Context: an optimization exercise on an open-source flow, tuned for small area. The choices shown serve that exercise and are no tape-out recipe. Function was checked by simulation only, so behaviour that the tests miss may differ from the original. The series may have gaps, and a smaller design here may also do less where the tests do not look. Power is estimated from default activity; no workload was simulated.

### design/flow/design.v
module MIPS(input logic Clk, input logic reset,
			input  logic [31:0] MemData,
			output logic [31:0] Address,
			output logic [31:0] WriteDataMem,
			output logic [04:0] WriteRegister,
			output logic [31:0] WriteDataReg,
			output logic wr,
			output logic RegWrite
  );
	localparam logic [5:0]
		S_RESET   = 6'd0,
		S_STACK   = 6'd1,
		S_FETCH   = 6'd2,
		S_F1      = 6'd3,
		S_F2      = 6'd4,
		S_DECODE  = 6'd5,
		S_ALU     = 6'd6,    
		S_WB      = 6'd7,    
		S_SLT     = 6'd8,    
		S_LUI     = 6'd9,
		S_BEQ     = 6'd10,   
		S_J       = 6'd11,
		S_JR      = 6'd12,
		S_JALC    = 6'd13,
		S_JAL31   = 6'd14,
		S_RTE     = 6'd15,
		S_NOP     = 6'd16,
		S_BREAK   = 6'd17,
		S_MULT0   = 6'd18,
		S_MULT1   = 6'd19,
		S_MFX     = 6'd20,
		S_MFST    = 6'd21,
		S_SH1     = 6'd22,
		S_SH2     = 6'd23,
		S_SHW     = 6'd24,
		S_LWA     = 6'd25,
		S_LW      = 6'd26,
		S_LWD1    = 6'd27,
		S_LWD2    = 6'd28,
		S_LWWB    = 6'd29,
		S_SWA     = 6'd30,
		S_SW      = 6'd31,
		S_SBA     = 6'd32,   
		S_SBD1    = 6'd33,
		S_SBD2    = 6'd34,
		S_SBD3    = 6'd35,
		S_SBW     = 6'd36,
		S_LBA     = 6'd37,   
		S_LB2     = 6'd38,
		S_LBD1    = 6'd39,
		S_LBD2    = 6'd40,
		S_LB3     = 6'd41,
		S_EX1     = 6'd42,   
		S_EX2     = 6'd43,
		S_EXD1    = 6'd44,
		S_EXD2    = 6'd45,
		S_EXLD    = 6'd46;
	logic [5:0] state, nstate;
	logic [31:0] PC, EPC, IR, A, HI, LO;
	logic [5:0]  cnt;
	logic        eq;
	logic [31:0] regs [0:31];
	wire [5:0]  op    = IR[31:26];
	wire [4:0]  rs    = IR[25:21];
	wire [4:0]  rt    = IR[20:16];
	wire [4:0]  rd    = IR[15:11];
	wire [4:0]  shamt = IR[10:6];
	wire [5:0]  funct = IR[5:0];
	wire [15:0] imm   = IR[15:0];
	wire [31:0] simm  = {{16{imm[15]}}, imm};
	wire [31:0] boff  = {simm[29:0], 2'b00};
	wire [4:0]  raddr = (state == S_F2) ? MemData[25:21] : rt;
	wire [31:0] B     = regs[raddr];
	logic [1:0]  lsel;    
	logic [1:0]  rsel;    
	logic [1:0]  aop;     
	logic [31:0] L, R, Rx, res;
	logic [32:0] sum;
	logic        ovf, lt, zero;
	always_comb begin
		case (lsel)
			2'd0:    L = PC;
			2'd1:    L = A;
			default: L = HI;
		endcase
		case (rsel)
			2'd0: R = B;
			2'd1: R = 32'd4;
			2'd2: R = simm;
			2'd3: R = boff;
		endcase
	end
	assign Rx  = (aop == 2'd1) ? ~R : R;
	assign sum = {1'b0, L} + {1'b0, Rx} + {32'd0, (aop == 2'd1)};
	assign ovf = (L[31] == Rx[31]) && (sum[31] != L[31]);
	assign lt  = (L[31] != R[31]) ? L[31] : sum[31];
	always_comb begin
		case (aop)
			2'd2:    res = L & R;
			2'd3:    res = L ^ R;
			default: res = sum[31:0];
		endcase
	end
	assign zero = (res == 32'd0);
	wire rtype   = (op == 6'h00);
	logic [1:0] iop;
	always_comb begin
		if (rtype) begin
			case (funct[2:1])
				2'b00:   iop = 2'd0;             
				2'b01:   iop = 2'd1;             
				2'b10:   iop = 2'd2;             
				default: iop = 2'd3;             
			endcase
		end else begin
			case (op[2:1])
				2'b00:   iop = 2'd0;             
				2'b10:   iop = 2'd2;             
				default: iop = 2'd3;             
			endcase
		end
	end
	wire trapov = rtype ? (funct == 6'h20 || funct == 6'h22) : (op == 6'h08);
	wire [4:0]  shn   = funct[2] ? A[4:0] : shamt;
	wire        left  = (funct[1:0] == 2'b00);
	wire        arith = funct[0] & funct[1];
	logic [31:0] shin, shout;
	logic [63:0] shr;
	always_comb begin
		for (int i = 0; i < 32; i++) shin[i] = left ? B[31-i] : B[i];
		shr = {{32{arith & B[31]}}, shin} >> shn;
		for (int i = 0; i < 32; i++) shout[i] = left ? shr[31-i] : shr[i];
	end
	always_comb begin
		lsel = 2'd1; rsel = 2'd2; aop = 2'd0;
		case (state)
			S_F2, S_EX1:            begin lsel = 2'd0; rsel = 2'd1; aop = (state == S_EX1) ? 2'd1 : 2'd0; end
			S_DECODE:               begin rsel = 2'd0; aop = 2'd3; end
			S_ALU, S_WB:            begin rsel = rtype ? 2'd0 : 2'd2; aop = iop; end
			S_SLT:                  begin rsel = rtype ? 2'd0 : 2'd2; aop = 2'd1; end
			S_J, S_JR, S_BEQ:       begin lsel = 2'd0; rsel = 2'd3; end
			S_MULT1:                begin lsel = 2'd2; rsel = 2'd0; end
			default: ;
		endcase
	end
	always_comb begin
		nstate = state;
		case (state)
			S_RESET:  nstate = S_STACK;
			S_STACK:  nstate = S_FETCH;
			S_FETCH:  nstate = S_F1;
			S_F1:     nstate = S_F2;
			S_F2:     nstate = S_DECODE;
			S_DECODE: begin
				case (op)
					6'h00: begin
						case (funct)
							6'h20, 6'h21, 6'h22, 6'h23, 6'h24, 6'h26: nstate = S_ALU;
							6'h0d: nstate = S_BREAK;
							6'h00: nstate = (shamt == 5'd0) ? S_NOP : S_SH1;
							6'h02, 6'h03, 6'h04, 6'h07: nstate = S_SH1;
							6'h18: nstate = S_MULT0;
							6'h10, 6'h12: nstate = S_MFX;
							6'h08: nstate = S_JR;
							6'h2a: nstate = S_SLT;
							default: nstate = S_EX1;
						endcase
					end
					6'h10:   nstate = (funct == 6'h10) ? S_RTE : S_EX1;
					6'h24, 6'h25: nstate = S_LBA;
					6'h04, 6'h05: nstate = S_BEQ;
					6'h08, 6'h09, 6'h0c, 6'h0e: nstate = S_ALU;
					6'h23:   nstate = S_LWA;
					6'h2b:   nstate = S_SWA;
					6'h28, 6'h29: nstate = S_SBA;
					6'h0f:   nstate = S_LUI;
					6'h02:   nstate = S_J;
					6'h03:   nstate = S_JALC;
					6'h0a:   nstate = S_SLT;
					default: nstate = S_EX1;
				endcase
			end
			S_ALU:    nstate = (trapov && ovf) ? S_EX1 : S_WB;
			S_JALC:   nstate = S_JAL31;
			S_BREAK:  nstate = S_BREAK;
			S_MULT0:  nstate = S_MULT1;
			S_MULT1:  nstate = (cnt == 6'd33) ? S_FETCH : S_MULT1;
			S_MFX:    nstate = S_MFST;
			S_SH1:    nstate = S_SH2;
			S_SH2:    nstate = S_SHW;
			S_LWA:    nstate = S_LW;
			S_LW:     nstate = S_LWD1;
			S_LWD1:   nstate = S_LWD2;
			S_LWD2:   nstate = S_LWWB;
			S_SWA:    nstate = S_SW;
			S_SBA:    nstate = S_SBD1;
			S_SBD1:   nstate = S_SBD2;
			S_SBD2:   nstate = S_SBD3;
			S_SBD3:   nstate = S_SBW;
			S_LBA:    nstate = S_LB2;
			S_LB2:    nstate = S_LBD1;
			S_LBD1:   nstate = S_LBD2;
			S_LBD2:   nstate = S_LB3;
			S_EX1:    nstate = S_EX2;
			S_EX2:    nstate = S_EXD1;
			S_EXD1:   nstate = S_EXD2;
			S_EXD2:   nstate = S_EXLD;
			default:  nstate = S_FETCH;   
		endcase
	end
	wire addr_alu = (state == S_LW) || (state == S_LWD1) || (state == S_LWD2) ||
	                (state == S_SW) || (state == S_SBD1) || (state == S_SBD2) ||
	                (state == S_SBD3) || (state == S_SBW) || (state == S_LB2) ||
	                (state == S_J) || (state == S_JR);
	wire addr_exc = (state == S_EX2);
	always_comb begin
		if (addr_alu)      Address = res;
		else if (addr_exc) Address = 32'd252;
		else               Address = PC;
	end
	assign wr = (state == S_SW) || (state == S_SBW);
	always_comb begin
		if (state == S_SW)  WriteDataMem = B;
		else if (op[0])     WriteDataMem = {MemData[31:16], B[15:0]};    
		else                WriteDataMem = {MemData[31:8],  B[7:0]};     
	end
	always_comb begin
		RegWrite = 1'b0;
		WriteRegister = rt;
		WriteDataReg = res;
		case (state)
			S_STACK: begin RegWrite = 1'b1; WriteRegister = 5'd29; WriteDataReg = 32'd227; end
			S_WB:    begin RegWrite = 1'b1; WriteRegister = rtype ? rd : rt; end
			S_SLT:   begin RegWrite = 1'b1; WriteRegister = rd; WriteDataReg = {31'd0, lt}; end
			S_LUI:   begin RegWrite = 1'b1; WriteDataReg = {imm, 16'd0}; end
			S_JAL31: begin RegWrite = 1'b1; WriteRegister = 5'd31; WriteDataReg = PC; end
			S_MFST:  begin RegWrite = 1'b1; WriteRegister = rd; WriteDataReg = funct[1] ? LO : HI; end
			S_SHW:   begin RegWrite = 1'b1; WriteRegister = rd; WriteDataReg = shout; end
			S_LWWB:  begin RegWrite = 1'b1; WriteDataReg = MemData; end
			S_LB3:   begin RegWrite = 1'b1; WriteDataReg = op[0] ? {16'd0, A[15:0]} : {24'd0, A[7:0]}; end
			default: ;
		endcase
	end
	always_ff @(posedge Clk) begin
		if (reset) state <= S_RESET;
		else        state <= nstate;
	end
	wire [31:0] wdata = reset ? 32'd0 : WriteDataReg;
	always_ff @(posedge Clk) begin
		for (int i = 0; i < 32; i++)
			if (reset || (RegWrite && WriteRegister == i[4:0]))
				regs[i] <= wdata;
	end
	logic        pc_ld;
	logic [31:0] pc_nx;
	always_comb begin
		pc_ld = 1'b0;
		pc_nx = res;
		case (state)
			S_F2:    pc_ld = 1'b1;
			S_BEQ:   pc_ld = eq ^ op[0];
			S_J, S_JAL31: begin pc_ld = 1'b1; pc_nx = {PC[31:28], IR[25:0], 2'b00}; end
			S_JR:    begin pc_ld = 1'b1; pc_nx = A; end
			S_RTE:   begin pc_ld = 1'b1; pc_nx = EPC; end
			S_EXLD:  begin pc_ld = 1'b1; pc_nx = {24'd0, trapov ? A[7:0] : A[15:8]}; end
			default: ;
		endcase
	end
	always_ff @(posedge Clk) begin
		if (reset)      PC <= 32'd0;
		else if (pc_ld) PC <= pc_nx;
	end
	always_ff @(posedge Clk) begin
		if (reset)               EPC <= 32'd0;
		else if (state == S_EX1) EPC <= res;
	end
	always_ff @(posedge Clk) begin
		if (state == S_F2) IR <= MemData;
	end
	wire a_mem = (state == S_LBD2) || (state == S_EXD2);
	always_ff @(posedge Clk) begin
		if (state == S_F2) A <= B;
		else if (a_mem)    A[15:0] <= MemData[15:0];
	end
	always_ff @(posedge Clk) begin
		if (state == S_DECODE) eq <= zero;
	end
	always_ff @(posedge Clk) begin
		if (reset) begin
			HI <= 32'd0;
			LO <= 32'd0;
		end else if (state == S_MULT0) begin
			HI <= 32'd0;
			LO <= A;
		end else if (state == S_MULT1 && !cnt[5]) begin
			if (LO[0]) begin
				HI <= sum[32:1];
				LO <= {sum[0], LO[31:1]};
			end else begin
				HI <= {1'b0, HI[31:1]};
				LO <= {HI[0], LO[31:1]};
			end
		end
	end
	always_ff @(posedge Clk) begin
		if (state == S_MULT0)      cnt <= 6'd0;
		else if (state == S_MULT1) cnt <= cnt + 6'd1;
	end
endmodule
### design/flow/run.sh
#!/bin/bash
# synth_recipe.tcl (not shown) runs the flow's synth.tcl, then flattens the netlist and writes it again
# the make line also repeats each setting of config.mk as NAME=value (left out here)
make -C /OpenROAD-flow-scripts/flow DESIGN_CONFIG=/design/flow/config.mk WORK_HOME=/design/flow/orfs CLKGATE_MAP_FILE= SYNTH_SCRIPT=/design/flow/synth_recipe.tcl finish
### design/flow/config.mk
export PLATFORM = sky130hd
export DESIGN_NAME = MIPS
export DESIGN_NICKNAME = MIPS
export VERILOG_FILES = /design/flow/design.v
export SDC_FILE = /design/flow/constraint.sdc
export NUM_CORES = 4
export LEC_CHECK = 0
export CAP_MARGIN = 20
export CORE_MARGIN = 2
export CORE_UTILIZATION = 40
export SLEW_MARGIN = 20
export SYNTH_MEMORY_MAX_BITS = 8192
### design/flow/constraint.sdc
create_clock -name core_clock -period 22.0 [get_ports {Clk}]
set_input_delay 4.4000 -clock core_clock [delete_from_list [all_inputs] [get_ports {Clk}]]
set_output_delay 4.4000 -clock core_clock [all_outputs]
set_load 0.01 [all_outputs]
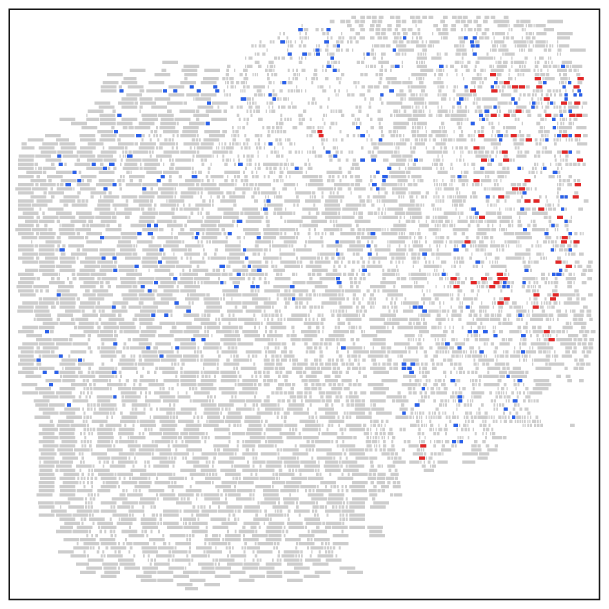
run_1/logic_types.png
(1.5 px per um)
Blue is non-inverting ao/oa cells, cells 240. Red is fa/ha/maj cells, cells 68.

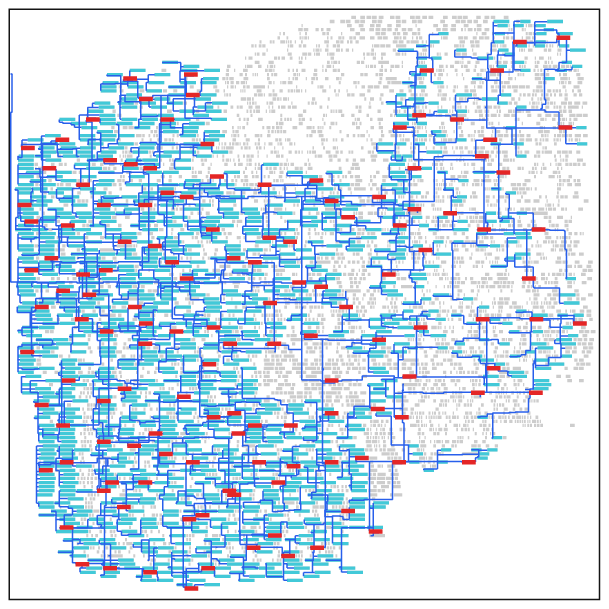
run_1/clk_routes.png
(1.5 px per um)
Cyan is flip-flops, count 1229. Blue is clock wires, length 15700 um. Red is clock drivers, count 137.
Position of the flops: widely spread. There are 138 routed clock nets.

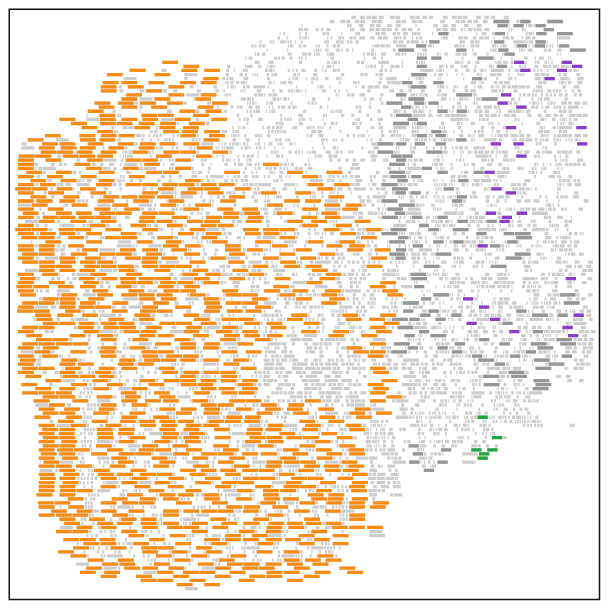
run_1/flops_by_reg.png
(1.5 px per um) Other sequential cells in the stronger grey, the rest of the logic in the fainter grey.
Purple is `HI`, placed flops 32. Green is `state`, placed flops 6, where bottom right. Orange is `regs`, placed flops 1024.
Another 167 sequential cells are not coloured.

==> flow_summary_export.csv, run 1 <==
group,metric,value,unit
synth,syn_nets,5524,
worst_setup_path,path_max_fanout,24,
grt,grt_max_degree,73,
worst_setup_path,path_depth,27,
synth,syn_area,0.0604,sq mm
synth,yosys.area.top_type_share,54.2,%
clock_network,clk_pin_slew,60,ps
synth,yosysSeqAreaShare,58.8,%
timing,fmax,56.6,MHz
worst_setup_path,cp-start-kind,"input port",
worst_setup_path,rrSetupSlack,12180,ps
clock_network,hold_buffers,0,
floorplanning,io_pins,137,
synth,yosys_most_used_dff,"edfxtp_1",
synth,synth_simple_gate_area_share,12.3,%
power_and_ir_drop,peakVddDrop,0.0000748,V
detailed_routing,wire_per_inst,38.6,um
timing,slew_headroom,12.7,%
timing,rsz0062_at_grt,"no",
floorplanning,die_h,393,um
worst_setup_path,worstReg2RegStart,"state[2]",
placement,place_ws,4840,ps
worst_setup_path,crit_type,"input port to primary output",
worst_setup_path,critical_path_buf_inv_count,4,
synth,ys_seq_elements,1229,
min_path,hold_class,"flop to flop",
grt,grt_pass1_wl,404000,um
synth,synth_edf_count,1089,
finish,fin_util,46.9,%
finish,final_cell_count_no_fill,7707,
clock_network,cts_setup_buffers,0,
power_and_ir_drop,leakage,24.1,nW
run_status,status,"no timing/DRC/antenna violations",
floorplanning,dieArea,0.154,sq mm
timing,final.setup.tns,0,ps
finish,syn_to_final_growth,16.4,%
synth,synth_compound_area_share,20.8,%
worst_setup_path,worstSetupEndpoint,"WriteDataReg[31]",
run,drv_cap,0,
synth,ys_async_sr_fraction,0,%
timing,worst_pin_slew,1310,ps
grt,grt-ovfl-total,0,
worst_setup_path,cpPeakStageDelay,700,ps
placement,placed_cell_area,0.0658,sq mm
worst_setup_path,r2r_end,"regs[29][24]",
clock_network,insertion_delay,810,ps
grt,grt_pass1_vias,49600,
synth,synth_top_family_by_area,"compound AO/OA/AOI/OAI gates",
timing,skew,45.2,ps
detailed_routing,dr.first_iter.drc_count,10700,
detailed_routing,first_pass_iters,9,
floorplanning,die_width,393,um
worst_setup_path,critPathTopFamily,"simple AND/OR/NAND/NOR gates",
timing,fin_crit,17660,ps
timing,slew_violations,0,
clock_network,cts_made_buffers,137,
synth,synth_area_leaders,"edfxtp_1, o21ai_0, dfxtp_1",
floorplanning,start_util,40.3,%
timing,setup_slack,4340,ps
synth,synthDistinctLibCells,109,
finish,fin_nets,5670,
worst_setup_path,cp_slowest_cell,"nor3_1",
grt,antenna_found_initial,23,
min_path,min_from,"EPC[27]",
placement,dp.cells,7447,
worst_setup_path,critical_path_arrival,13260,ps
detailed_routing,drt_wl_total,297000,um
detailed_routing,drc,0,
synth,post-synth-top-count-cell,"edfxtp_1",
placement,place_hpwl,191000,um
clock_network,cts_root_buffer,"clkbuf_16",
clock_network,tritoncts,"yes",
placement,gp_congestion,1.03,
grt,grt_use_total,37.7,%
finish,drive_above_1_share,13.6,%
synth,avgSynthCellArea,11.1,sq um
floorplanning,coreArea,0.150,sq mm
synth,syn_inst,5424,
worst_setup_path,cp-startpoint,"MemData[22]",
timing,setup_viol,0,
worst_setup_path,critPathCaptureType,"primary output",
synth,netlist.top_cell.by_area,"edfxtp_1",
floorplanning,rows,142,
synth,synth_common_cells,"edfxtp_1, o21ai_0, nand2_1",
clock_network,cts_htree_levels,4,
power_and_ir_drop,powerDensity,99.9,mW/mm^2
worst_setup_path,cp.required,17600,ps
clock_network,cts.sinks,1229,
worst_setup_path,reg2reg_depth,30,
synth,synthXorXnorAreaFrac,0.899,%
clock_network,cts_resized,0,
clock_network,cts.path.max_buffers,3,
detailed_routing,vias,54200,
detailed_routing,avgViaCountPerCell,7.04,
finish,stdcell_area,0.0703,sq mm
placement,io_buffers,136,
timing,post-route-period-util,80.3,%
synth,synth-adder-area-share,1.41,%
timing,hold_viol,0,
detailed_routing,ant_nets,0,
synth,yosys_warnings,2,
finish,fillers,13700,
worst_setup_path,crit_top_cell,"a21o_1",
synth,synthMuxAreaShare,2.75,%
run 1: metrics by stage:
step,hold slack (ps),total power [W]
after global placement,442,0.00464
after CTS,455,0.00693
after global routing,468,0.00715
final,459,0.00702
after floorplan,436,0.00385
after detailed placement,449,0.00465
run 1: report_power, final:
group | switching (W) | internal, W
clock network | 0.00101 | 0.00132
registers | 0.000112 | 0.00309
logic | 0.00112 | 0.000378
run 1: cell type report:
| type | count | area, sq um | share of cell area [%] |
|---|---|---|---|
| inverter | 41 | 156 | 0.223 |
| clock inverter | 73 | 820 | 1.17 |
| sequential | 1229 | 35500 | 50.5 |
| clock buffer | 171 | 3630 | 5.16 |
| antenna | 16 | 40.0 | 0.0570 |
| tap | 2016 | 2520 | 3.59 |
| multi-input combinational | 3735 | 24100 | 34.3 |
| timing repair buffer | 426 | 3540 | 5.03 |
run 1: sequential cells by signal (all words and copies together) (netlist names):
name	count
state	6
IR	32
PC	32
cnt	6
HI	32
EPC	32
LO	32
A	32
eq	1
regs	1024
run 1: cell families (layout without fill, tap and decap cells):
group,Yosys count,in the layout
compound gates,1943,1943
buf+inv,460,711
simple gates,1505,1505
flops,1229,1229
xor+xnor,62,62
mux,157,157
fa+ha+maj,68,68
other cells,0,16
run 1: tightest hold or removal path, delay by kind of cell (launching register included):
family	cells	cell delay (ps)
AOI/OAI and AO/OA	1	50
DFF	1	310
and+or+nand+nor	1	50
run 1: routing by layer:
| metal | track usage (%) | wire length [um] |
|---|---|---|
| met1 | 47.9 | 105000 |
| met5 | 0 | 117 |
| met2 | 53.3 | 121000 |
| met4 | 27.3 | 26300 |
| met3 | 12.8 | 44400 |
run 1: worst min-delay path by stage:
| stage | to | depth (start not counted) |
|---|---|---|
| after floorplan | EPC[10] | 2 |
| after global placement | EPC[10] | 2 |
| after detailed placement | EPC[27] | 2 |
| after CTS | EPC[27] | 2 |
| after global routing | EPC[8] | 2 |
| final | EPC[27] | 2 |
run 1: layout by cell type (no fill, tap or decap), types with 86 or more instances in the layout:
cell type and n:
a211oi_1 86, a21oi_1 275, a22oi_1 125, buf_4 291, clkbuf_16 139, clkdlybuf4s50_1 135
dfxtp_1 140, edfxtp_1 1089, mux2i_1 109, nand2_1 408, nand3_1 87, nand4_1 179
nor2_1 371, o21ai_0 757
run_1/layer_met1.png
(1 px per um) Supply wires on this layer in grey.
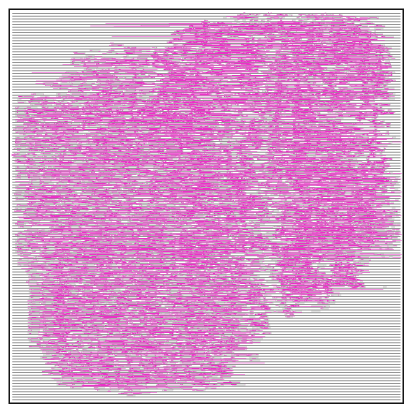

--- run 2 (changed files replaced; the others as in run 1) ---
==> design/flow/design.v <==
module MIPS(input logic Clk, input logic reset,
			input  logic [31:0] MemData,
			output logic [31:0] Address,
			output logic [31:0] WriteDataMem,
			output logic [04:0] WriteRegister,
			output logic [31:0] WriteDataReg,
			output logic wr,
			output logic RegWrite
  );
	logic [31:0] PC, EPC, IR, A, HI, LO;
	wire [5:0]  op    = IR[31:26];
	wire [4:0]  rt    = IR[20:16];
	wire [4:0]  rd    = IR[15:11];
	wire [4:0]  shamt = IR[10:6];
	wire [5:0]  funct = IR[5:0];
	wire [15:0] imm   = IR[15:0];
	wire [31:0] simm  = {{16{imm[15]}}, imm};
	wire [31:0] boff  = {simm[29:0], 2'b00};
	logic lPC, lA, lHI, lLO;
	logic rB, r4, rImm, rBoff, rFF, rFFFF;
	logic aSub, aAnd, aXor;
	logic adAlu, adExc;
	logic wRes, w227, wLt, wLui, wSh, wMem;
	logic wrRd, wr29, wr31;
	logic pcLd, pRes, pJmp, pA, pEPC;
	logic epcLd, irLd, aLdB, aLdMem, aExcHi, mInit, mStep, rdRs;
	logic ovf, lt;
	mips_ctl u_ctl (
		.Clk(Clk), .reset(reset), .IR(IR), .ovf(ovf), .eq(eq), .lo0(LO[0]),
		.lPC(lPC), .lA(lA), .lHI(lHI), .lLO(lLO),
		.rB(rB), .r4(r4), .rImm(rImm), .rBoff(rBoff), .rFF(rFF), .rFFFF(rFFFF),
		.aSub(aSub), .aAnd(aAnd), .aXor(aXor),
		.adAlu(adAlu), .adExc(adExc), .wr(wr),
		.RegWrite(RegWrite), .wRes(wRes), .w227(w227), .wLt(wLt), .wLui(wLui),
		.wSh(wSh), .wMem(wMem),
		.wrRd(wrRd), .wr29(wr29), .wr31(wr31),
		.pcLd(pcLd), .pRes(pRes), .pJmp(pJmp), .pA(pA), .pEPC(pEPC),
		.epcLd(epcLd), .irLd(irLd), .aLdB(aLdB), .aLdMem(aLdMem), .aExcHi(aExcHi),
		.mInit(mInit), .mStep(mStep), .rdRs(rdRs)
	);
	wire [4:0]  raddr = rdRs ? IR[25:21] : rt;
	logic [31:0] B;
	mips_rf u_rf (.Clk(Clk), .reset(reset), .we(RegWrite), .wa(WriteRegister),
	              .wd(WriteDataReg), .ra(raddr), .rd(B));
	wire [31:0] L = ({32{lPC}} & PC) | ({32{lA}} & A) | ({32{lHI}} & HI) | ({32{lLO}} & LO);
	wire [31:0] R = ({32{rB}} & B) | ({32{r4}} & 32'd4) | ({32{rImm}} & simm) | ({32{rBoff}} & boff) |
	                {16'd0, {8{rFFFF}}, {8{rFF | rFFFF}}};
	wire [31:0] Rx = aSub ? ~R : R;
	logic [32:0] sum;
	mips_add u_add (.a(L), .b(Rx), .ci(aSub), .s(sum));
	assign ovf = (L[31] == Rx[31]) && (sum[31] != L[31]);
	assign lt  = (L[31] != R[31]) ? L[31] : sum[31];
	wire [31:0] res = aAnd ? (L & R) : aXor ? (L ^ R) : sum[31:0];
	wire [4:0]  shn   = funct[2] ? A[4:0] : shamt;
	wire        left  = (funct[1:0] == 2'b00);
	wire        arith = funct[0] & funct[1];
	logic [31:0] shout;
	mips_shift u_sh (.x(B), .n(shn), .left(left), .fill(arith & B[31]), .y(shout));
	assign Address = adAlu ? res : adExc ? 32'd252 : PC;
	assign WriteDataMem = {op[1] ? B[31:16] : MemData[31:16],
	                       (op[1] | op[0]) ? B[15:8] : MemData[15:8], B[7:0]};
	assign WriteRegister = wr29 ? 5'd29 : wr31 ? 5'd31 : wrRd ? rd : rt;
	assign WriteDataReg = ({32{wRes}} & res) | ({32{wSh}} & shout) | ({32{wMem}} & MemData) |
	                      ({32{wLui}} & {imm, 16'd0}) | {24'd0, {8{w227}} & 8'd227} |
	                      {31'd0, wLt & lt};
	wire [31:0] pc_nx = ({32{pRes}} & res) | ({32{pJmp}} & {PC[31:28], IR[25:0], 2'b00}) |
	                    ({32{pA}} & A) | ({32{pEPC}} & EPC);
	always_ff @(posedge Clk) begin
		if (reset)     PC <= 32'd0;
		else if (pcLd) PC <= pc_nx;
	end
	always_ff @(posedge Clk) begin
		if (reset)      EPC <= 32'd0;
		else if (epcLd) EPC <= res;
	end
	always_ff @(posedge Clk) begin
		if (irLd) IR <= MemData;
	end
	always_ff @(posedge Clk) begin
		if (aLdB)        A <= B;
		else if (aLdMem) A[15:0] <= {MemData[15:8], aExcHi ? MemData[15:8] : MemData[7:0]};
	end
	wire eq = (A == B);
	always_ff @(posedge Clk) begin
		if (reset) begin
			HI <= 32'd0;
			LO <= 32'd0;
		end else if (mInit) begin
			HI <= 32'd0;
			LO <= A;
		end else if (mStep) begin
			HI <= sum[32:1];
			LO <= {sum[0], LO[31:1]};
		end
	end
endmodule
module mips_ctl(
	input  logic        Clk, reset,
	input  logic [31:0] IR,
	input  logic        ovf, eq, lo0,
	output logic        lPC, lA, lHI, lLO,
	output logic        rB, r4, rImm, rBoff, rFF, rFFFF,
	output logic        aSub, aAnd, aXor,
	output logic        adAlu, adExc, wr,
	output logic        RegWrite, wRes, w227, wLt, wLui, wSh, wMem,
	output logic        wrRd, wr29, wr31,
	output logic        pcLd, pRes, pJmp, pA, pEPC,
	output logic        epcLd, irLd, aLdB, aLdMem, aExcHi, mInit, mStep, rdRs
);
	localparam logic [5:0]
		S_RESET  = 6'd0,  S_FETCH  = 6'd1,  S_F1    = 6'd2,  S_F2    = 6'd3,
		S_DECODE = 6'd4,  S_ALU    = 6'd5,  S_BEQ   = 6'd6,  S_JALC  = 6'd7,
		S_RTE    = 6'd8,  S_NOP    = 6'd9,  S_BREAK = 6'd10, S_MULT0 = 6'd11,
		S_MULT1  = 6'd12, S_MFX    = 6'd13, S_SH1   = 6'd14, S_SH2   = 6'd15,
		S_LWA    = 6'd16, S_SWA    = 6'd17, S_SBA   = 6'd18, S_LBA   = 6'd19,
		S_LBD1   = 6'd20, S_LBD2   = 6'd21, S_EX1   = 6'd22, S_EX2   = 6'd23,
		S_EXD1   = 6'd24, S_EXD2   = 6'd25, S_EXLD  = 6'd26,
		S_J      = 6'b100000, S_JR   = 6'b100001, S_LW   = 6'b100010, S_LWD1 = 6'b100011,
		S_LWD2   = 6'b100100, S_SBD1 = 6'b100101, S_SBD2 = 6'b100110, S_SBD3 = 6'b100111,
		S_SW     = 6'b101000, S_SBW  = 6'b101001, S_LB2  = 6'b101010,
		S_STACK  = 6'b110000, S_WB   = 6'b110001, S_SLT  = 6'b110010, S_LUI  = 6'b110011,
		S_JAL31  = 6'b110100, S_MFST = 6'b110101, S_SHW  = 6'b110110, S_LWWB = 6'b110111,
		S_LB3    = 6'b111000;
	logic [5:0] state, nstate;
	logic [5:0] cnt;
	wire [5:0] op    = IR[31:26];
	wire [4:0] shamt = IR[10:6];
	wire [5:0] funct = IR[5:0];
	wire rtype = (op == 6'h00);
	wire trapov = rtype ? (funct == 6'h20 || funct == 6'h22) : (op == 6'h08);
	logic iSub, iAnd, iXor;
	always_comb begin
		if (rtype) begin
			iSub = (funct[2:1] == 2'b01);
			iAnd = (funct[2:1] == 2'b10);
			iXor = (funct[2:1] == 2'b11);
		end else begin
			iSub = 1'b0;
			iAnd = (op[2:1] == 2'b10);
			iXor = (op[2:1] == 2'b11);
		end
	end
	always_comb begin
		lPC = 1'b0; lA = 1'b1; lHI = 1'b0; lLO = 1'b0;
		rB = 1'b0; r4 = 1'b0; rImm = 1'b1; rBoff = 1'b0; rFF = 1'b0; rFFFF = 1'b0;
		aSub = 1'b0; aAnd = 1'b0; aXor = 1'b0;
		case (state)
			S_F2:     begin lPC = 1'b1; lA = 1'b0; r4 = 1'b1; rImm = 1'b0; end
			S_EX1:    begin lPC = 1'b1; lA = 1'b0; r4 = 1'b1; rImm = 1'b0; aSub = 1'b1; end
			S_ALU, S_WB: begin rB = rtype; rImm = ~rtype; aSub = iSub; aAnd = iAnd; aXor = iXor; end
			S_SLT:    begin rB = rtype; rImm = ~rtype; aSub = 1'b1; end
			S_J, S_JR, S_BEQ: begin lPC = 1'b1; lA = 1'b0; rBoff = 1'b1; rImm = 1'b0; end
			S_MULT1:  begin lHI = 1'b1; lA = 1'b0; rB = lo0; rImm = 1'b0; end
			S_JAL31:  begin lPC = 1'b1; lA = 1'b0; rImm = 1'b0; end
			S_MFST:   begin lHI = ~funct[1]; lLO = funct[1]; lA = 1'b0; rImm = 1'b0; end
			S_LB3:    begin rImm = 1'b0; rFF = ~op[0]; rFFFF = op[0]; aAnd = 1'b1; end
			S_EXLD:   begin rImm = 1'b0; rFF = 1'b1; aAnd = 1'b1; end
			default: ;
		endcase
	end
	assign adAlu = state[5] & ~state[4];
	assign adExc = (state == S_EX2);
	assign wr    = adAlu & state[3] & ~state[1];     
	assign RegWrite = state[5] & state[4];
	assign w227 = (state == S_STACK);
	assign wRes = (state == S_WB) | (state == S_JAL31) | (state == S_MFST) | (state == S_LB3);
	assign wLt  = (state == S_SLT);
	assign wLui = (state == S_LUI);
	assign wSh  = (state == S_SHW);
	assign wMem = (state == S_LWWB);
	assign wr29 = (state == S_STACK);
	assign wr31 = (state == S_JAL31);
	assign wrRd = (state == S_SLT) | (state == S_MFST) | (state == S_SHW) | ((state == S_WB) & rtype);
	assign pRes = (state == S_F2) | (state == S_BEQ) | (state == S_EXLD);
	assign pJmp = (state == S_J) | (state == S_JAL31);
	assign pA   = (state == S_JR);
	assign pEPC = (state == S_RTE);
	assign pcLd = (state == S_F2) | ((state == S_BEQ) & (eq ^ op[0])) | pJmp | pA | pEPC | (state == S_EXLD);
	assign epcLd  = (state == S_EX1);
	assign irLd   = (state == S_F2);
	assign rdRs   = (state == S_DECODE);
	assign aLdB   = (state == S_DECODE);
	assign aLdMem = (state == S_LBD2) | (state == S_EXD2);
	assign aExcHi = (state == S_EXD2) & ~trapov;
	assign mInit  = (state == S_MULT0);
	assign mStep  = (state == S_MULT1) & ~cnt[5];
	always_comb begin
		nstate = S_FETCH;
		case (state)
			S_RESET:  nstate = S_STACK;
			S_FETCH:  nstate = S_F1;
			S_F1:     nstate = S_F2;
			S_F2:     nstate = S_DECODE;
			S_DECODE: begin
				case (op)
					6'h00: begin
						case (funct)
							6'h20, 6'h21, 6'h22, 6'h23, 6'h24, 6'h26: nstate = S_ALU;
							6'h0d: nstate = S_BREAK;
							6'h00: nstate = (shamt == 5'd0) ? S_NOP : S_SH1;
							6'h02, 6'h03, 6'h04, 6'h07: nstate = S_SH1;
							6'h18: nstate = S_MULT0;
							6'h10, 6'h12: nstate = S_MFX;
							6'h08: nstate = S_JR;
							6'h2a: nstate = S_SLT;
							default: nstate = S_EX1;
						endcase
					end
					6'h10:   nstate = (funct == 6'h10) ? S_RTE : S_EX1;
					6'h24, 6'h25: nstate = S_LBA;
					6'h04, 6'h05: nstate = S_BEQ;
					6'h08, 6'h09, 6'h0c, 6'h0e: nstate = S_ALU;
					6'h23:   nstate = S_LWA;
					6'h2b:   nstate = S_SWA;
					6'h28, 6'h29: nstate = S_SBA;
					6'h0f:   nstate = S_LUI;
					6'h02:   nstate = S_J;
					6'h03:   nstate = S_JALC;
					6'h0a:   nstate = S_SLT;
					default: nstate = S_EX1;
				endcase
			end
			S_ALU:    nstate = (trapov && ovf) ? S_EX1 : S_WB;
			S_JALC:   nstate = S_JAL31;
			S_BREAK:  nstate = S_BREAK;
			S_MULT0:  nstate = S_MULT1;
			S_MULT1:  nstate = (cnt == 6'd33) ? S_FETCH : S_MULT1;
			S_MFX:    nstate = S_MFST;
			S_SH1:    nstate = S_SH2;
			S_SH2:    nstate = S_SHW;
			S_LWA:    nstate = S_LW;
			S_LW:     nstate = S_LWD1;
			S_LWD1:   nstate = S_LWD2;
			S_LWD2:   nstate = S_LWWB;
			S_SWA:    nstate = S_SW;
			S_SBA:    nstate = S_SBD1;
			S_SBD1:   nstate = S_SBD2;
			S_SBD2:   nstate = S_SBD3;
			S_SBD3:   nstate = S_SBW;
			S_LBA:    nstate = S_LB2;
			S_LB2:    nstate = S_LBD1;
			S_LBD1:   nstate = S_LBD2;
			S_LBD2:   nstate = S_LB3;
			S_EX1:    nstate = S_EX2;
			S_EX2:    nstate = S_EXD1;
			S_EXD1:   nstate = S_EXD2;
			S_EXD2:   nstate = S_EXLD;
			default:  nstate = S_FETCH;
		endcase
	end
	always_ff @(posedge Clk) begin
		if (reset) state <= S_RESET;
		else       state <= nstate;
	end
	always_ff @(posedge Clk) begin
		if (state == S_MULT0)      cnt <= 6'd0;
		else if (state == S_MULT1) cnt <= cnt + 6'd1;
	end
endmodule
module mips_rf(input logic Clk, input logic reset, input logic we, input logic [4:0] wa,
               input logic [31:0] wd, input logic [4:0] ra, output logic [31:0] rd);
	logic [31:0] regs [0:31];
	assign rd = regs[ra];
	wire [31:0] wdata = reset ? 32'd0 : wd;
	always_ff @(posedge Clk)
		for (int i = 0; i < 32; i++)
			if (reset || (we && wa == i[4:0]))
				regs[i] <= wdata;
endmodule
module mips_add(input logic [31:0] a, input logic [31:0] b, input logic ci, output logic [32:0] s);
	logic        c16, h0c, h1c;
	logic [15:0] h0, h1;
	mips_add16 u_lo (.a(a[15:0]),  .b(b[15:0]),  .ci(ci),   .s(s[15:0]), .co(c16));
	mips_add16 u_h0 (.a(a[31:16]), .b(b[31:16]), .ci(1'b0), .s(h0),      .co(h0c));
	mips_add16 u_h1 (.a(a[31:16]), .b(b[31:16]), .ci(1'b1), .s(h1),      .co(h1c));
	assign s[31:16] = c16 ? h1 : h0;
	assign s[32]    = c16 ? h1c : h0c;
endmodule
module mips_add16(input logic [15:0] a, input logic [15:0] b, input logic ci,
                  output logic [15:0] s, output logic co);
	logic [16:0] c;
	assign c[0] = ci;
	for (genvar k = 0; k < 16; k++) begin : g_rc
		assign s[k]   = a[k] ^ b[k] ^ c[k];
		assign c[k+1] = (a[k] & b[k]) | (c[k] & (a[k] ^ b[k]));
	end
	assign co = c[16];
endmodule
module mips_shift(input logic [31:0] x, input logic [4:0] n, input logic left, input logic fill,
                  output logic [31:0] y);
	logic [31:0] xin;
	logic [63:0] r;
	always_comb begin
		for (int i = 0; i < 32; i++) xin[i] = left ? x[31-i] : x[i];
		r = {{32{fill}}, xin} >> n;
		for (int i = 0; i < 32; i++) y[i] = left ? r[31-i] : r[i];
	end
endmodule
==> design/flow/config.mk <==
export PLATFORM = sky130hd
export DESIGN_NAME = MIPS
export DESIGN_NICKNAME = MIPS
export VERILOG_FILES = /design/flow/design.v
export SDC_FILE = /design/flow/constraint.sdc
export NUM_CORES = 4
export LEC_CHECK = 0
export CAP_MARGIN = 5
export CORE_MARGIN = 2
export CORE_UTILIZATION = 40
export CTS_BUF_LIST = sky130_fd_sc_hd__clkbuf_16
export CTS_CLUSTER_DIAMETER = 60
export CTS_CLUSTER_SIZE = 20
export SLEW_MARGIN = 5
export SYNTH_HIERARCHICAL = 1
export SYNTH_MEMORY_MAX_BITS = 8192
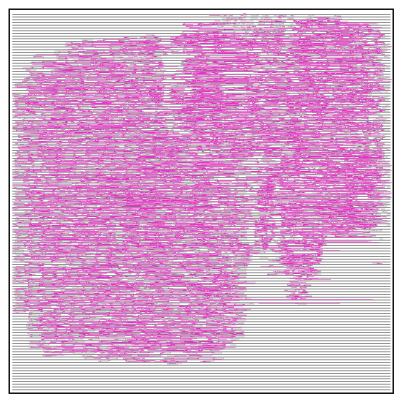
run_2/layer_met1.png
(1 px per um) Supply wires on this layer in grey.
The wires run mostly horizontal. The layer carries 86.1 mm of wire. 4419 nets have wire on it. The longest straight run is 149 um. The layer holds 37% of the routed length.

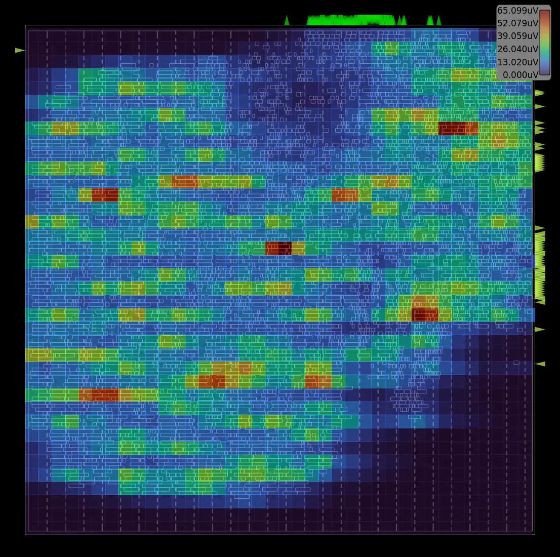
run_2/ir_drop.png
Net Sw Power: 0.00210 W
P_int: 0.00427 W
Power Total: 0.00638 W
PD cells: 98.0 mW/mm^2

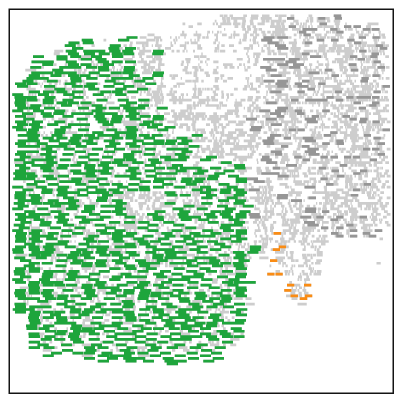
run_2/by_instance.png
(1 px per um) Other sequential cells in the stronger grey, the rest of the logic in the fainter grey.
Green is `u_rf`, placed flops 1024. Orange is `u_ctl`, placed flops 12.
Another 192 sequential cells are not coloured.

==> run 2 against run 1 <==
Against the previous run:
- setup slack worse by 1200 ps
- critical path depth up 15
- critical endpoint is now Address[31]
- non-clock buffer count down 92
- sequential power is 15% lower
- largest power group unchanged
- routed wire length shrank 22%
- flip-flop and latch count is 1 lower
- via count down 21%
- first-iteration DRC count fell by 36%
- clock power shrank 19%
- total power decreased by 9.2%
==> flow_summary_export.csv, run 2 <==
group,metric,value,unit
run_status,status,"no timing/DRC/antenna violations",
placement,io_buffers,136,
timing,rsz0062_at_grt,"no",
finish,final_common_cell,"edfxtp_1",
timing,fin_crit,18880,ps
timing,hold_slack,496,ps
worst_setup_path,crit_top_cell,"fa_1",
floorplanning,io_pins,137,
synth,avgSynthCellArea,13.0,sq um
worst_setup_path,worstReg2RegStart,"u_ctl.state[4]",
timing,worst_pin_slew,1330,ps
synth,syn_inst,4414,
clock_network,cts_resized,0,
worst_setup_path,cp-start-kind,"flop",
detailed_routing,ant_nets,0,
min_path,min_from,"PC[15]",
detailed_routing,wire_per_inst,35.6,um
clock_network,cts.path.max_buffers,3,
synth,synth_common_cells,"edfxtp_1, a22oi_1, nand2_1",
synth,synth_edf_count,1088,
finish,stdcell_area,0.0651,sq mm
timing,slew_violations,0,
power_and_ir_drop,leakage,22.9,nW
grt,antenna_found_initial,9,
worst_setup_path,cp_slowest_cell,"mux2_4",
timing,setup_slack,3120,ps
synth,synth_area_leaders,"edfxtp_1, a22oi_1, dfxtp_1",
min_path,whs_endpoint,"PC[15]",
clock_network,cts_setup_buffers,0,
placement,place_ws,4090,ps
grt,grt_pass1_vias,40200,
worst_setup_path,cpPeakStageDelay,790,ps
grt,grt_pass1_wl,319000,um
synth,synthDistinctLibCells,105,
finish,fin_util,45.9,%
finish,largest_reg_flops,1024,
timing,post-route-period-util,85.8,%
worst_setup_path,critPathCaptureType,"primary output",
finish,fillers,12700,
synth,ys_seq_elements,1228,
detailed_routing,drc,0,
clock_network,cts_made_buffers,98,
worst_setup_path,r2r_end,"u_rf.regs[20][18]",
synth,ys_async_sr_fraction,0,%
worst_setup_path,cp.required,17600,ps
clock_network,tritoncts,"yes",
timing,final.setup.tns,0,ps
placement,dp.cells,6323,
grt,grt_max_degree,73,
floorplanning,coreArea,0.142,sq mm
min_path,hold_depth,2,
synth,syn_nets,4530,
floorplanning,start_util,40.4,%
clock_network,insertion_delay,780,ps
clock_network,cts_htree_levels,3,
finish,drive_above_1_share,15.6,%
detailed_routing,vias,42800,
worst_setup_path,critPathTopFamily,"adder cells",
clock_network,cts.sinks,1228,
synth,yosys_most_used_dff,"edfxtp_1",
detailed_routing,avgViaCountPerCell,6.59,
synth,yosys.area.top_type_share,57.0,%
timing,slew_headroom,10.7,%
synth,syn_area,0.0573,sq mm
worst_setup_path,crit_type,"flop to primary output",
grt,grt-ovfl-total,0,
placement,gp_congestion,0.952,
run,drv_cap,0,
finish,fin_nets,4649,
placement,placed_cell_area,0.0617,sq mm
floorplanning,dieArea,0.146,sq mm
==> run 2: cell count changes in the layout (fill, tap and decap cells not counted), sizes merged, moves of 73 or more <==
cell,previous run,this run
a22oi,125,439
buf,291,199
mux2i,114,209
a211oi,120,31
o21ai,780,109
a21oi,279,152
mux2,40,159
clkbuf,171,98
nand4,181,64
==> run 2: tightest hold or removal path, cell delays in order (launching register included) <==
cell	delay [ps]
dfxtp_1	320
nor2_1	90
nor3_1	50
==> run 2: final cells by class <==
class	instances	area [sq um]	area share, %
multi-input cells	2812	20800	32.0
flip-flops and latches	1228	35500	54.5
diodes	4	10.0	0.0154
repair buffers	334	2850	4.38
clock inverters	69	915	1.41
inverters	59	221	0.340
clock buffers	98	2450	3.77
well taps	1890	2360	3.63
==> run 2: where the power goes <==
group	internal [W]	switching [W]	total [W]
combinational	0.000638	0.00112	0.00175
clock	0.000963	0.000927	0.00189
sequential	0.00267	0.0000602	0.00273
total	0.00427	0.00210	0.00638
==> run 2: logic make-up (layout without fill, tap and decap cells) <==
logic type               after synthesis  in the layout  share of synthesized area [%]
multiplexers                         397            397                           8.04
XOR/XNOR                              74             74                           1.14
other                                  2              6                         0.0131
flip-flops                          1228           1228                           61.9
AO/OA/AOI/OAI                       1082           1082                           13.7
AND/OR/NAND/NOR                     1175           1175                           9.76
adder cells (fa/ha/maj)               82             82                           2.42
buffers and inverters                374            560                           3.03
==> run 2: worst max-delay path by stage <==
stage,start,end,slack (ps),cells after the start
after floorplan,u_ctl.state[2],Address[28],5650,44
after global placement,u_ctl.state[4],Address[31],4140,42
after detailed placement,u_ctl.state[4],Address[31],4090,42
after CTS,u_ctl.state[4],Address[31],3270,42
after global routing,u_ctl.state[4],Address[31],2630,42
final,u_ctl.state[4],Address[31],3120,42
==> run 2: modules after synthesis (local to each module, per instance) <==
| module | cells inside | area, sq um |
|---|---|---|
| MIPS | 1358 | 12000 |
| mips_add | 21 | 268 |
| mips_add16 | 26 | 358 |
| mips_ctl | 353 | 2220 |
| mips_rf | 2149 | 38200 |
| mips_shift | 455 | 3580 |
==> run 2: layer usage <==
layer,GRT usage (%),vias to the layer above,part of all wire [%]
met4,16.9,4,6.3
met3,6.88,639,12
met5,0,-,0.0095
li1,-,17400,-
met1,40.6,21600,37
met2,47.4,3167,45
run_2/clk_routes.png
(1.5 px per um)
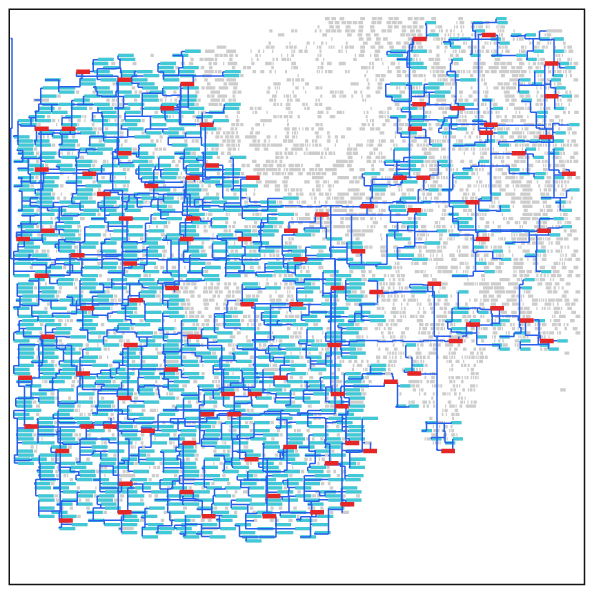

==> run 3: changes to the inputs <==
==> design/flow/flow/run.sh (new file) <==
#!/bin/bash
# Own layout flow: the standard flow (standard.sh) with these changes,
# all made through ORFS's own variables and Yosys's own commands:
#   - synthesis is synth_recipe.tcl except that ORFS's liberty mapping step
#     (made after the flip-flops are mapped, as in the standard synthesis)
#     maps the register file, control, shifter and top-level datapath with
#     an area-oriented ABC script (flow/abc_area_nobuf.script: dc2, dch,
#     amap, then gate sizing), and the adder modules with ORFS's
#     speed script (flow/split_synth.tcl);
#   - port buffers are sky130_fd_sc_hd__buf_1 (every port still gets one);
#   - clock-tree synthesis inserts no dummy loads, and clusters sinks 20 at
#     a time within 60 um, with clkbuf_16 only.
# Each tool's output: synth_make.log and flow_make.log here, and ORFS's own
# per-step logs under orfs/logs/.
set -euo pipefail
W=$(pwd)
export BUFFER_PORTS_ARGS="-buffer_cell sky130_fd_sc_hd__buf_1"
export CTS_ARGS="-sink_clustering_enable -repair_clock_nets -dont_use_dummy_load -sink_clustering_size 20 -sink_clustering_max_diameter 60 -buf_list sky130_fd_sc_hd__clkbuf_16"
export ABC_SPEED_MODULES="mips_add mips_add16"
export ABC_ALT_MODULES="MIPS mips_rf mips_shift mips_ctl"
export ABC_ALT_SCRIPT="$W/flow/abc_area_nobuf.script"
make -C "$FLOW_HOME" DESIGN_CONFIG="$W/config.mk" WORK_HOME="$W/orfs" CLKGATE_MAP_FILE= \
  SYNTH_SCRIPT="$W/flow/split_synth.tcl" synth > synth_make.log 2>&1
bash standard.sh > flow_make.log 2>&1
==> design/flow/flow/abc_area_nobuf.script (new file) <==
strash
dc2
dch
amap
topo
stime -c
upsize -c
dnsize -c
==> design/flow/flow/split_synth.tcl (new file) <==
# The standard flow's synthesis script (synth_recipe.tcl) with one change: ORFS's liberty
# mapping step (its one "abc" call, made after the flip-flops are mapped, so
# the registers are the standard synthesis's) maps the modules in
# ABC_ALT_MODULES with the ABC script ABC_ALT_SCRIPT and the modules in
# ABC_SPEED_MODULES with the script ORFS chose.
proc synth {args} { yosys synth -nofsm -noshare {*}$args }
proc abc {args} {
  set i [lsearch -exact $args -script]
  set alt_args [lreplace $args [expr {$i + 1}] [expr {$i + 1}] $::env(ABC_ALT_SCRIPT)]
  yosys abc {*}$args {*}$::env(ABC_SPEED_MODULES)
  yosys abc {*}$alt_args {*}$::env(ABC_ALT_MODULES)
}
source $::env(SCRIPTS_DIR)/synth.tcl
# left out here: clear keep_hierarchy, flatten, clean up, hide names made inside functions, write 1_2_yosys.v
==> design/flow/standard.sh (new file) <==
#!/bin/bash
# synth_recipe.tcl (not shown) runs the flow's synth.tcl, then flattens the netlist and writes it again
# the make line also repeats each setting of config.mk as NAME=value (left out here)
make -C /OpenROAD-flow-scripts/flow DESIGN_CONFIG=/design/flow/config.mk WORK_HOME=/design/flow/orfs CLKGATE_MAP_FILE= SYNTH_SCRIPT=/design/flow/synth_recipe.tcl "${@:-finish}"
removed: design/flow/run.sh
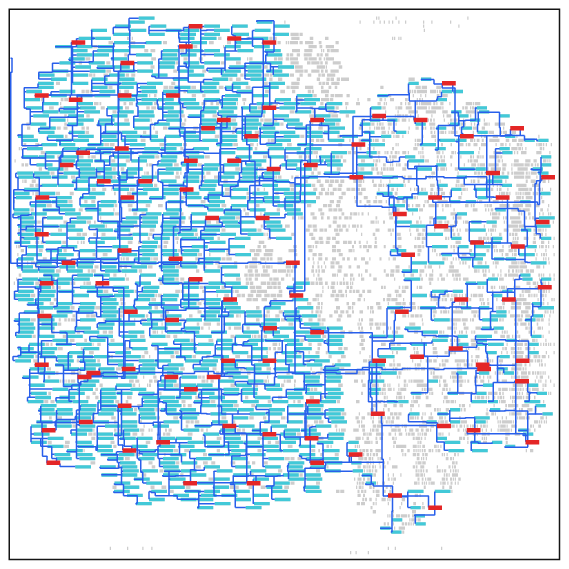
run_3/clk_routes.png
(1.5 px per um)
Cyan is flip-flops, count 1228. Red is clock drivers, count 101. Blue is clock wires, length 14000 um.
There are 102 routed clock nets.

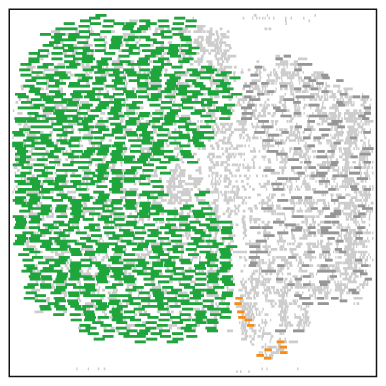
run_3/by_instance.png
(1 px per um) Other sequential cells in the stronger grey, the rest of the logic in the fainter grey.
Orange is `u_ctl`, placed flops 12. Green is `u_rf`, placed flops 1024.
Another 192 sequential cells are not coloured.

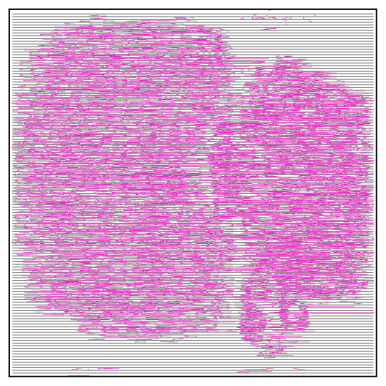
run_3/layer_met1.png
(1 px per um) Supply wires on this layer in grey.
The layer carries 81.5 mm of wire. The layer holds 38% of the routed length. The longest straight run is 133 um. 4048 nets have wire on it. The wires run mostly horizontal.

==> run 3 against run 2 <==
Against the previous run:
- final area is 8.6% lower
- critical endpoint is now WriteDataReg[27]
- critical path type unchanged
- critical path depth rose by 4
- flip-flop and latch count is the same
- core utilization about the same
==> flow_summary_export.csv, run 3 <==
group,metric,value,unit
power_and_ir_drop,cellInternalPower,0.00398,W
power_and_ir_drop,clock_power,0.00159,W
finish,final_cell_mix,"edfxtp_1, nor2_1, clkinv_1, nand2_1, a222oi_1",
min_path,hold_class,"flop to flop",
run,drv_cap,0,
floorplanning,tapcell.inserted,1742,
power_and_ir_drop,peakVddDrop,0.0000579,V
synth,syn_nets,3843,
worst_setup_path,cpPeakStageDelay,690,ps
finish,final_common_cell,"edfxtp_1",
floorplanning,dieArea,0.134,sq mm
synth,post-synth-top-count-cell,"edfxtp_1",
worst_setup_path,crit_top_cell,"fa_1",
worst_setup_path,critPathTopFamily,"adder cells",
worst_setup_path,path_max_fanout,21,
synth,synth_edf_count,1088,
finish,clkbuf_count,101,
power_and_ir_drop,powerDensity,100,mW/mm^2
worst_setup_path,reg2reg_depth,46,
timing,fmax,52.5,MHz
power_and_ir_drop,leakage,20.1,nW
finish,nNonClkInverters,252,
timing,setup_viol,0,
run_status,status,"no timing/DRC/antenna violations",
timing,post-route-period-util,86.5,%
clock_network,cts.sinks,1228,
synth,ys_async_sr_fraction,0,%
worst_setup_path,critical_path_buf_inv_count,12,
clock_network,insertion_delay,780,ps
synth,syn_area,0.0524,sq mm
clock_network,cts_root_buffer,"clkbuf_16",
worst_setup_path,cp-start-kind,"flop",
finish,final-clk-cell-share,4.25,%
timing,worst_pin_slew,1340,ps
floorplanning,io_pins,137,
finish,multi_input_cells,2243,
min_path,hold_depth,2,
finish,largest_reg_flops,1024,
synth,synthDistinctLibCells,77,
synth,synthXorXnorAreaFrac,0,%
worst_setup_path,worstReg2RegStart,"u_ctl.state[3]",
grt,grt_use_total,31.1,%
placement,io_buffers,136,
synth,yosys_most_used_dff,"edfxtp_1",
worst_setup_path,critPathCaptureType,"primary output",
synth,yosysSeqAreaShare,67.8,%
finish,seq_cells,1228,
detailed_routing,drc,0,
floorplanning,rows,132,
finish,register_area,0.0355,sq mm
power_and_ir_drop,p_comb,0.00165,W
clock_network,cts_resized,0,
grt,antenna_found_initial,4,
power_and_ir_drop,power_leader,"sequential cells",
synth,netlist.top_cell.by_area,"edfxtp_1",
detailed_routing,first_pass_iters,9,
finish,seq_share,59.6,%
clock_network,tritoncts,"yes",
clock_network,cts.path.max_buffers,3,
power_and_ir_drop,switchingPower,0.00199,W
finish,syn_to_final_growth,13.6,%
power_and_ir_drop,p_clk_share,26.7,%
synth,synth_common_cells,"edfxtp_1, nor2_1, clkinv_1",
synth,avgSynthCellArea,14.0,sq um
clock_network,cts_setup_buffers,0,
synth,synth_area_leaders,"edfxtp_1, dfxtp_1, a222oi_1",
finish,drive_above_1_share,10.7,%
detailed_routing,drt_wl_total,215000,um
finish,regMostFlops,"u_rf.regs",
grt,grt_max_degree,102,
grt,grt_pass1_vias,37300,
worst_setup_path,cp.required,17600,ps
timing,fin_crit,19030,ps
power_and_ir_drop,p_seq,0.00273,W
power_and_ir_drop,switching_share,33.3,%
synth,syn_inst,3727,
synth,synth_top_family_by_area,"compound AO/OA/AOI/OAI gates",
timing,rsz0062_at_grt,"no",
synth,synthMuxAreaShare,0.437,%
synth,yosys.area.top_type_share,62.4,%
floorplanning,start_util,40.4,%
power_and_ir_drop,seqPwrFrac,45.7,%
finish,num-nonclk-buffers,315,
timing,slew_violations,0,
finish,fin_nets,4257,
grt,grt_pass1_wl,297000,um
floorplanning,die_h,366,um
finish,top_area_cell_class,"registers",
clock_network,cts_htree_levels,3,
worst_setup_path,crit_type,"flop to primary output",
detailed_routing,wl_met2,95200,um
synth,synth_simple_gate_area_share,7.95,%
detailed_routing,wl_met3,27500,um
placement,placed_cell_area,0.0569,sq mm
grt,grt-ovfl-total,0,
==> run 3: cell count changes after synthesis, sizes merged, moves of 53 or more <==
cell | previous run | this run
a222oi | 42 | 186
a22o | 48 | 112
a22oi | 439 | 115
buf | 157 | 4
clkbuf | 158 | 0
clkinv | 1 | 207
mux2 | 159 | 17
mux2i | 209 | 0
nand2 | 364 | 210
nand2b | 55 | 2
o22a | 10 | 125
o22ai | 22 | 155
xor2 | 71 | 0
==> run 3: worst register-to-register path, delay by kind of cell, from the launching register on <==
family          cells  cell delay (ps)
compound gates     10             3680
fa+ha+maj          16             6140
buf+inv            12             1850
flops               1              380
mux                 1              310
simple gates        7             2400
==> run 3: worst max-delay path by stage <==
stage / end / slack, ps / startpoint / cells past startpoint
final: WriteDataReg[27] / 2970 / u_ctl.state[3] / 46
after global routing: WriteDataReg[22] / 2370 / u_ctl.state[3] / 46
after global placement: WriteDataReg[29] / 4060 / u_ctl.state[3] / 46
after detailed placement: WriteDataReg[29] / 4000 / u_ctl.state[3] / 46
after floorplan: WriteDataReg[26] / 4650 / u_ctl.state[3] / 44
after CTS: WriteDataReg[29] / 3180 / u_ctl.state[3] / 46
==> run 3: cell families (layout without fill, tap and decap cells) <==
| kind of cell | after synthesis | in the layout |
|---|---|---|
| other | 2 | 2 |
| AND/OR/NAND/NOR | 844 | 844 |
| flip-flops | 1228 | 1228 |
| buffers and inverters | 256 | 668 |
| AO/OA/AOI/OAI | 1298 | 1298 |
| adder cells (fa/ha/maj) | 82 | 82 |
| multiplexers | 17 | 17 |
==> run 3: metal layers <==
metal / vias to the layer above / GRT usage (%)
met4: 0 / 13.0
met2: 3169 / 47.7
li1: 16300 / -
met5: - / 0
met3: 539 / 7.06
met1: 20300 / 42.5
==> run 3: stage by stage <==
step,util (%),setup slack [ps],power [W],hold WS (ps),instances
after floorplan,-,4650,0.00373,433,3727
after CTS,45.9,3180,0.00592,461,5880
final,45.9,2970,0.00597,462,5881
after global placement,43.9,4060,0.00435,451,5779
after detailed placement,43.9,4000,0.00436,453,5779
after global routing,45.9,2370,0.00616,485,5881
==> run 3: modules after synthesis (local to each module, per instance) <==
module	cells	cell area, sq um
mips_add	21	268
MIPS	1270	10700
mips_ctl	284	1650
mips_add16	26	358
mips_shift	256	1830
mips_rf	1818	36800
run_3/flops_by_reg.png
(2 px per um) Other sequential cells in the stronger grey, the rest of the logic in the fainter grey.
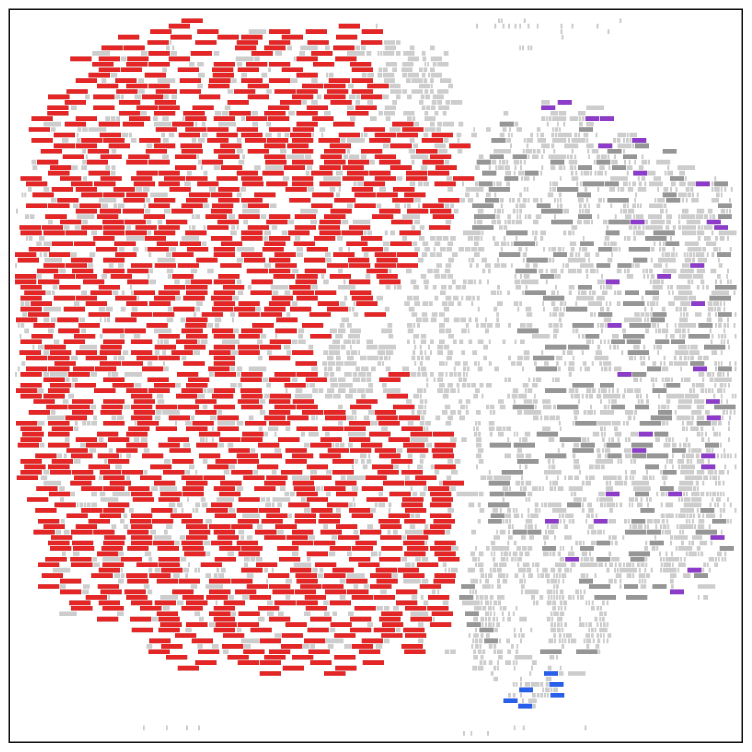

==> run 4: changes to the inputs <==
--- a/design/flow/flow/run.sh
+++ b/design/flow/flow/run.sh
@@ -6,9 +6,9 @@
 #     maps the register file, control, shifter and top-level datapath with
 #     an area-oriented ABC script (flow/abc_area_nobuf.script: dc2, dch,
-#     amap, then gate sizing), and the adder modules with ORFS's
+#     amap), and the adder modules with ORFS's
 #     speed script (flow/split_synth.tcl);
 #   - port buffers are sky130_fd_sc_hd__buf_1 (every port still gets one);
-#   - clock-tree synthesis inserts no dummy loads, and clusters sinks 20 at
-#     a time within 60 um, with clkbuf_16 only.
+#   - clock-tree synthesis inserts no dummy loads, and clusters sinks 10 at
+#     a time within 35 um, with clkbuf_4 only.
 # Each tool's output: synth_make.log and flow_make.log here, and ORFS's own
 # per-step logs under orfs/logs/.
@@ -16,5 +16,5 @@
 W=$(pwd)
 export BUFFER_PORTS_ARGS="-buffer_cell sky130_fd_sc_hd__buf_1"
-export CTS_ARGS="-sink_clustering_enable -repair_clock_nets -dont_use_dummy_load -sink_clustering_size 20 -sink_clustering_max_diameter 60 -buf_list sky130_fd_sc_hd__clkbuf_16"
+export CTS_ARGS="-sink_clustering_enable -repair_clock_nets -dont_use_dummy_load -sink_clustering_size 10 -sink_clustering_max_diameter 35 -buf_list sky130_fd_sc_hd__clkbuf_4"
 export ABC_SPEED_MODULES="mips_add mips_add16"
 export ABC_ALT_MODULES="MIPS mips_rf mips_shift mips_ctl"
==> design/flow/flow/abc_area_nobuf.script (replaced) <==
strash
dc2
dch
amap
--- a/design/flow/config.mk
+++ b/design/flow/config.mk
@@ -8,8 +8,8 @@
 export CAP_MARGIN = 5
 export CORE_MARGIN = 2
-export CORE_UTILIZATION = 40
-export CTS_BUF_LIST = sky130_fd_sc_hd__clkbuf_16
-export CTS_CLUSTER_DIAMETER = 60
-export CTS_CLUSTER_SIZE = 20
+export CORE_UTILIZATION = 45
+export CTS_BUF_LIST = sky130_fd_sc_hd__clkbuf_4
+export CTS_CLUSTER_DIAMETER = 35
+export CTS_CLUSTER_SIZE = 10
 export SLEW_MARGIN = 5
 export SYNTH_HIERARCHICAL = 1
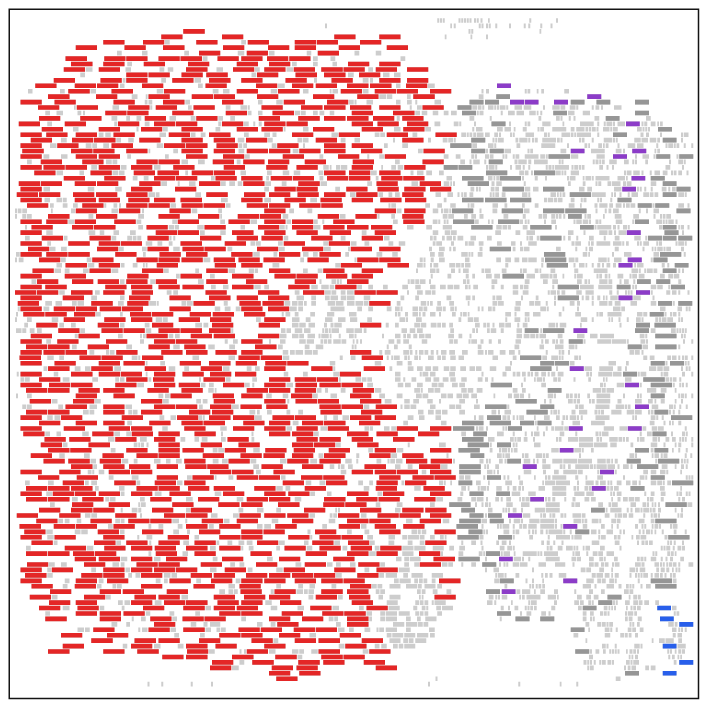
run_4/flops_by_reg.png
(2 px per um) Other sequential cells in the stronger grey, the rest of the logic in the fainter grey.
Blue is `u_ctl.cnt`, placed flops 6, where bottom right. Purple is `HI`, placed flops 32, where a vertical strip on the right. Red is `u_rf.regs`, placed flops 1024.

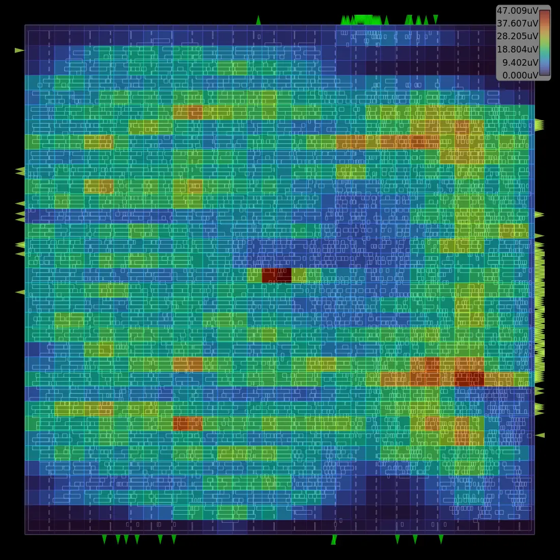
run_4/ir_drop.png
P_int: 0.00358 W
PD cells: 95.2 mW/mm^2
Net Sw Power: 0.00194 W

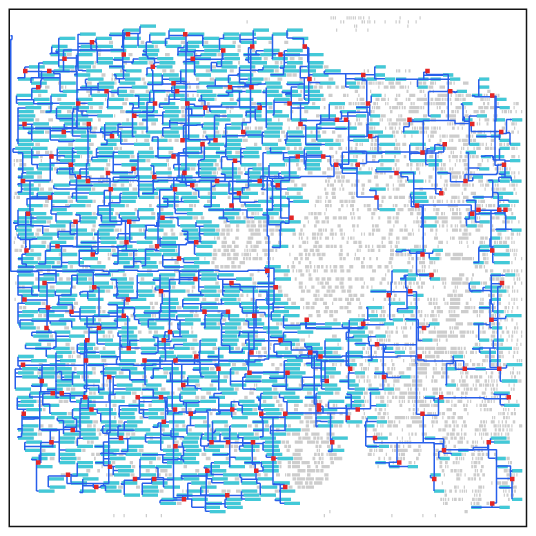
run_4/clk_routes.png
(1.5 px per um)
Blue is clock wires, length 14400 um. Cyan is flip-flops, count 1228. Red is clock drivers, count 195.
There are 196 routed clock nets.

==> run 4 against run 3 <==
Against the previous run:
- still clean on timing, DRC and antenna
- global-route usage is 4.0 points higher
- fmax down 5.4%
- final cell count decreased by 2.0%
- clock power is 28% lower
- clock skew grew 75 ps
- critical path depth down 2
- non-clock buffer count up 8
- flip-flop and latch count did not move
- total power down 7.5%
- sequential power about the same
- die area is 12% lower
- critical path type unchanged
- largest power group unchanged
==> flow_summary_export.csv, run 4 <==
group,metric,value,unit
timing,slew_headroom,8.72,%
finish,drive_above_1_share,12.2,%
worst_setup_path,crit_top_cell,"fa_1",
timing,fin_crit,20130,ps
floorplanning,dieArea,0.118,sq mm
clock_network,cts_resized,0,
timing,fmax,49.7,MHz
timing,slew_violations,0,
synth,netlist.top_cell.by_area,"edfxtp_1",
synth,synth_common_cells,"edfxtp_1, nor2_1, clkinv_1",
synth,synth_area_leaders,"edfxtp_1, dfxtp_1, a222oi_1",
detailed_routing,dr.first_iter.drc_count,6743,
grt,grt-ovfl-total,0,
clock_network,cts_root_buffer,"clkbuf_4",
synth,avgSynthCellArea,13.9,sq um
timing,worst_pin_slew,1350,ps
synth,syn_inst,3727,
finish,syn_to_final_growth,11.6,%
clock_network,cts.sinks,1228,
placement,place_hpwl,133000,um
clock_network,insertion_delay,1220,ps
run_status,status,"no timing/DRC/antenna violations",
detailed_routing,wire_per_inst,36.5,um
worst_setup_path,crit_type,"flop to primary output",
detailed_routing,first_pass_iters,9,
detailed_routing,ant_nets,0,
worst_setup_path,worstReg2RegStart,"u_ctl.state[3]",
min_path,hold_class,"flop to flop",
clock_network,tritoncts,"yes",
grt,use_met1,46.6,%
placement,gp_congestion,1.05,
detailed_routing,drt_wl_total,210000,um
finish,regMostFlops,"u_rf.regs",
worst_setup_path,critPathCaptureType,"primary output",
grt,grtUsageMet3,9.19,%
synth,ys_seq_elements,1228,
floorplanning,io_pins,137,
synth,yosysSeqAreaShare,68.2,%
synth,yosys.area.top_type_share,62.8,%
timing,rsz0062_at_grt,"no",
timing,hold_viol,0,
worst_setup_path,critical_path_arrival,15730,ps
finish,final_common_cell,"edfxtp_1",
grt,grt_use_total,35.1,%
power_and_ir_drop,leakage,19.6,nW
placement,io_buffers,136,
grt,grt_pass1_vias,37800,
run,drv_cap,0,
synth,yosys_warnings,11,
power_and_ir_drop,peakVddDrop,0.0000462,V
finish,fillers,9985,
timing,setup_viol,0,
timing,skew,207,ps
synth,post-synth-top-count-cell,"edfxtp_1",
synth,syn_area,0.0520,sq mm
finish,fin_nets,4359,
worst_setup_path,cp_slowest_cell,"o21ai_0",
finish,largest_reg_flops,1024,
floorplanning,die_h,344,um
detailed_routing,drc,0,
worst_setup_path,cp.required,17600,ps
grt,antenna_found_initial,6,
detailed_routing,avgViaCountPerCell,7.00,
timing,post-route-period-util,91.5,%
floorplanning,die_width,344,um
worst_setup_path,path_max_fanout,36,
worst_setup_path,cp-start-kind,"flop",
synth,synthDistinctLibCells,58,
clock_network,clk_pin_slew,80,ps
clock_network,cts.path.max_buffers,3,
clock_network,cts_made_buffers,195,
grt,grt_max_degree,66,
finish,final_cell_mix,"edfxtp_1, nor2_1, clkinv_1, nand2_1, clkbuf_4",
clock_network,hold_buffers,0,
synth,synth_edf_count,1088,
grt,grt_pass1_wl,290000,um
finish,final_cell_count_no_fill,5764,
clock_network,cts_setup_buffers,0,
grt,grt_busiest_layer,"met2",
placement,dp.cells,5558,
synth,ys_async_sr_fraction,0,%
worst_setup_path,cpPeakStageDelay,1060,ps
floorplanning,start_util,45.4,%
clock_network,cts_htree_levels,4,
floorplanning,rows,124,
timing,final.setup.tns,0,ps
worst_setup_path,cp-startpoint,"u_ctl.state[3]",
synth,yosys_most_used_dff,"edfxtp_1",
detailed_routing,vias,40300,
grt,use_met2,53.6,%
min_path,min_from,"LO[28]",
synth,syn_nets,3843,
floorplanning,coreArea,0.115,sq mm
-- run 4: cell type report --
cell class	count	area (sq um)	area share, %
diodes	11	27.5	0.0474
clock buffers	195	1460	2.52
inverters	252	946	1.63
multi-input cells	2243	16300	28.1
flip-flops and latches	1228	35500	61.1
well taps	1512	1890	3.26
repair buffers	323	1930	3.33
-- run 4: kinds of logic after synthesis --
family / Yosys count / share of synthesized area (%)
flip-flops: 1228 / 68.2
AO/OA/AOI/OAI: 1298 / 19.3
buffers and inverters: 256 / 1.91
adder cells (fa/ha/maj): 82 / 2.67
AND/OR/NAND/NOR: 844 / 7.40
other: 2 / 0.0144
multiplexers: 17 / 0.440
-- run 4: Yosys stat by module (local to each module, per instance) --
module	copies in the design	cells inside	area (sq um)
mips_rf	1	1818	36500
MIPS	1	1270	10700
mips_shift	1	256	1810
mips_ctl	1	284	1620
mips_add16	3	26	358
mips_add	1	21	268
-- run 4: power by group --
group          internal [W]  switching (W)  total, W  leakage [nW]
clock network      0.000402       0.000751   0.00115         0.897
logic              0.000512        0.00113   0.00164          6.48
registers           0.00267      0.0000613   0.00273          12.3
-- run 4: critical path: cells and delay by family, from the launching register on --
kind / cells / cell delay [ps]
and+or+nand+nor: 6 / 1410
AOI/OAI and AO/OA: 10 / 3920
muxes: 1 / 350
buffers and inverters: 11 / 2500
adders and majority gates: 16 / 5990
DFF: 1 / 360
-- run 4: layer usage --
| metal | part of all wire, % | vias to the layer above |
|---|---|---|
| met5 | 0.0043 | - |
| met4 | 5.6 | 2 |
| met3 | 13 | 548 |
| met2 | 44 | 3151 |
| met1 | 37 | 20100 |
| li1 | - | 16600 |
-- run 4: stage by stage --
stage | area (sq um) | hold slack, ps | setup WS [ps] | total power (W) | utilization (%)
finish | 58000 | 452 | 1870 | 0.00552 | 50.7
detailed placement | 56500 | 455 | 3480 | 0.00434 | 49.4
floorplan | 52000 | 433 | 3820 | 0.00372 | -
CTS | 58000 | 434 | 2230 | 0.00547 | 50.7
global placement | 56500 | 452 | 3600 | 0.00434 | 49.4
global route | 58000 | 481 | 1350 | 0.00572 | 50.7
-- run 4: final timing paths --
kind / end / slack (ps) / cells after the start
worst min register to register: LO[27] / 450 / 2
worst min-delay path: LO[27] / 450 / 2
worst max register to register: u_rf.regs[21][16] / 6260 / 44
worst max-delay path: WriteDataReg[28] / 1870 / 44
run_4/by_instance.png
(1 px per um) Other sequential cells in the stronger grey, the rest of the logic in the fainter grey.
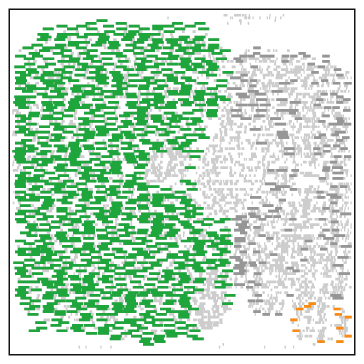

==> run 5: changes to the inputs <==
--- a/design/flow/flow/run.sh
+++ b/design/flow/flow/run.sh
@@ -5,5 +5,5 @@
 #     (made after the flip-flops are mapped, as in the standard synthesis)
 #     maps the register file, control, shifter and top-level datapath with
-#     an area-oriented ABC script (flow/abc_area_nobuf.script: dc2, dch,
+#     an area-oriented ABC script (flow/abc_area_nobuf.script: fraig, dc2, dch,
 #     amap), and the adder modules with ORFS's
 #     speed script (flow/split_synth.tcl);
==> design/flow/flow/abc_area_nobuf.script (replaced) <==
strash
fraig
dc2
dch
amap
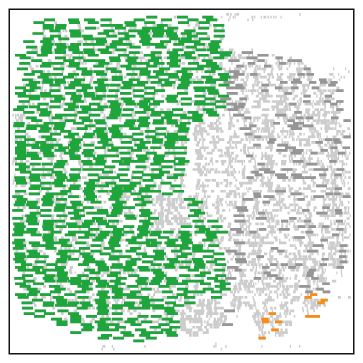
run_5/by_instance.png
(1 px per um) Other sequential cells in the stronger grey, the rest of the logic in the fainter grey.
Orange is `u_ctl`, placed flops 12, where bottom right. Green is `u_rf`, placed flops 1024.
Another 192 sequential cells are not coloured.

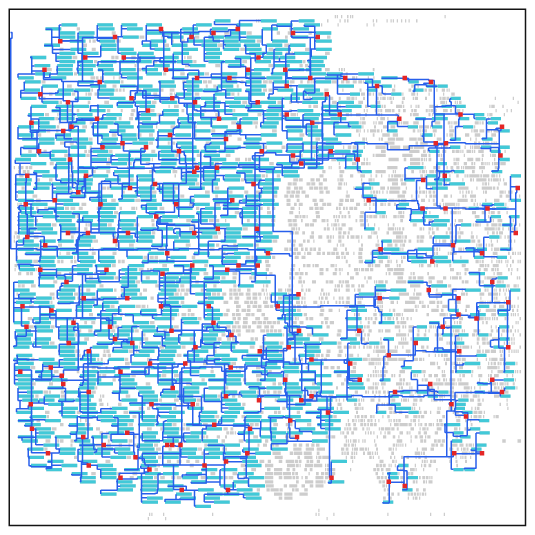
run_5/clk_routes.png
(1.5 px per um)
Red is clock drivers, count 195. Cyan is flip-flops, count 1228. Blue is clock wires, length 14700 um.
There are 196 routed clock nets. Position of the flops: widely spread.

==> run 5 against run 4 <==
Against the previous run:
- flip-flop and latch count unchanged
- setup slack got worse by 160 ps
- routed wire length increased by 1.5%
- non-clock buffer count decreased by 10
- synthesized cell count is 1.7% lower
- critical path depth is 1 higher
- die area decreased by 0.46%
- clock-buffer cell count stayed put
==> flow_summary_export.csv, run 5 <==
group,metric,value,unit
run_status,status,"no timing/DRC/antenna violations",
synth,synthXorXnorAreaFrac,0,%
worst_setup_path,cp-start-kind,"flop",
synth,synthMuxAreaShare,0.442,%
placement,place_hpwl,132000,um
clock_network,clk_pin_slew,80,ps
synth,yosys_warnings,11,
synth,yosysSeqAreaShare,68.6,%
power_and_ir_drop,leakage,19.5,nW
synth,syn_nets,3780,
synth,synth_area_leaders,"edfxtp_1, dfxtp_1, a222oi_1",
clock_network,insertion_delay,1300,ps
clock_network,cts.sinks,1228,
worst_setup_path,cpPeakStageDelay,580,ps
synth,synth_compound_area_share,19.2,%
floorplanning,die_width,343,um
grt,grt-ovfl-total,0,
floorplanning,rows,124,
detailed_routing,first_pass_iters,10,
timing,setup_slack,1710,ps
synth,synthDistinctLibCells,58,
synth,syn_area,0.0517,sq mm
worst_setup_path,cp_slowest_cell,"a2111oi_0",
timing,skew,204,ps
min_path,hold_class,"flop to flop",
synth,avgSynthCellArea,14.1,sq um
synth,ys_async_sr_fraction,0,%
timing,fmax,49.3,MHz
clock_network,cts.path.max_buffers,3,
synth,synth_edf_count,1088,
finish,final_common_cell,"edfxtp_1",
finish,fin_nets,4286,
timing,post-route-period-util,92.2,%
timing,slew_headroom,7.13,%
grt,grt_use_total,35.7,%
timing,rsz0062_at_grt,"no",
detailed_routing,dr.first_iter.drc_count,6674,
finish,fin_util,50.5,%
synth,yosys_most_used_dff,"edfxtp_1",
worst_setup_path,critical_path_arrival,15890,ps
grt,antenna_found_initial,7,
synth,ys_seq_elements,1228,
clock_network,cts_htree_levels,4,
worst_setup_path,path_max_fanout,41,
grt,grt_max_degree,66,
floorplanning,start_util,45.3,%
finish,fillers,9960,
clock_network,cts_root_buffer,"clkbuf_4",
floorplanning,io_pins,137,
worst_setup_path,crit_top_cell,"fa_1",
grt,grt_pass1_wl,293000,um
power_and_ir_drop,peakVddDrop,0.0000722,V
floorplanning,dieArea,0.118,sq mm
synth,yosys.area.top_type_share,63.1,%
placement,gp_congestion,1.02,
clock_network,cts_setup_buffers,0,
grt,grt_pass1_vias,37700,
synth,synth_top_family_by_area,"compound AO/OA/AOI/OAI gates",
timing,fin_crit,20290,ps
placement,io_buffers,136,
clock_network,cts_made_buffers,195,
detailed_routing,vias,40400,
timing,final.setup.tns,0,ps
detailed_routing,avgViaCountPerCell,7.10,
placement,place_ws,3330,ps
floorplanning,die_h,343,um
synth,synth_common_cells,"edfxtp_1, nor2_1, clkinv_1",
detailed_routing,drt_wl_total,214000,um
timing,setup_viol,0,
synth,synth_simple_gate_area_share,7.06,%
synth,synth-adder-area-share,2.68,%
timing,slew_violations,0,
timing,worst_pin_slew,1390,ps
worst_setup_path,critPathCaptureType,"primary output",
synth,netlist.top_cell.by_area,"edfxtp_1",
worst_setup_path,crit_type,"flop to primary output",
detailed_routing,drc,0,
finish,drive_above_1_share,12.0,%
power_and_ir_drop,powerDensity,105,mW/mm^2
timing,hold_viol,0,
run,drv_cap,0,
detailed_routing,wire_per_inst,37.5,um
clock_network,tritoncts,"yes",
finish,final_cell_mix,"edfxtp_1, nor2_1, clkinv_1, a222oi_1, clkbuf_4",
synth,syn_inst,3664,
synth,post-synth-top-count-cell,"edfxtp_1",
worst_setup_path,cp.required,17600,ps
clock_network,cts_resized,0,
floorplanning,coreArea,0.114,sq mm
finish,syn_to_final_growth,11.4,%
finish,largest_reg_flops,1024,
clock_network,hold_buffers,0,
finish,regMostFlops,"u_rf.regs",
detailed_routing,ant_nets,0,
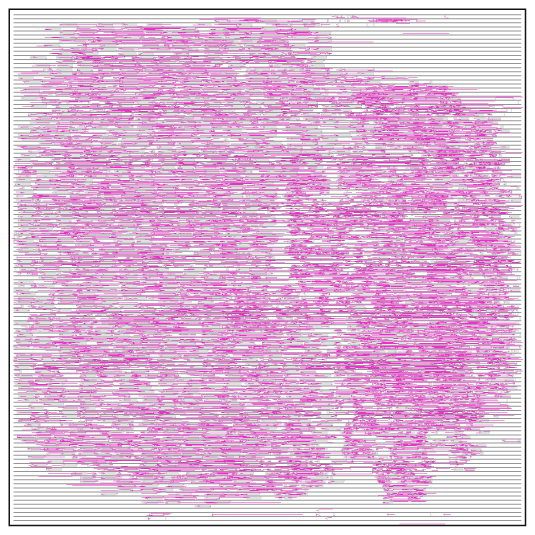
run_5/layer_met1.png
(1.5 px per um) Supply wires on this layer in grey.
The wires run mostly horizontal. The layer carries 76.8 mm of wire. The layer holds 36% of the routed length. The longest straight run is 173 um. 4104 nets have wire on it.

## run 5: routing by layer
metal	part of all wire [%]	global-route usage (%)	up-vias
met5	0.013	0	-
met4	5.9	18.4	4
met3	14	10.3	682
met2	44	54.9	3197
met1	36	46.1	20100
li1	-	-	16400
## run 5: per-module statistics from Yosys (local to each module, per instance)
module,cells inside,flops+latches
mips_rf,1767,1024
MIPS,1270,192
mips_shift,256,0
mips_ctl,272,12
mips_add16,26,0
mips_add,21,0
## run 5: worst max-delay path: cells and delay by family (launching register included)
| family | cells | cell delay, ps |
|---|---|---|
| adder cells (fa/ha/maj) | 16 | 6090 |
| AO/OA/AOI/OAI | 9 | 3240 |
| buffers and inverters | 12 | 2890 |
| AND/OR/NAND/NOR | 7 | 1600 |
| flip-flops | 1 | 470 |
| multiplexers | 1 | 340 |
## run 5: kinds of logic (layout without fill, tap and decap cells)
family / count (synthesis) / in the layout
AOI/OAI and AO/OA: 1280 / 1280
other: 2 / 12
and+or+nand+nor: 785 / 785
adders and majority gates: 82 / 82
DFF: 1228 / 1228
buffers and inverters: 270 / 774
muxes: 17 / 17
## run 5: layout make-up
cell class                 count  area, sq um  area share, %
multi-input combinational   2166        15900           27.6
sequential                  1228        35500           61.6
timing repair buffer         313         1840           3.20
tap                         1512         1890           3.28
antenna                       10         25.0         0.0434
clock buffer                 195         1460           2.54
inverter                     266          998           1.73
## run 5: final timing paths
path / start / end / slack, ps / cells after the start
setup / recovery: u_ctl.state[2] / WriteDataReg[21] / 1710 / 45
hold reg to reg: LO[21] / LO[20] / 450 / 2
setup reg to reg: u_ctl.state[2] / u_rf.regs[18][17] / 6300 / 45
hold / removal: LO[21] / LO[20] / 450 / 2
## run 5: stage by stage
stage,hold WS (ps),instance area [sq um],total power [W],cells
CTS,464,57600,0.00600,5680
floorplan,433,51700,0.00402,3664
global route,494,57600,0.00629,5686
detailed placement,457,56100,0.00487,5485
global placement,453,56100,0.00486,5485
finish,452,57600,0.00608,5690
## run 5: power breakdown
part	internal, W	leakage (nW)	switching, W
Sequential	0.00271	12.3	0.0000682
Combinational	0.000642	6.29	0.00149
Clock	0.000402	0.897	0.000765
run_5/ir_drop.png
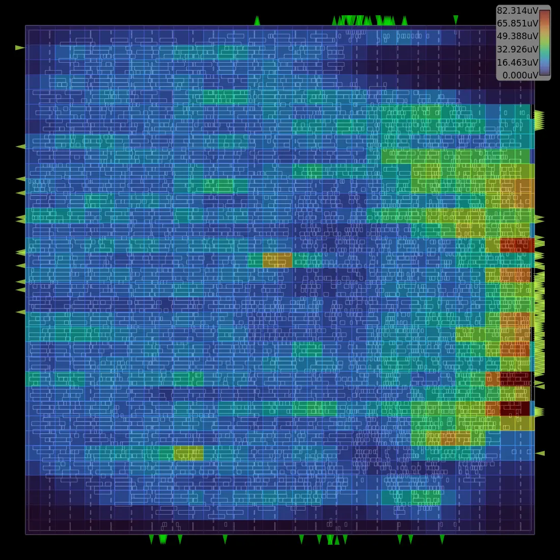

==> run 6: changes to the inputs <==
--- a/design/flow/flow/run.sh
+++ b/design/flow/flow/run.sh
@@ -5,6 +5,6 @@
 #     (made after the flip-flops are mapped, as in the standard synthesis)
 #     maps the register file, control, shifter and top-level datapath with
-#     an area-oriented ABC script (flow/abc_area_nobuf.script: fraig, dc2, dch,
-#     amap), and the adder modules with ORFS's
+#     an area-oriented ABC script (flow/abc_area_nobuf.script: fraig, dc2, dch -f,
+#     amap -m), and the adder modules with ORFS's
 #     speed script (flow/split_synth.tcl);
 #   - port buffers are sky130_fd_sc_hd__buf_1 (every port still gets one);
==> design/flow/flow/abc_area_nobuf.script (replaced) <==
strash
fraig
dc2
dch -f
amap -m
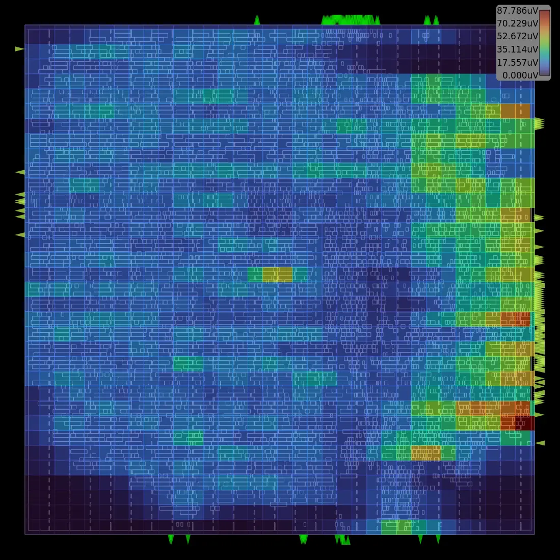
run_6/ir_drop.png
Power Total: 0.00605 W
P_int: 0.00380 W
Net Sw Power: 0.00225 W
PD cells: 105 mW/mm^2

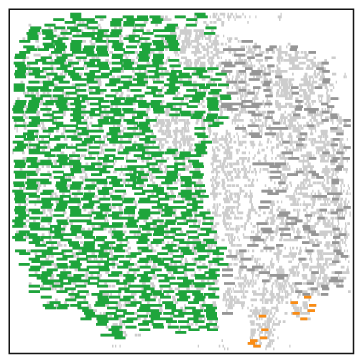
run_6/by_instance.png
(1 px per um) Other sequential cells in the stronger grey, the rest of the logic in the fainter grey.
Orange is `u_ctl`, placed flops 12, where bottom right. Green is `u_rf`, placed flops 1024.
Another 192 sequential cells are not coloured.

==> run 6 against run 5 <==
Against the previous run:
- now fails the layout checks on capacitance limit
- via count shrank 1.5%
- fmax decreased by 2.1%
- sequential power about the same
- core utilization barely moved
- synthesized cell count shrank 1.6%
- register-to-register slack lost 670 ps
- clock-buffer cell count did not move
- area after synthesis fell by 0.14%
- final area barely moved
- global-route usage is 1.2 points lower
- largest power group unchanged
==> flow_summary_export.csv, run 6 <==
group,metric,value,unit
detailed_routing,vias,39800,
finish,regMostFlops,"u_rf.regs",
finish,fillers,10000,
timing,slew_headroom,2.03,%
clock_network,hold_buffers,0,
timing,post-route-period-util,94.2,%
min_path,hold_class,"flop to flop",
run_status,so_faults,"capacitance limit",
timing,rsz0062_at_grt,"no",
synth,post-synth-top-count-cell,"edfxtp_1",
detailed_routing,avgViaCountPerCell,7.06,
timing,fin_crit,20730,ps
grt,grt_use_total,34.5,%
synth,yosys_most_used_dff,"edfxtp_1",
grt,grt-ovfl-total,0,
worst_setup_path,critPathCaptureType,"primary output",
timing,setup_slack,1270,ps
power_and_ir_drop,peakVddDrop,0.0000528,V
clock_network,cts_setup_buffers,0,
timing,final.setup.tns,0,ps
run,drv_cap,1,
synth,netlist.top_cell.by_area,"edfxtp_1",
power_and_ir_drop,leakage,19.2,nW
finish,final_common_cell,"edfxtp_1",
run_status,status,"finished with violations",
clock_network,clk_pin_slew,90,ps
placement,gp_congestion,1.01,
synth,synth_edf_count,1088,
synth,ys_seq_elements,1228,
floorplanning,start_util,45.3,%
synth,ys_async_sr_fraction,0,%
detailed_routing,wire_per_inst,36.5,um
clock_network,insertion_delay,1240,ps
floorplanning,io_pins,137,
finish,syn_to_final_growth,11.6,%
placement,place_hpwl,130000,um
worst_setup_path,critical_path_arrival,16330,ps
finish,fin_nets,4237,
timing,slew_violations,0,
synth,yosys.area.top_type_share,63.2,%
floorplanning,die_h,343,um
synth,yosys_warnings,11,
floorplanning,die_width,343,um
timing,skew,189,ps
synth,yosysSeqAreaShare,68.6,%
clock_network,cts_made_buffers,195,
detailed_routing,dr.first_iter.drc_count,6845,
grt,grt_pass1_wl,285000,um
detailed_routing,ant_nets,0,
synth,synth_area_leaders,"edfxtp_1, dfxtp_1, a222oi_1",
finish,final_cell_mix,"edfxtp_1, clkinv_1, nor2_1, o22ai_1, a222oi_1",
synth,avgSynthCellArea,14.3,sq um
grt,grt_max_degree,60,
synth,syn_nets,3721,
synth,syn_area,0.0517,sq mm
synth,synth_common_cells,"edfxtp_1, nor2_1, clkinv_1",
detailed_routing,drc,0,
worst_setup_path,crit_top_cell,"fa_1",
worst_setup_path,cp.required,17600,ps
finish,largest_reg_flops,1024,
synth,syn_inst,3605,
timing,fmax,48.2,MHz
placement,io_buffers,136,
clock_network,cts.path.max_buffers,3,
clock_network,cts_resized,0,
grt,antenna_found_initial,11,
worst_setup_path,cp_slowest_cell,"a2111oi_0",
worst_setup_path,cpPeakStageDelay,1190,ps
clock_network,cts.sinks,1228,
floorplanning,coreArea,0.114,sq mm
synth,synthDistinctLibCells,56,
timing,worst_pin_slew,1430,ps
detailed_routing,drt_wl_total,206000,um
worst_setup_path,cp-start-kind,"flop",
worst_setup_path,critPathTopFamily,"adder cells",
clock_network,tritoncts,"yes",
clock_network,cts_htree_levels,4,
clock_network,cts_root_buffer,"clkbuf_4",
timing,hold_viol,0,
floorplanning,dieArea,0.118,sq mm
placement,place_ws,2930,ps
worst_setup_path,crit_type,"flop to primary output",
timing,setup_viol,0,
worst_setup_path,path_max_fanout,17,
detailed_routing,first_pass_iters,8,
worst_setup_path,critical_path_buf_inv_count,8,
finish,drive_above_1_share,12.6,%
grt,grt_pass1_vias,37300,
floorplanning,rows,124,
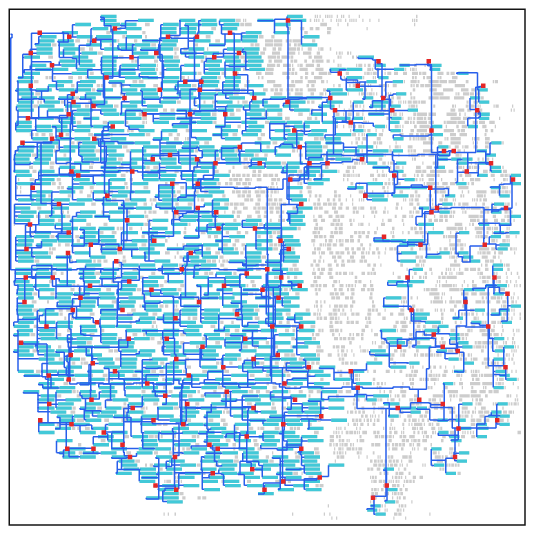
run_6/clk_routes.png
(1.5 px per um)
Blue is clock wires, length 14200 um. Cyan is flip-flops, count 1228. Red is clock drivers, count 195.
There are 196 routed clock nets.

## run 6: cell families (layout without fill, tap and decap cells)
family,Yosys count,count (layout),share of synthesized area [%]
compound gates,1307,1307,19.8
flops,1228,1228,68.6
simple gates,695,695,6.40
buf+inv,274,788,2.05
fa+ha+maj,82,82,2.68
mux,17,17,0.443
other cells,2,12,0.0145
## run 6: cell type report
type | instances | area, sq um | share of cell area [%]
sequential | 1228 | 35500 | 61.5
clock buffer | 195 | 1460 | 2.54
antenna | 10 | 25.0 | 0.0434
multi-input combinational | 2103 | 15900 | 27.5
inverter | 270 | 1010 | 1.76
tap | 1512 | 1890 | 3.28
timing repair buffer | 323 | 1930 | 3.35
## run 6: Yosys stat by module (local to each module, per instance)
module      cell area (sq um)  cells inside  flip-flops and latches  times used
MIPS                    10700          1215                     192           1
mips_add                  268            21                       0           1
mips_add16                358            26                       0           3
mips_ctl                 1600           272                      12           1
mips_rf                 36300          1762                    1024           1
mips_shift               1760           257                       0           1
## run 6: where the power goes
part	leakage (nW)	internal [W]	switching [W]	total, W
clock network	0.897	0.000402	0.000746	0.00115
logic	6.04	0.000689	0.00145	0.00214
registers	12.3	0.00271	0.0000598	0.00277
total	19.2	0.00380	0.00225	0.00605
## run 6: stage by stage
| stage | cells | util (%) | hold WS [ps] | power (W) | area [sq um] |
|---|---|---|---|---|---|
| finish | 5641 | 50.5 | 449 | 0.00605 | 57700 |
| global route | 5637 | 50.5 | 484 | 0.00626 | 57700 |
| CTS | 5628 | 50.4 | 456 | 0.00598 | 57600 |
| detailed placement | 5433 | 49.2 | 455 | 0.00486 | 56100 |
| global placement | 5433 | 49.2 | 450 | 0.00486 | 56100 |
| floorplan | 3605 | - | 433 | 0.00404 | 51700 |
## run 6: metal layers
| layer | part of all wire [%] | global-route usage [%] |
|---|---|---|
| met5 | 0.021 | 0 |
| met1 | 37 | 45.7 |
| met3 | 12 | 8.15 |
| met4 | 5.4 | 17.0 |
| met2 | 45 | 53.4 |
## run 6: worst paths after layout
check                           to  cells past startpoint  slack (ps)      startpoint
setup / recovery  WriteDataReg[31]                     39        1270  u_ctl.state[2]
hold / removal              LO[18]                      2         450          LO[19]
setup reg to reg  u_rf.regs[9][31]                     39        5630  u_ctl.state[2]
hold reg to reg             LO[18]                      2         450          LO[19]
run_6/layer_met1.png
(1.5 px per um) Supply wires on this layer in grey.
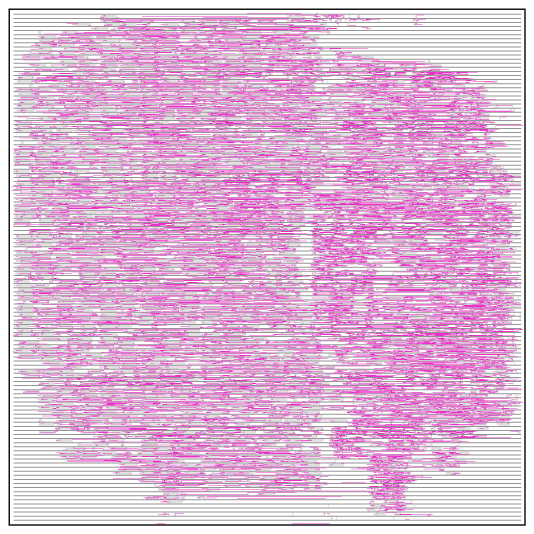

==> run 7: changes to the inputs <==
--- a/design/flow/design.v
+++ b/design/flow/design.v
@@ -9,4 +9,5 @@
   );
 	logic [31:0] PC, EPC, IR, A, HI, LO;
+	logic        eq;
 	wire [5:0]  op    = IR[31:26];
 	wire [4:0]  rt    = IR[20:16];
@@ -24,5 +25,5 @@
 	logic wrRd, wr29, wr31;
 	logic pcLd, pRes, pJmp, pA, pEPC;
-	logic epcLd, irLd, aLdB, aLdMem, aExcHi, mInit, mStep, rdRs;
+	logic epcLd, irLd, aLdB, aLdMem, aExcHi, eqLd, mInit, mStep, rdF2;
 	logic ovf, lt;
 	mips_ctl u_ctl (
@@ -37,7 +38,7 @@
 		.pcLd(pcLd), .pRes(pRes), .pJmp(pJmp), .pA(pA), .pEPC(pEPC),
 		.epcLd(epcLd), .irLd(irLd), .aLdB(aLdB), .aLdMem(aLdMem), .aExcHi(aExcHi),
-		.mInit(mInit), .mStep(mStep), .rdRs(rdRs)
+		.eqLd(eqLd), .mInit(mInit), .mStep(mStep), .rdF2(rdF2)
 	);
-	wire [4:0]  raddr = rdRs ? IR[25:21] : rt;
+	wire [4:0]  raddr = rdF2 ? MemData[25:21] : rt;
 	logic [31:0] B;
 	mips_rf u_rf (.Clk(Clk), .reset(reset), .we(RegWrite), .wa(WriteRegister),
@@ -81,5 +82,7 @@
 		else if (aLdMem) A[15:0] <= {MemData[15:8], aExcHi ? MemData[15:8] : MemData[7:0]};
 	end
-	wire eq = (A == B);
+	always_ff @(posedge Clk) begin
+		if (eqLd) eq <= (res == 32'd0);
+	end
 	always_ff @(posedge Clk) begin
 		if (reset) begin
@@ -106,5 +109,5 @@
 	output logic        wrRd, wr29, wr31,
 	output logic        pcLd, pRes, pJmp, pA, pEPC,
-	output logic        epcLd, irLd, aLdB, aLdMem, aExcHi, mInit, mStep, rdRs
+	output logic        epcLd, irLd, aLdB, aLdMem, aExcHi, eqLd, mInit, mStep, rdF2
 );
 	localparam logic [5:0]
@@ -150,4 +153,5 @@
 			S_ALU, S_WB: begin rB = rtype; rImm = ~rtype; aSub = iSub; aAnd = iAnd; aXor = iXor; end
 			S_SLT:    begin rB = rtype; rImm = ~rtype; aSub = 1'b1; end
+			S_DECODE: begin rB = 1'b1; rImm = 1'b0; aXor = 1'b1; end
 			S_J, S_JR, S_BEQ: begin lPC = 1'b1; lA = 1'b0; rBoff = 1'b1; rImm = 1'b0; end
 			S_MULT1:  begin lHI = 1'b1; lA = 1'b0; rB = lo0; rImm = 1'b0; end
@@ -179,6 +183,7 @@
 	assign epcLd  = (state == S_EX1);
 	assign irLd   = (state == S_F2);
-	assign rdRs   = (state == S_DECODE);
-	assign aLdB   = (state == S_DECODE);
+	assign rdF2   = (state == S_F2);
+	assign aLdB   = (state == S_F2);
+	assign eqLd   = (state == S_DECODE);
 	assign aLdMem = (state == S_LBD2) | (state == S_EXD2);
 	assign aExcHi = (state == S_EXD2) & ~trapov;
--- a/design/flow/flow/run.sh
+++ b/design/flow/flow/run.sh
@@ -5,6 +5,6 @@
 #     (made after the flip-flops are mapped, as in the standard synthesis)
 #     maps the register file, control, shifter and top-level datapath with
-#     an area-oriented ABC script (flow/abc_area_nobuf.script: fraig, dc2, dch -f,
-#     amap -m), and the adder modules with ORFS's
+#     an area-oriented ABC script (flow/abc_area_nobuf.script: fraig, dc2, dch,
+#     amap), and the adder modules with ORFS's
 #     speed script (flow/split_synth.tcl);
 #   - port buffers are sky130_fd_sc_hd__buf_1 (every port still gets one);
==> design/flow/flow/abc_area_nobuf.script (replaced) <==
strash
fraig
dc2
dch
amap
--- a/design/flow/config.mk
+++ b/design/flow/config.mk
@@ -6,5 +6,5 @@
 export NUM_CORES = 4
 export LEC_CHECK = 0
-export CAP_MARGIN = 5
+export CAP_MARGIN = 10
 export CORE_MARGIN = 2
 export CORE_UTILIZATION = 45
@@ -12,5 +12,5 @@
 export CTS_CLUSTER_DIAMETER = 35
 export CTS_CLUSTER_SIZE = 10
-export SLEW_MARGIN = 5
+export SLEW_MARGIN = 10
 export SYNTH_HIERARCHICAL = 1
 export SYNTH_MEMORY_MAX_BITS = 8192
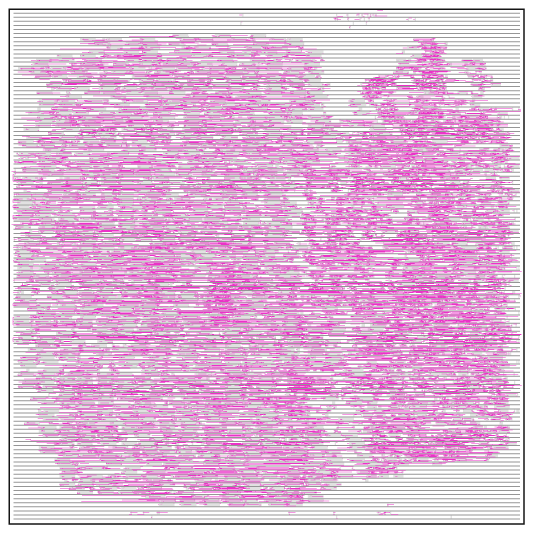
run_7/layer_met1.png
(1.5 px per um) Supply wires on this layer in grey.
4055 nets have wire on it. The layer holds 36% of the routed length. The longest straight run is 127 um.

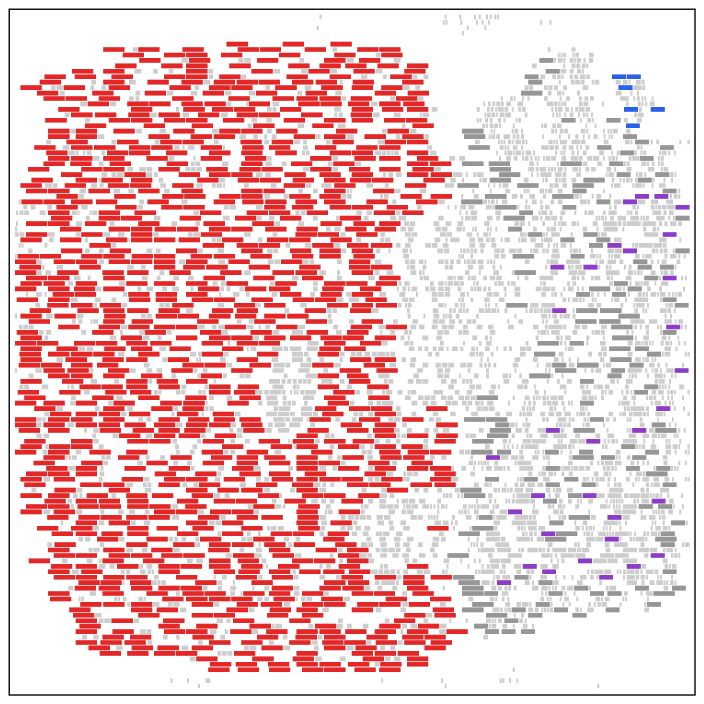
run_7/flops_by_reg.png
(2 px per um) Other sequential cells in the stronger grey, the rest of the logic in the fainter grey.
Purple is `HI`, placed flops 32. Red is `u_rf.regs`, placed flops 1024. Blue is `u_ctl.cnt`, placed flops 6, where top right.
Another 167 sequential cells are not coloured.

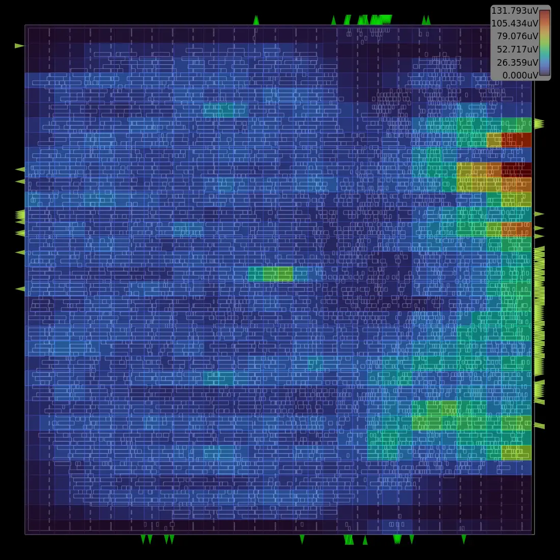
run_7/ir_drop.png
P_int: 0.00383 W
PD cells: 109 mW/mm^2
Power Total: 0.00627 W
Net Sw Power: 0.00245 W

==> run 7 against run 6 <==
Against the previous run:
- now clean on timing, DRC and antenna
- worst hold slack lost 3.9 ps
- synthesized cell count is 0.14% lower
- via count up 0.44%
- first-iteration DRC count up 15%
- final area is 0.17% lower
- non-clock buffer count grew 20
- critical path depth increased by 5
- combinational power up 9.8%
- highest routed layer unchanged
==> flow_summary_export.csv, run 7 <==
group,metric,value,unit
min_path,whs_endpoint,"LO[17]",
min_path,hold_depth,2,
worst_setup_path,crit_type,"input port to primary output",
timing,skew,195,ps
timing,worst_pin_slew,1370,ps
floorplanning,coreArea,0.114,sq mm
detailed_routing,avgViaCountPerCell,7.07,
placement,gp_congestion,1.03,
worst_setup_path,cpPeakStageDelay,930,ps
clock_network,cts.path.max_buffers,3,
finish,regMostFlops,"u_rf.regs",
synth,synth_area_leaders,"edfxtp_1, dfxtp_1, a222oi_1",
grt,grtUsageMet3,9.28,%
synth,ys_async_sr_fraction,0,%
timing,slew_headroom,8.55,%
grt,grt_pass1_wl,288000,um
worst_setup_path,cp.required,17600,ps
floorplanning,start_util,45.2,%
floorplanning,die_h,342,um
timing,final.setup.tns,0,ps
detailed_routing,drc,0,
floorplanning,die_width,342,um
worst_setup_path,reg2reg_depth,45,
grt,grt-ovfl-total,0,
placement,placed_cell_area,0.0560,sq mm
synth,avgSynthCellArea,14.3,sq um
timing,hold_viol,0,
timing,hold_slack,445,ps
worst_setup_path,critPathCaptureType,"primary output",
worst_setup_path,cp-start-kind,"input port",
worst_setup_path,worstReg2RegStart,"u_ctl.state[1]",
floorplanning,rows,124,
worst_setup_path,rrSetupSlack,7140,ps
synth,syn_area,0.0514,sq mm
finish,syn_to_final_growth,11.9,%
min_path,hold_class,"flop to flop",
synth,post-synth-top-count-cell,"edfxtp_1",
synth,syn_nets,3716,
clock_network,cts.sinks,1229,
synth,syn_inst,3600,
detailed_routing,ant_nets,0,
floorplanning,io_pins,137,
power_and_ir_drop,leakage,19.5,nW
grt,antenna_found_initial,17,
clock_network,cts_root_buffer,"clkbuf_4",
synth,synthDistinctLibCells,60,
floorplanning,dieArea,0.117,sq mm
timing,post-route-period-util,94.9,%
detailed_routing,wire_per_inst,36.8,um
detailed_routing,dr.first_iter.drc_count,7851,
finish,largest_reg_flops,1024,
clock_network,hold_buffers,0,
clock_network,tritoncts,"yes",
placement,dp.cells,5448,
detailed_routing,drt_wl_total,208000,um
worst_setup_path,critical_path_arrival,16470,ps
worst_setup_path,path_max_fanout,17,
grt,grt_max_degree,66,
placement,place_hpwl,130000,um
run_status,status,"no timing/DRC/antenna violations",
worst_setup_path,r2r_end,"eq",
finish,final_cell_mix,"edfxtp_1, nor2_1, a222oi_1, buf_4, clkinv_1",
timing,fin_crit,20870,ps
run,drv_cap,0,
synth,synth_edf_count,1089,
timing,rsz0062_at_grt,"no",
synth,synth_common_cells,"edfxtp_1, nor2_1, a222oi_1",
clock_network,clk_pin_slew,80,ps
synth,yosysSeqAreaShare,69.0,%
finish,final_common_cell,"edfxtp_1",
finish,fin_nets,4247,
grt,grt_use_total,35.1,%
timing,setup_viol,0,
clock_network,cts_setup_buffers,0,
[run 7: power by group]
| group | internal [W] | switching [W] |
|---|---|---|
| logic | 0.000718 | 0.00163 |
| clock network | 0.000394 | 0.000759 |
| registers | 0.00271 | 0.0000611 |
| total | 0.00383 | 0.00245 |
[run 7: worst max-delay path: cells and delay by family]
family / cells / cell delay, ps
AND/OR/NAND/NOR: 4 / 500
multiplexers: 1 / 320
adder cells (fa/ha/maj): 16 / 6060
AO/OA/AOI/OAI: 8 / 2190
buffers and inverters: 15 / 2960
[run 7: per-module statistics from Yosys (local to each module, per instance)]
module,flip-flops and latches,times used
mips_ctl,12,1
MIPS,193,1
mips_add,0,1
mips_rf,1024,1
mips_add16,0,3
mips_shift,0,1
[run 7: logic make-up after synthesis]
kind of cell	synth area share, %
AND/OR/NAND/NOR	7.27
adder cells (fa/ha/maj)	2.70
buffers and inverters	1.78
flip-flops	69.0
AO/OA/AOI/OAI	18.8
other	0.0146
multiplexers	0.445
[run 7: through the flow]
stage	worst slack, ps	total power, W	util [%]
floorplan	1340	0.00407	-
global placement	1380	0.00505	49.2
detailed placement	1340	0.00506	49.2
CTS	1270	0.00618	50.5
global route	629	0.00648	50.5
finish	1130	0.00627	50.6
[run 7: worst max path at each step]
stage,depth (start not counted),startpoint,end
2_1_floorplan,39,MemData[25],WriteDataReg[21]
3_3_place_gp,42,MemData[25],WriteDataReg[22]
4_1_cts,42,MemData[25],WriteDataReg[22]
6_report,44,MemData[25],WriteDataReg[26]
5_1_grt,42,MemData[25],WriteDataReg[22]
3_5_place_dp,42,MemData[25],WriteDataReg[22]
[run 7: area by class of cell]
class,instances,area [sq um],share of cell area [%]
diodes,17,42.5,0.0739
clock buffers,191,1430,2.49
inverters,229,860,1.49
multi-input cells,2137,15700,27.3
flip-flops and latches,1229,35500,61.7
well taps,1512,1890,3.29
repair buffers,343,2100,3.65
[run 7: per-layer routing]
metal	routed length [um]	part of all wire [%]
met1	75600	36
met2	91600	44
met3	28700	14
met4	12200	5.9
met5	170	0.082

## separate check: timing with driven ports
The flow's constraints put no driver on any port. The routed layouts listed below were extracted and timed again, unchanged, in two steps. Step 1: set_driving_cell puts a clkbuf_16 on Clk and a buf_2 on each other input, an assumption about the parent block. Step 2 moves the port delays by t, midway between the first and last clock arrival at a register: inputs arrive t later, outputs are due t later. That takes back most of the time a late clock gives input paths. Three values: no drivers, after step 1, after step 2; two values: the first two.
run	t (ns)	setup WS [ns]	worst setup path after step 2	latest minus earliest clock arrival (ns)	worst slew at a driven data input, ns
run 1	0.859	4.342 / 4.312 / 4.312	input to output	0.045 / 0.045	0.04
run 2	0.811	3.123 / 3.046 / 3.857	register to output	0.092 / 0.092	0.04
run 3	0.789	2.968 / 2.894 / 3.683	register to output	0.132 / 0.131	0.09
run 4	1.187	1.874 / 1.806 / 2.992	register to output	0.207 / 0.207	0.04
run 5	1.264	1.710 / 1.644 / 2.908	register to output	0.204 / 0.204	0.04
run 6	1.212	1.267 / 1.198 / 2.410	register to output	0.189 / 0.189	0.07
run 7	1.256	1.131 / 1.038 / 1.038	input to output	0.195 / 0.195	0.14
For run 7, which loses most, drivers alone change the setup slack by -0.093 ns; drivers and shift together by -0.093 ns.
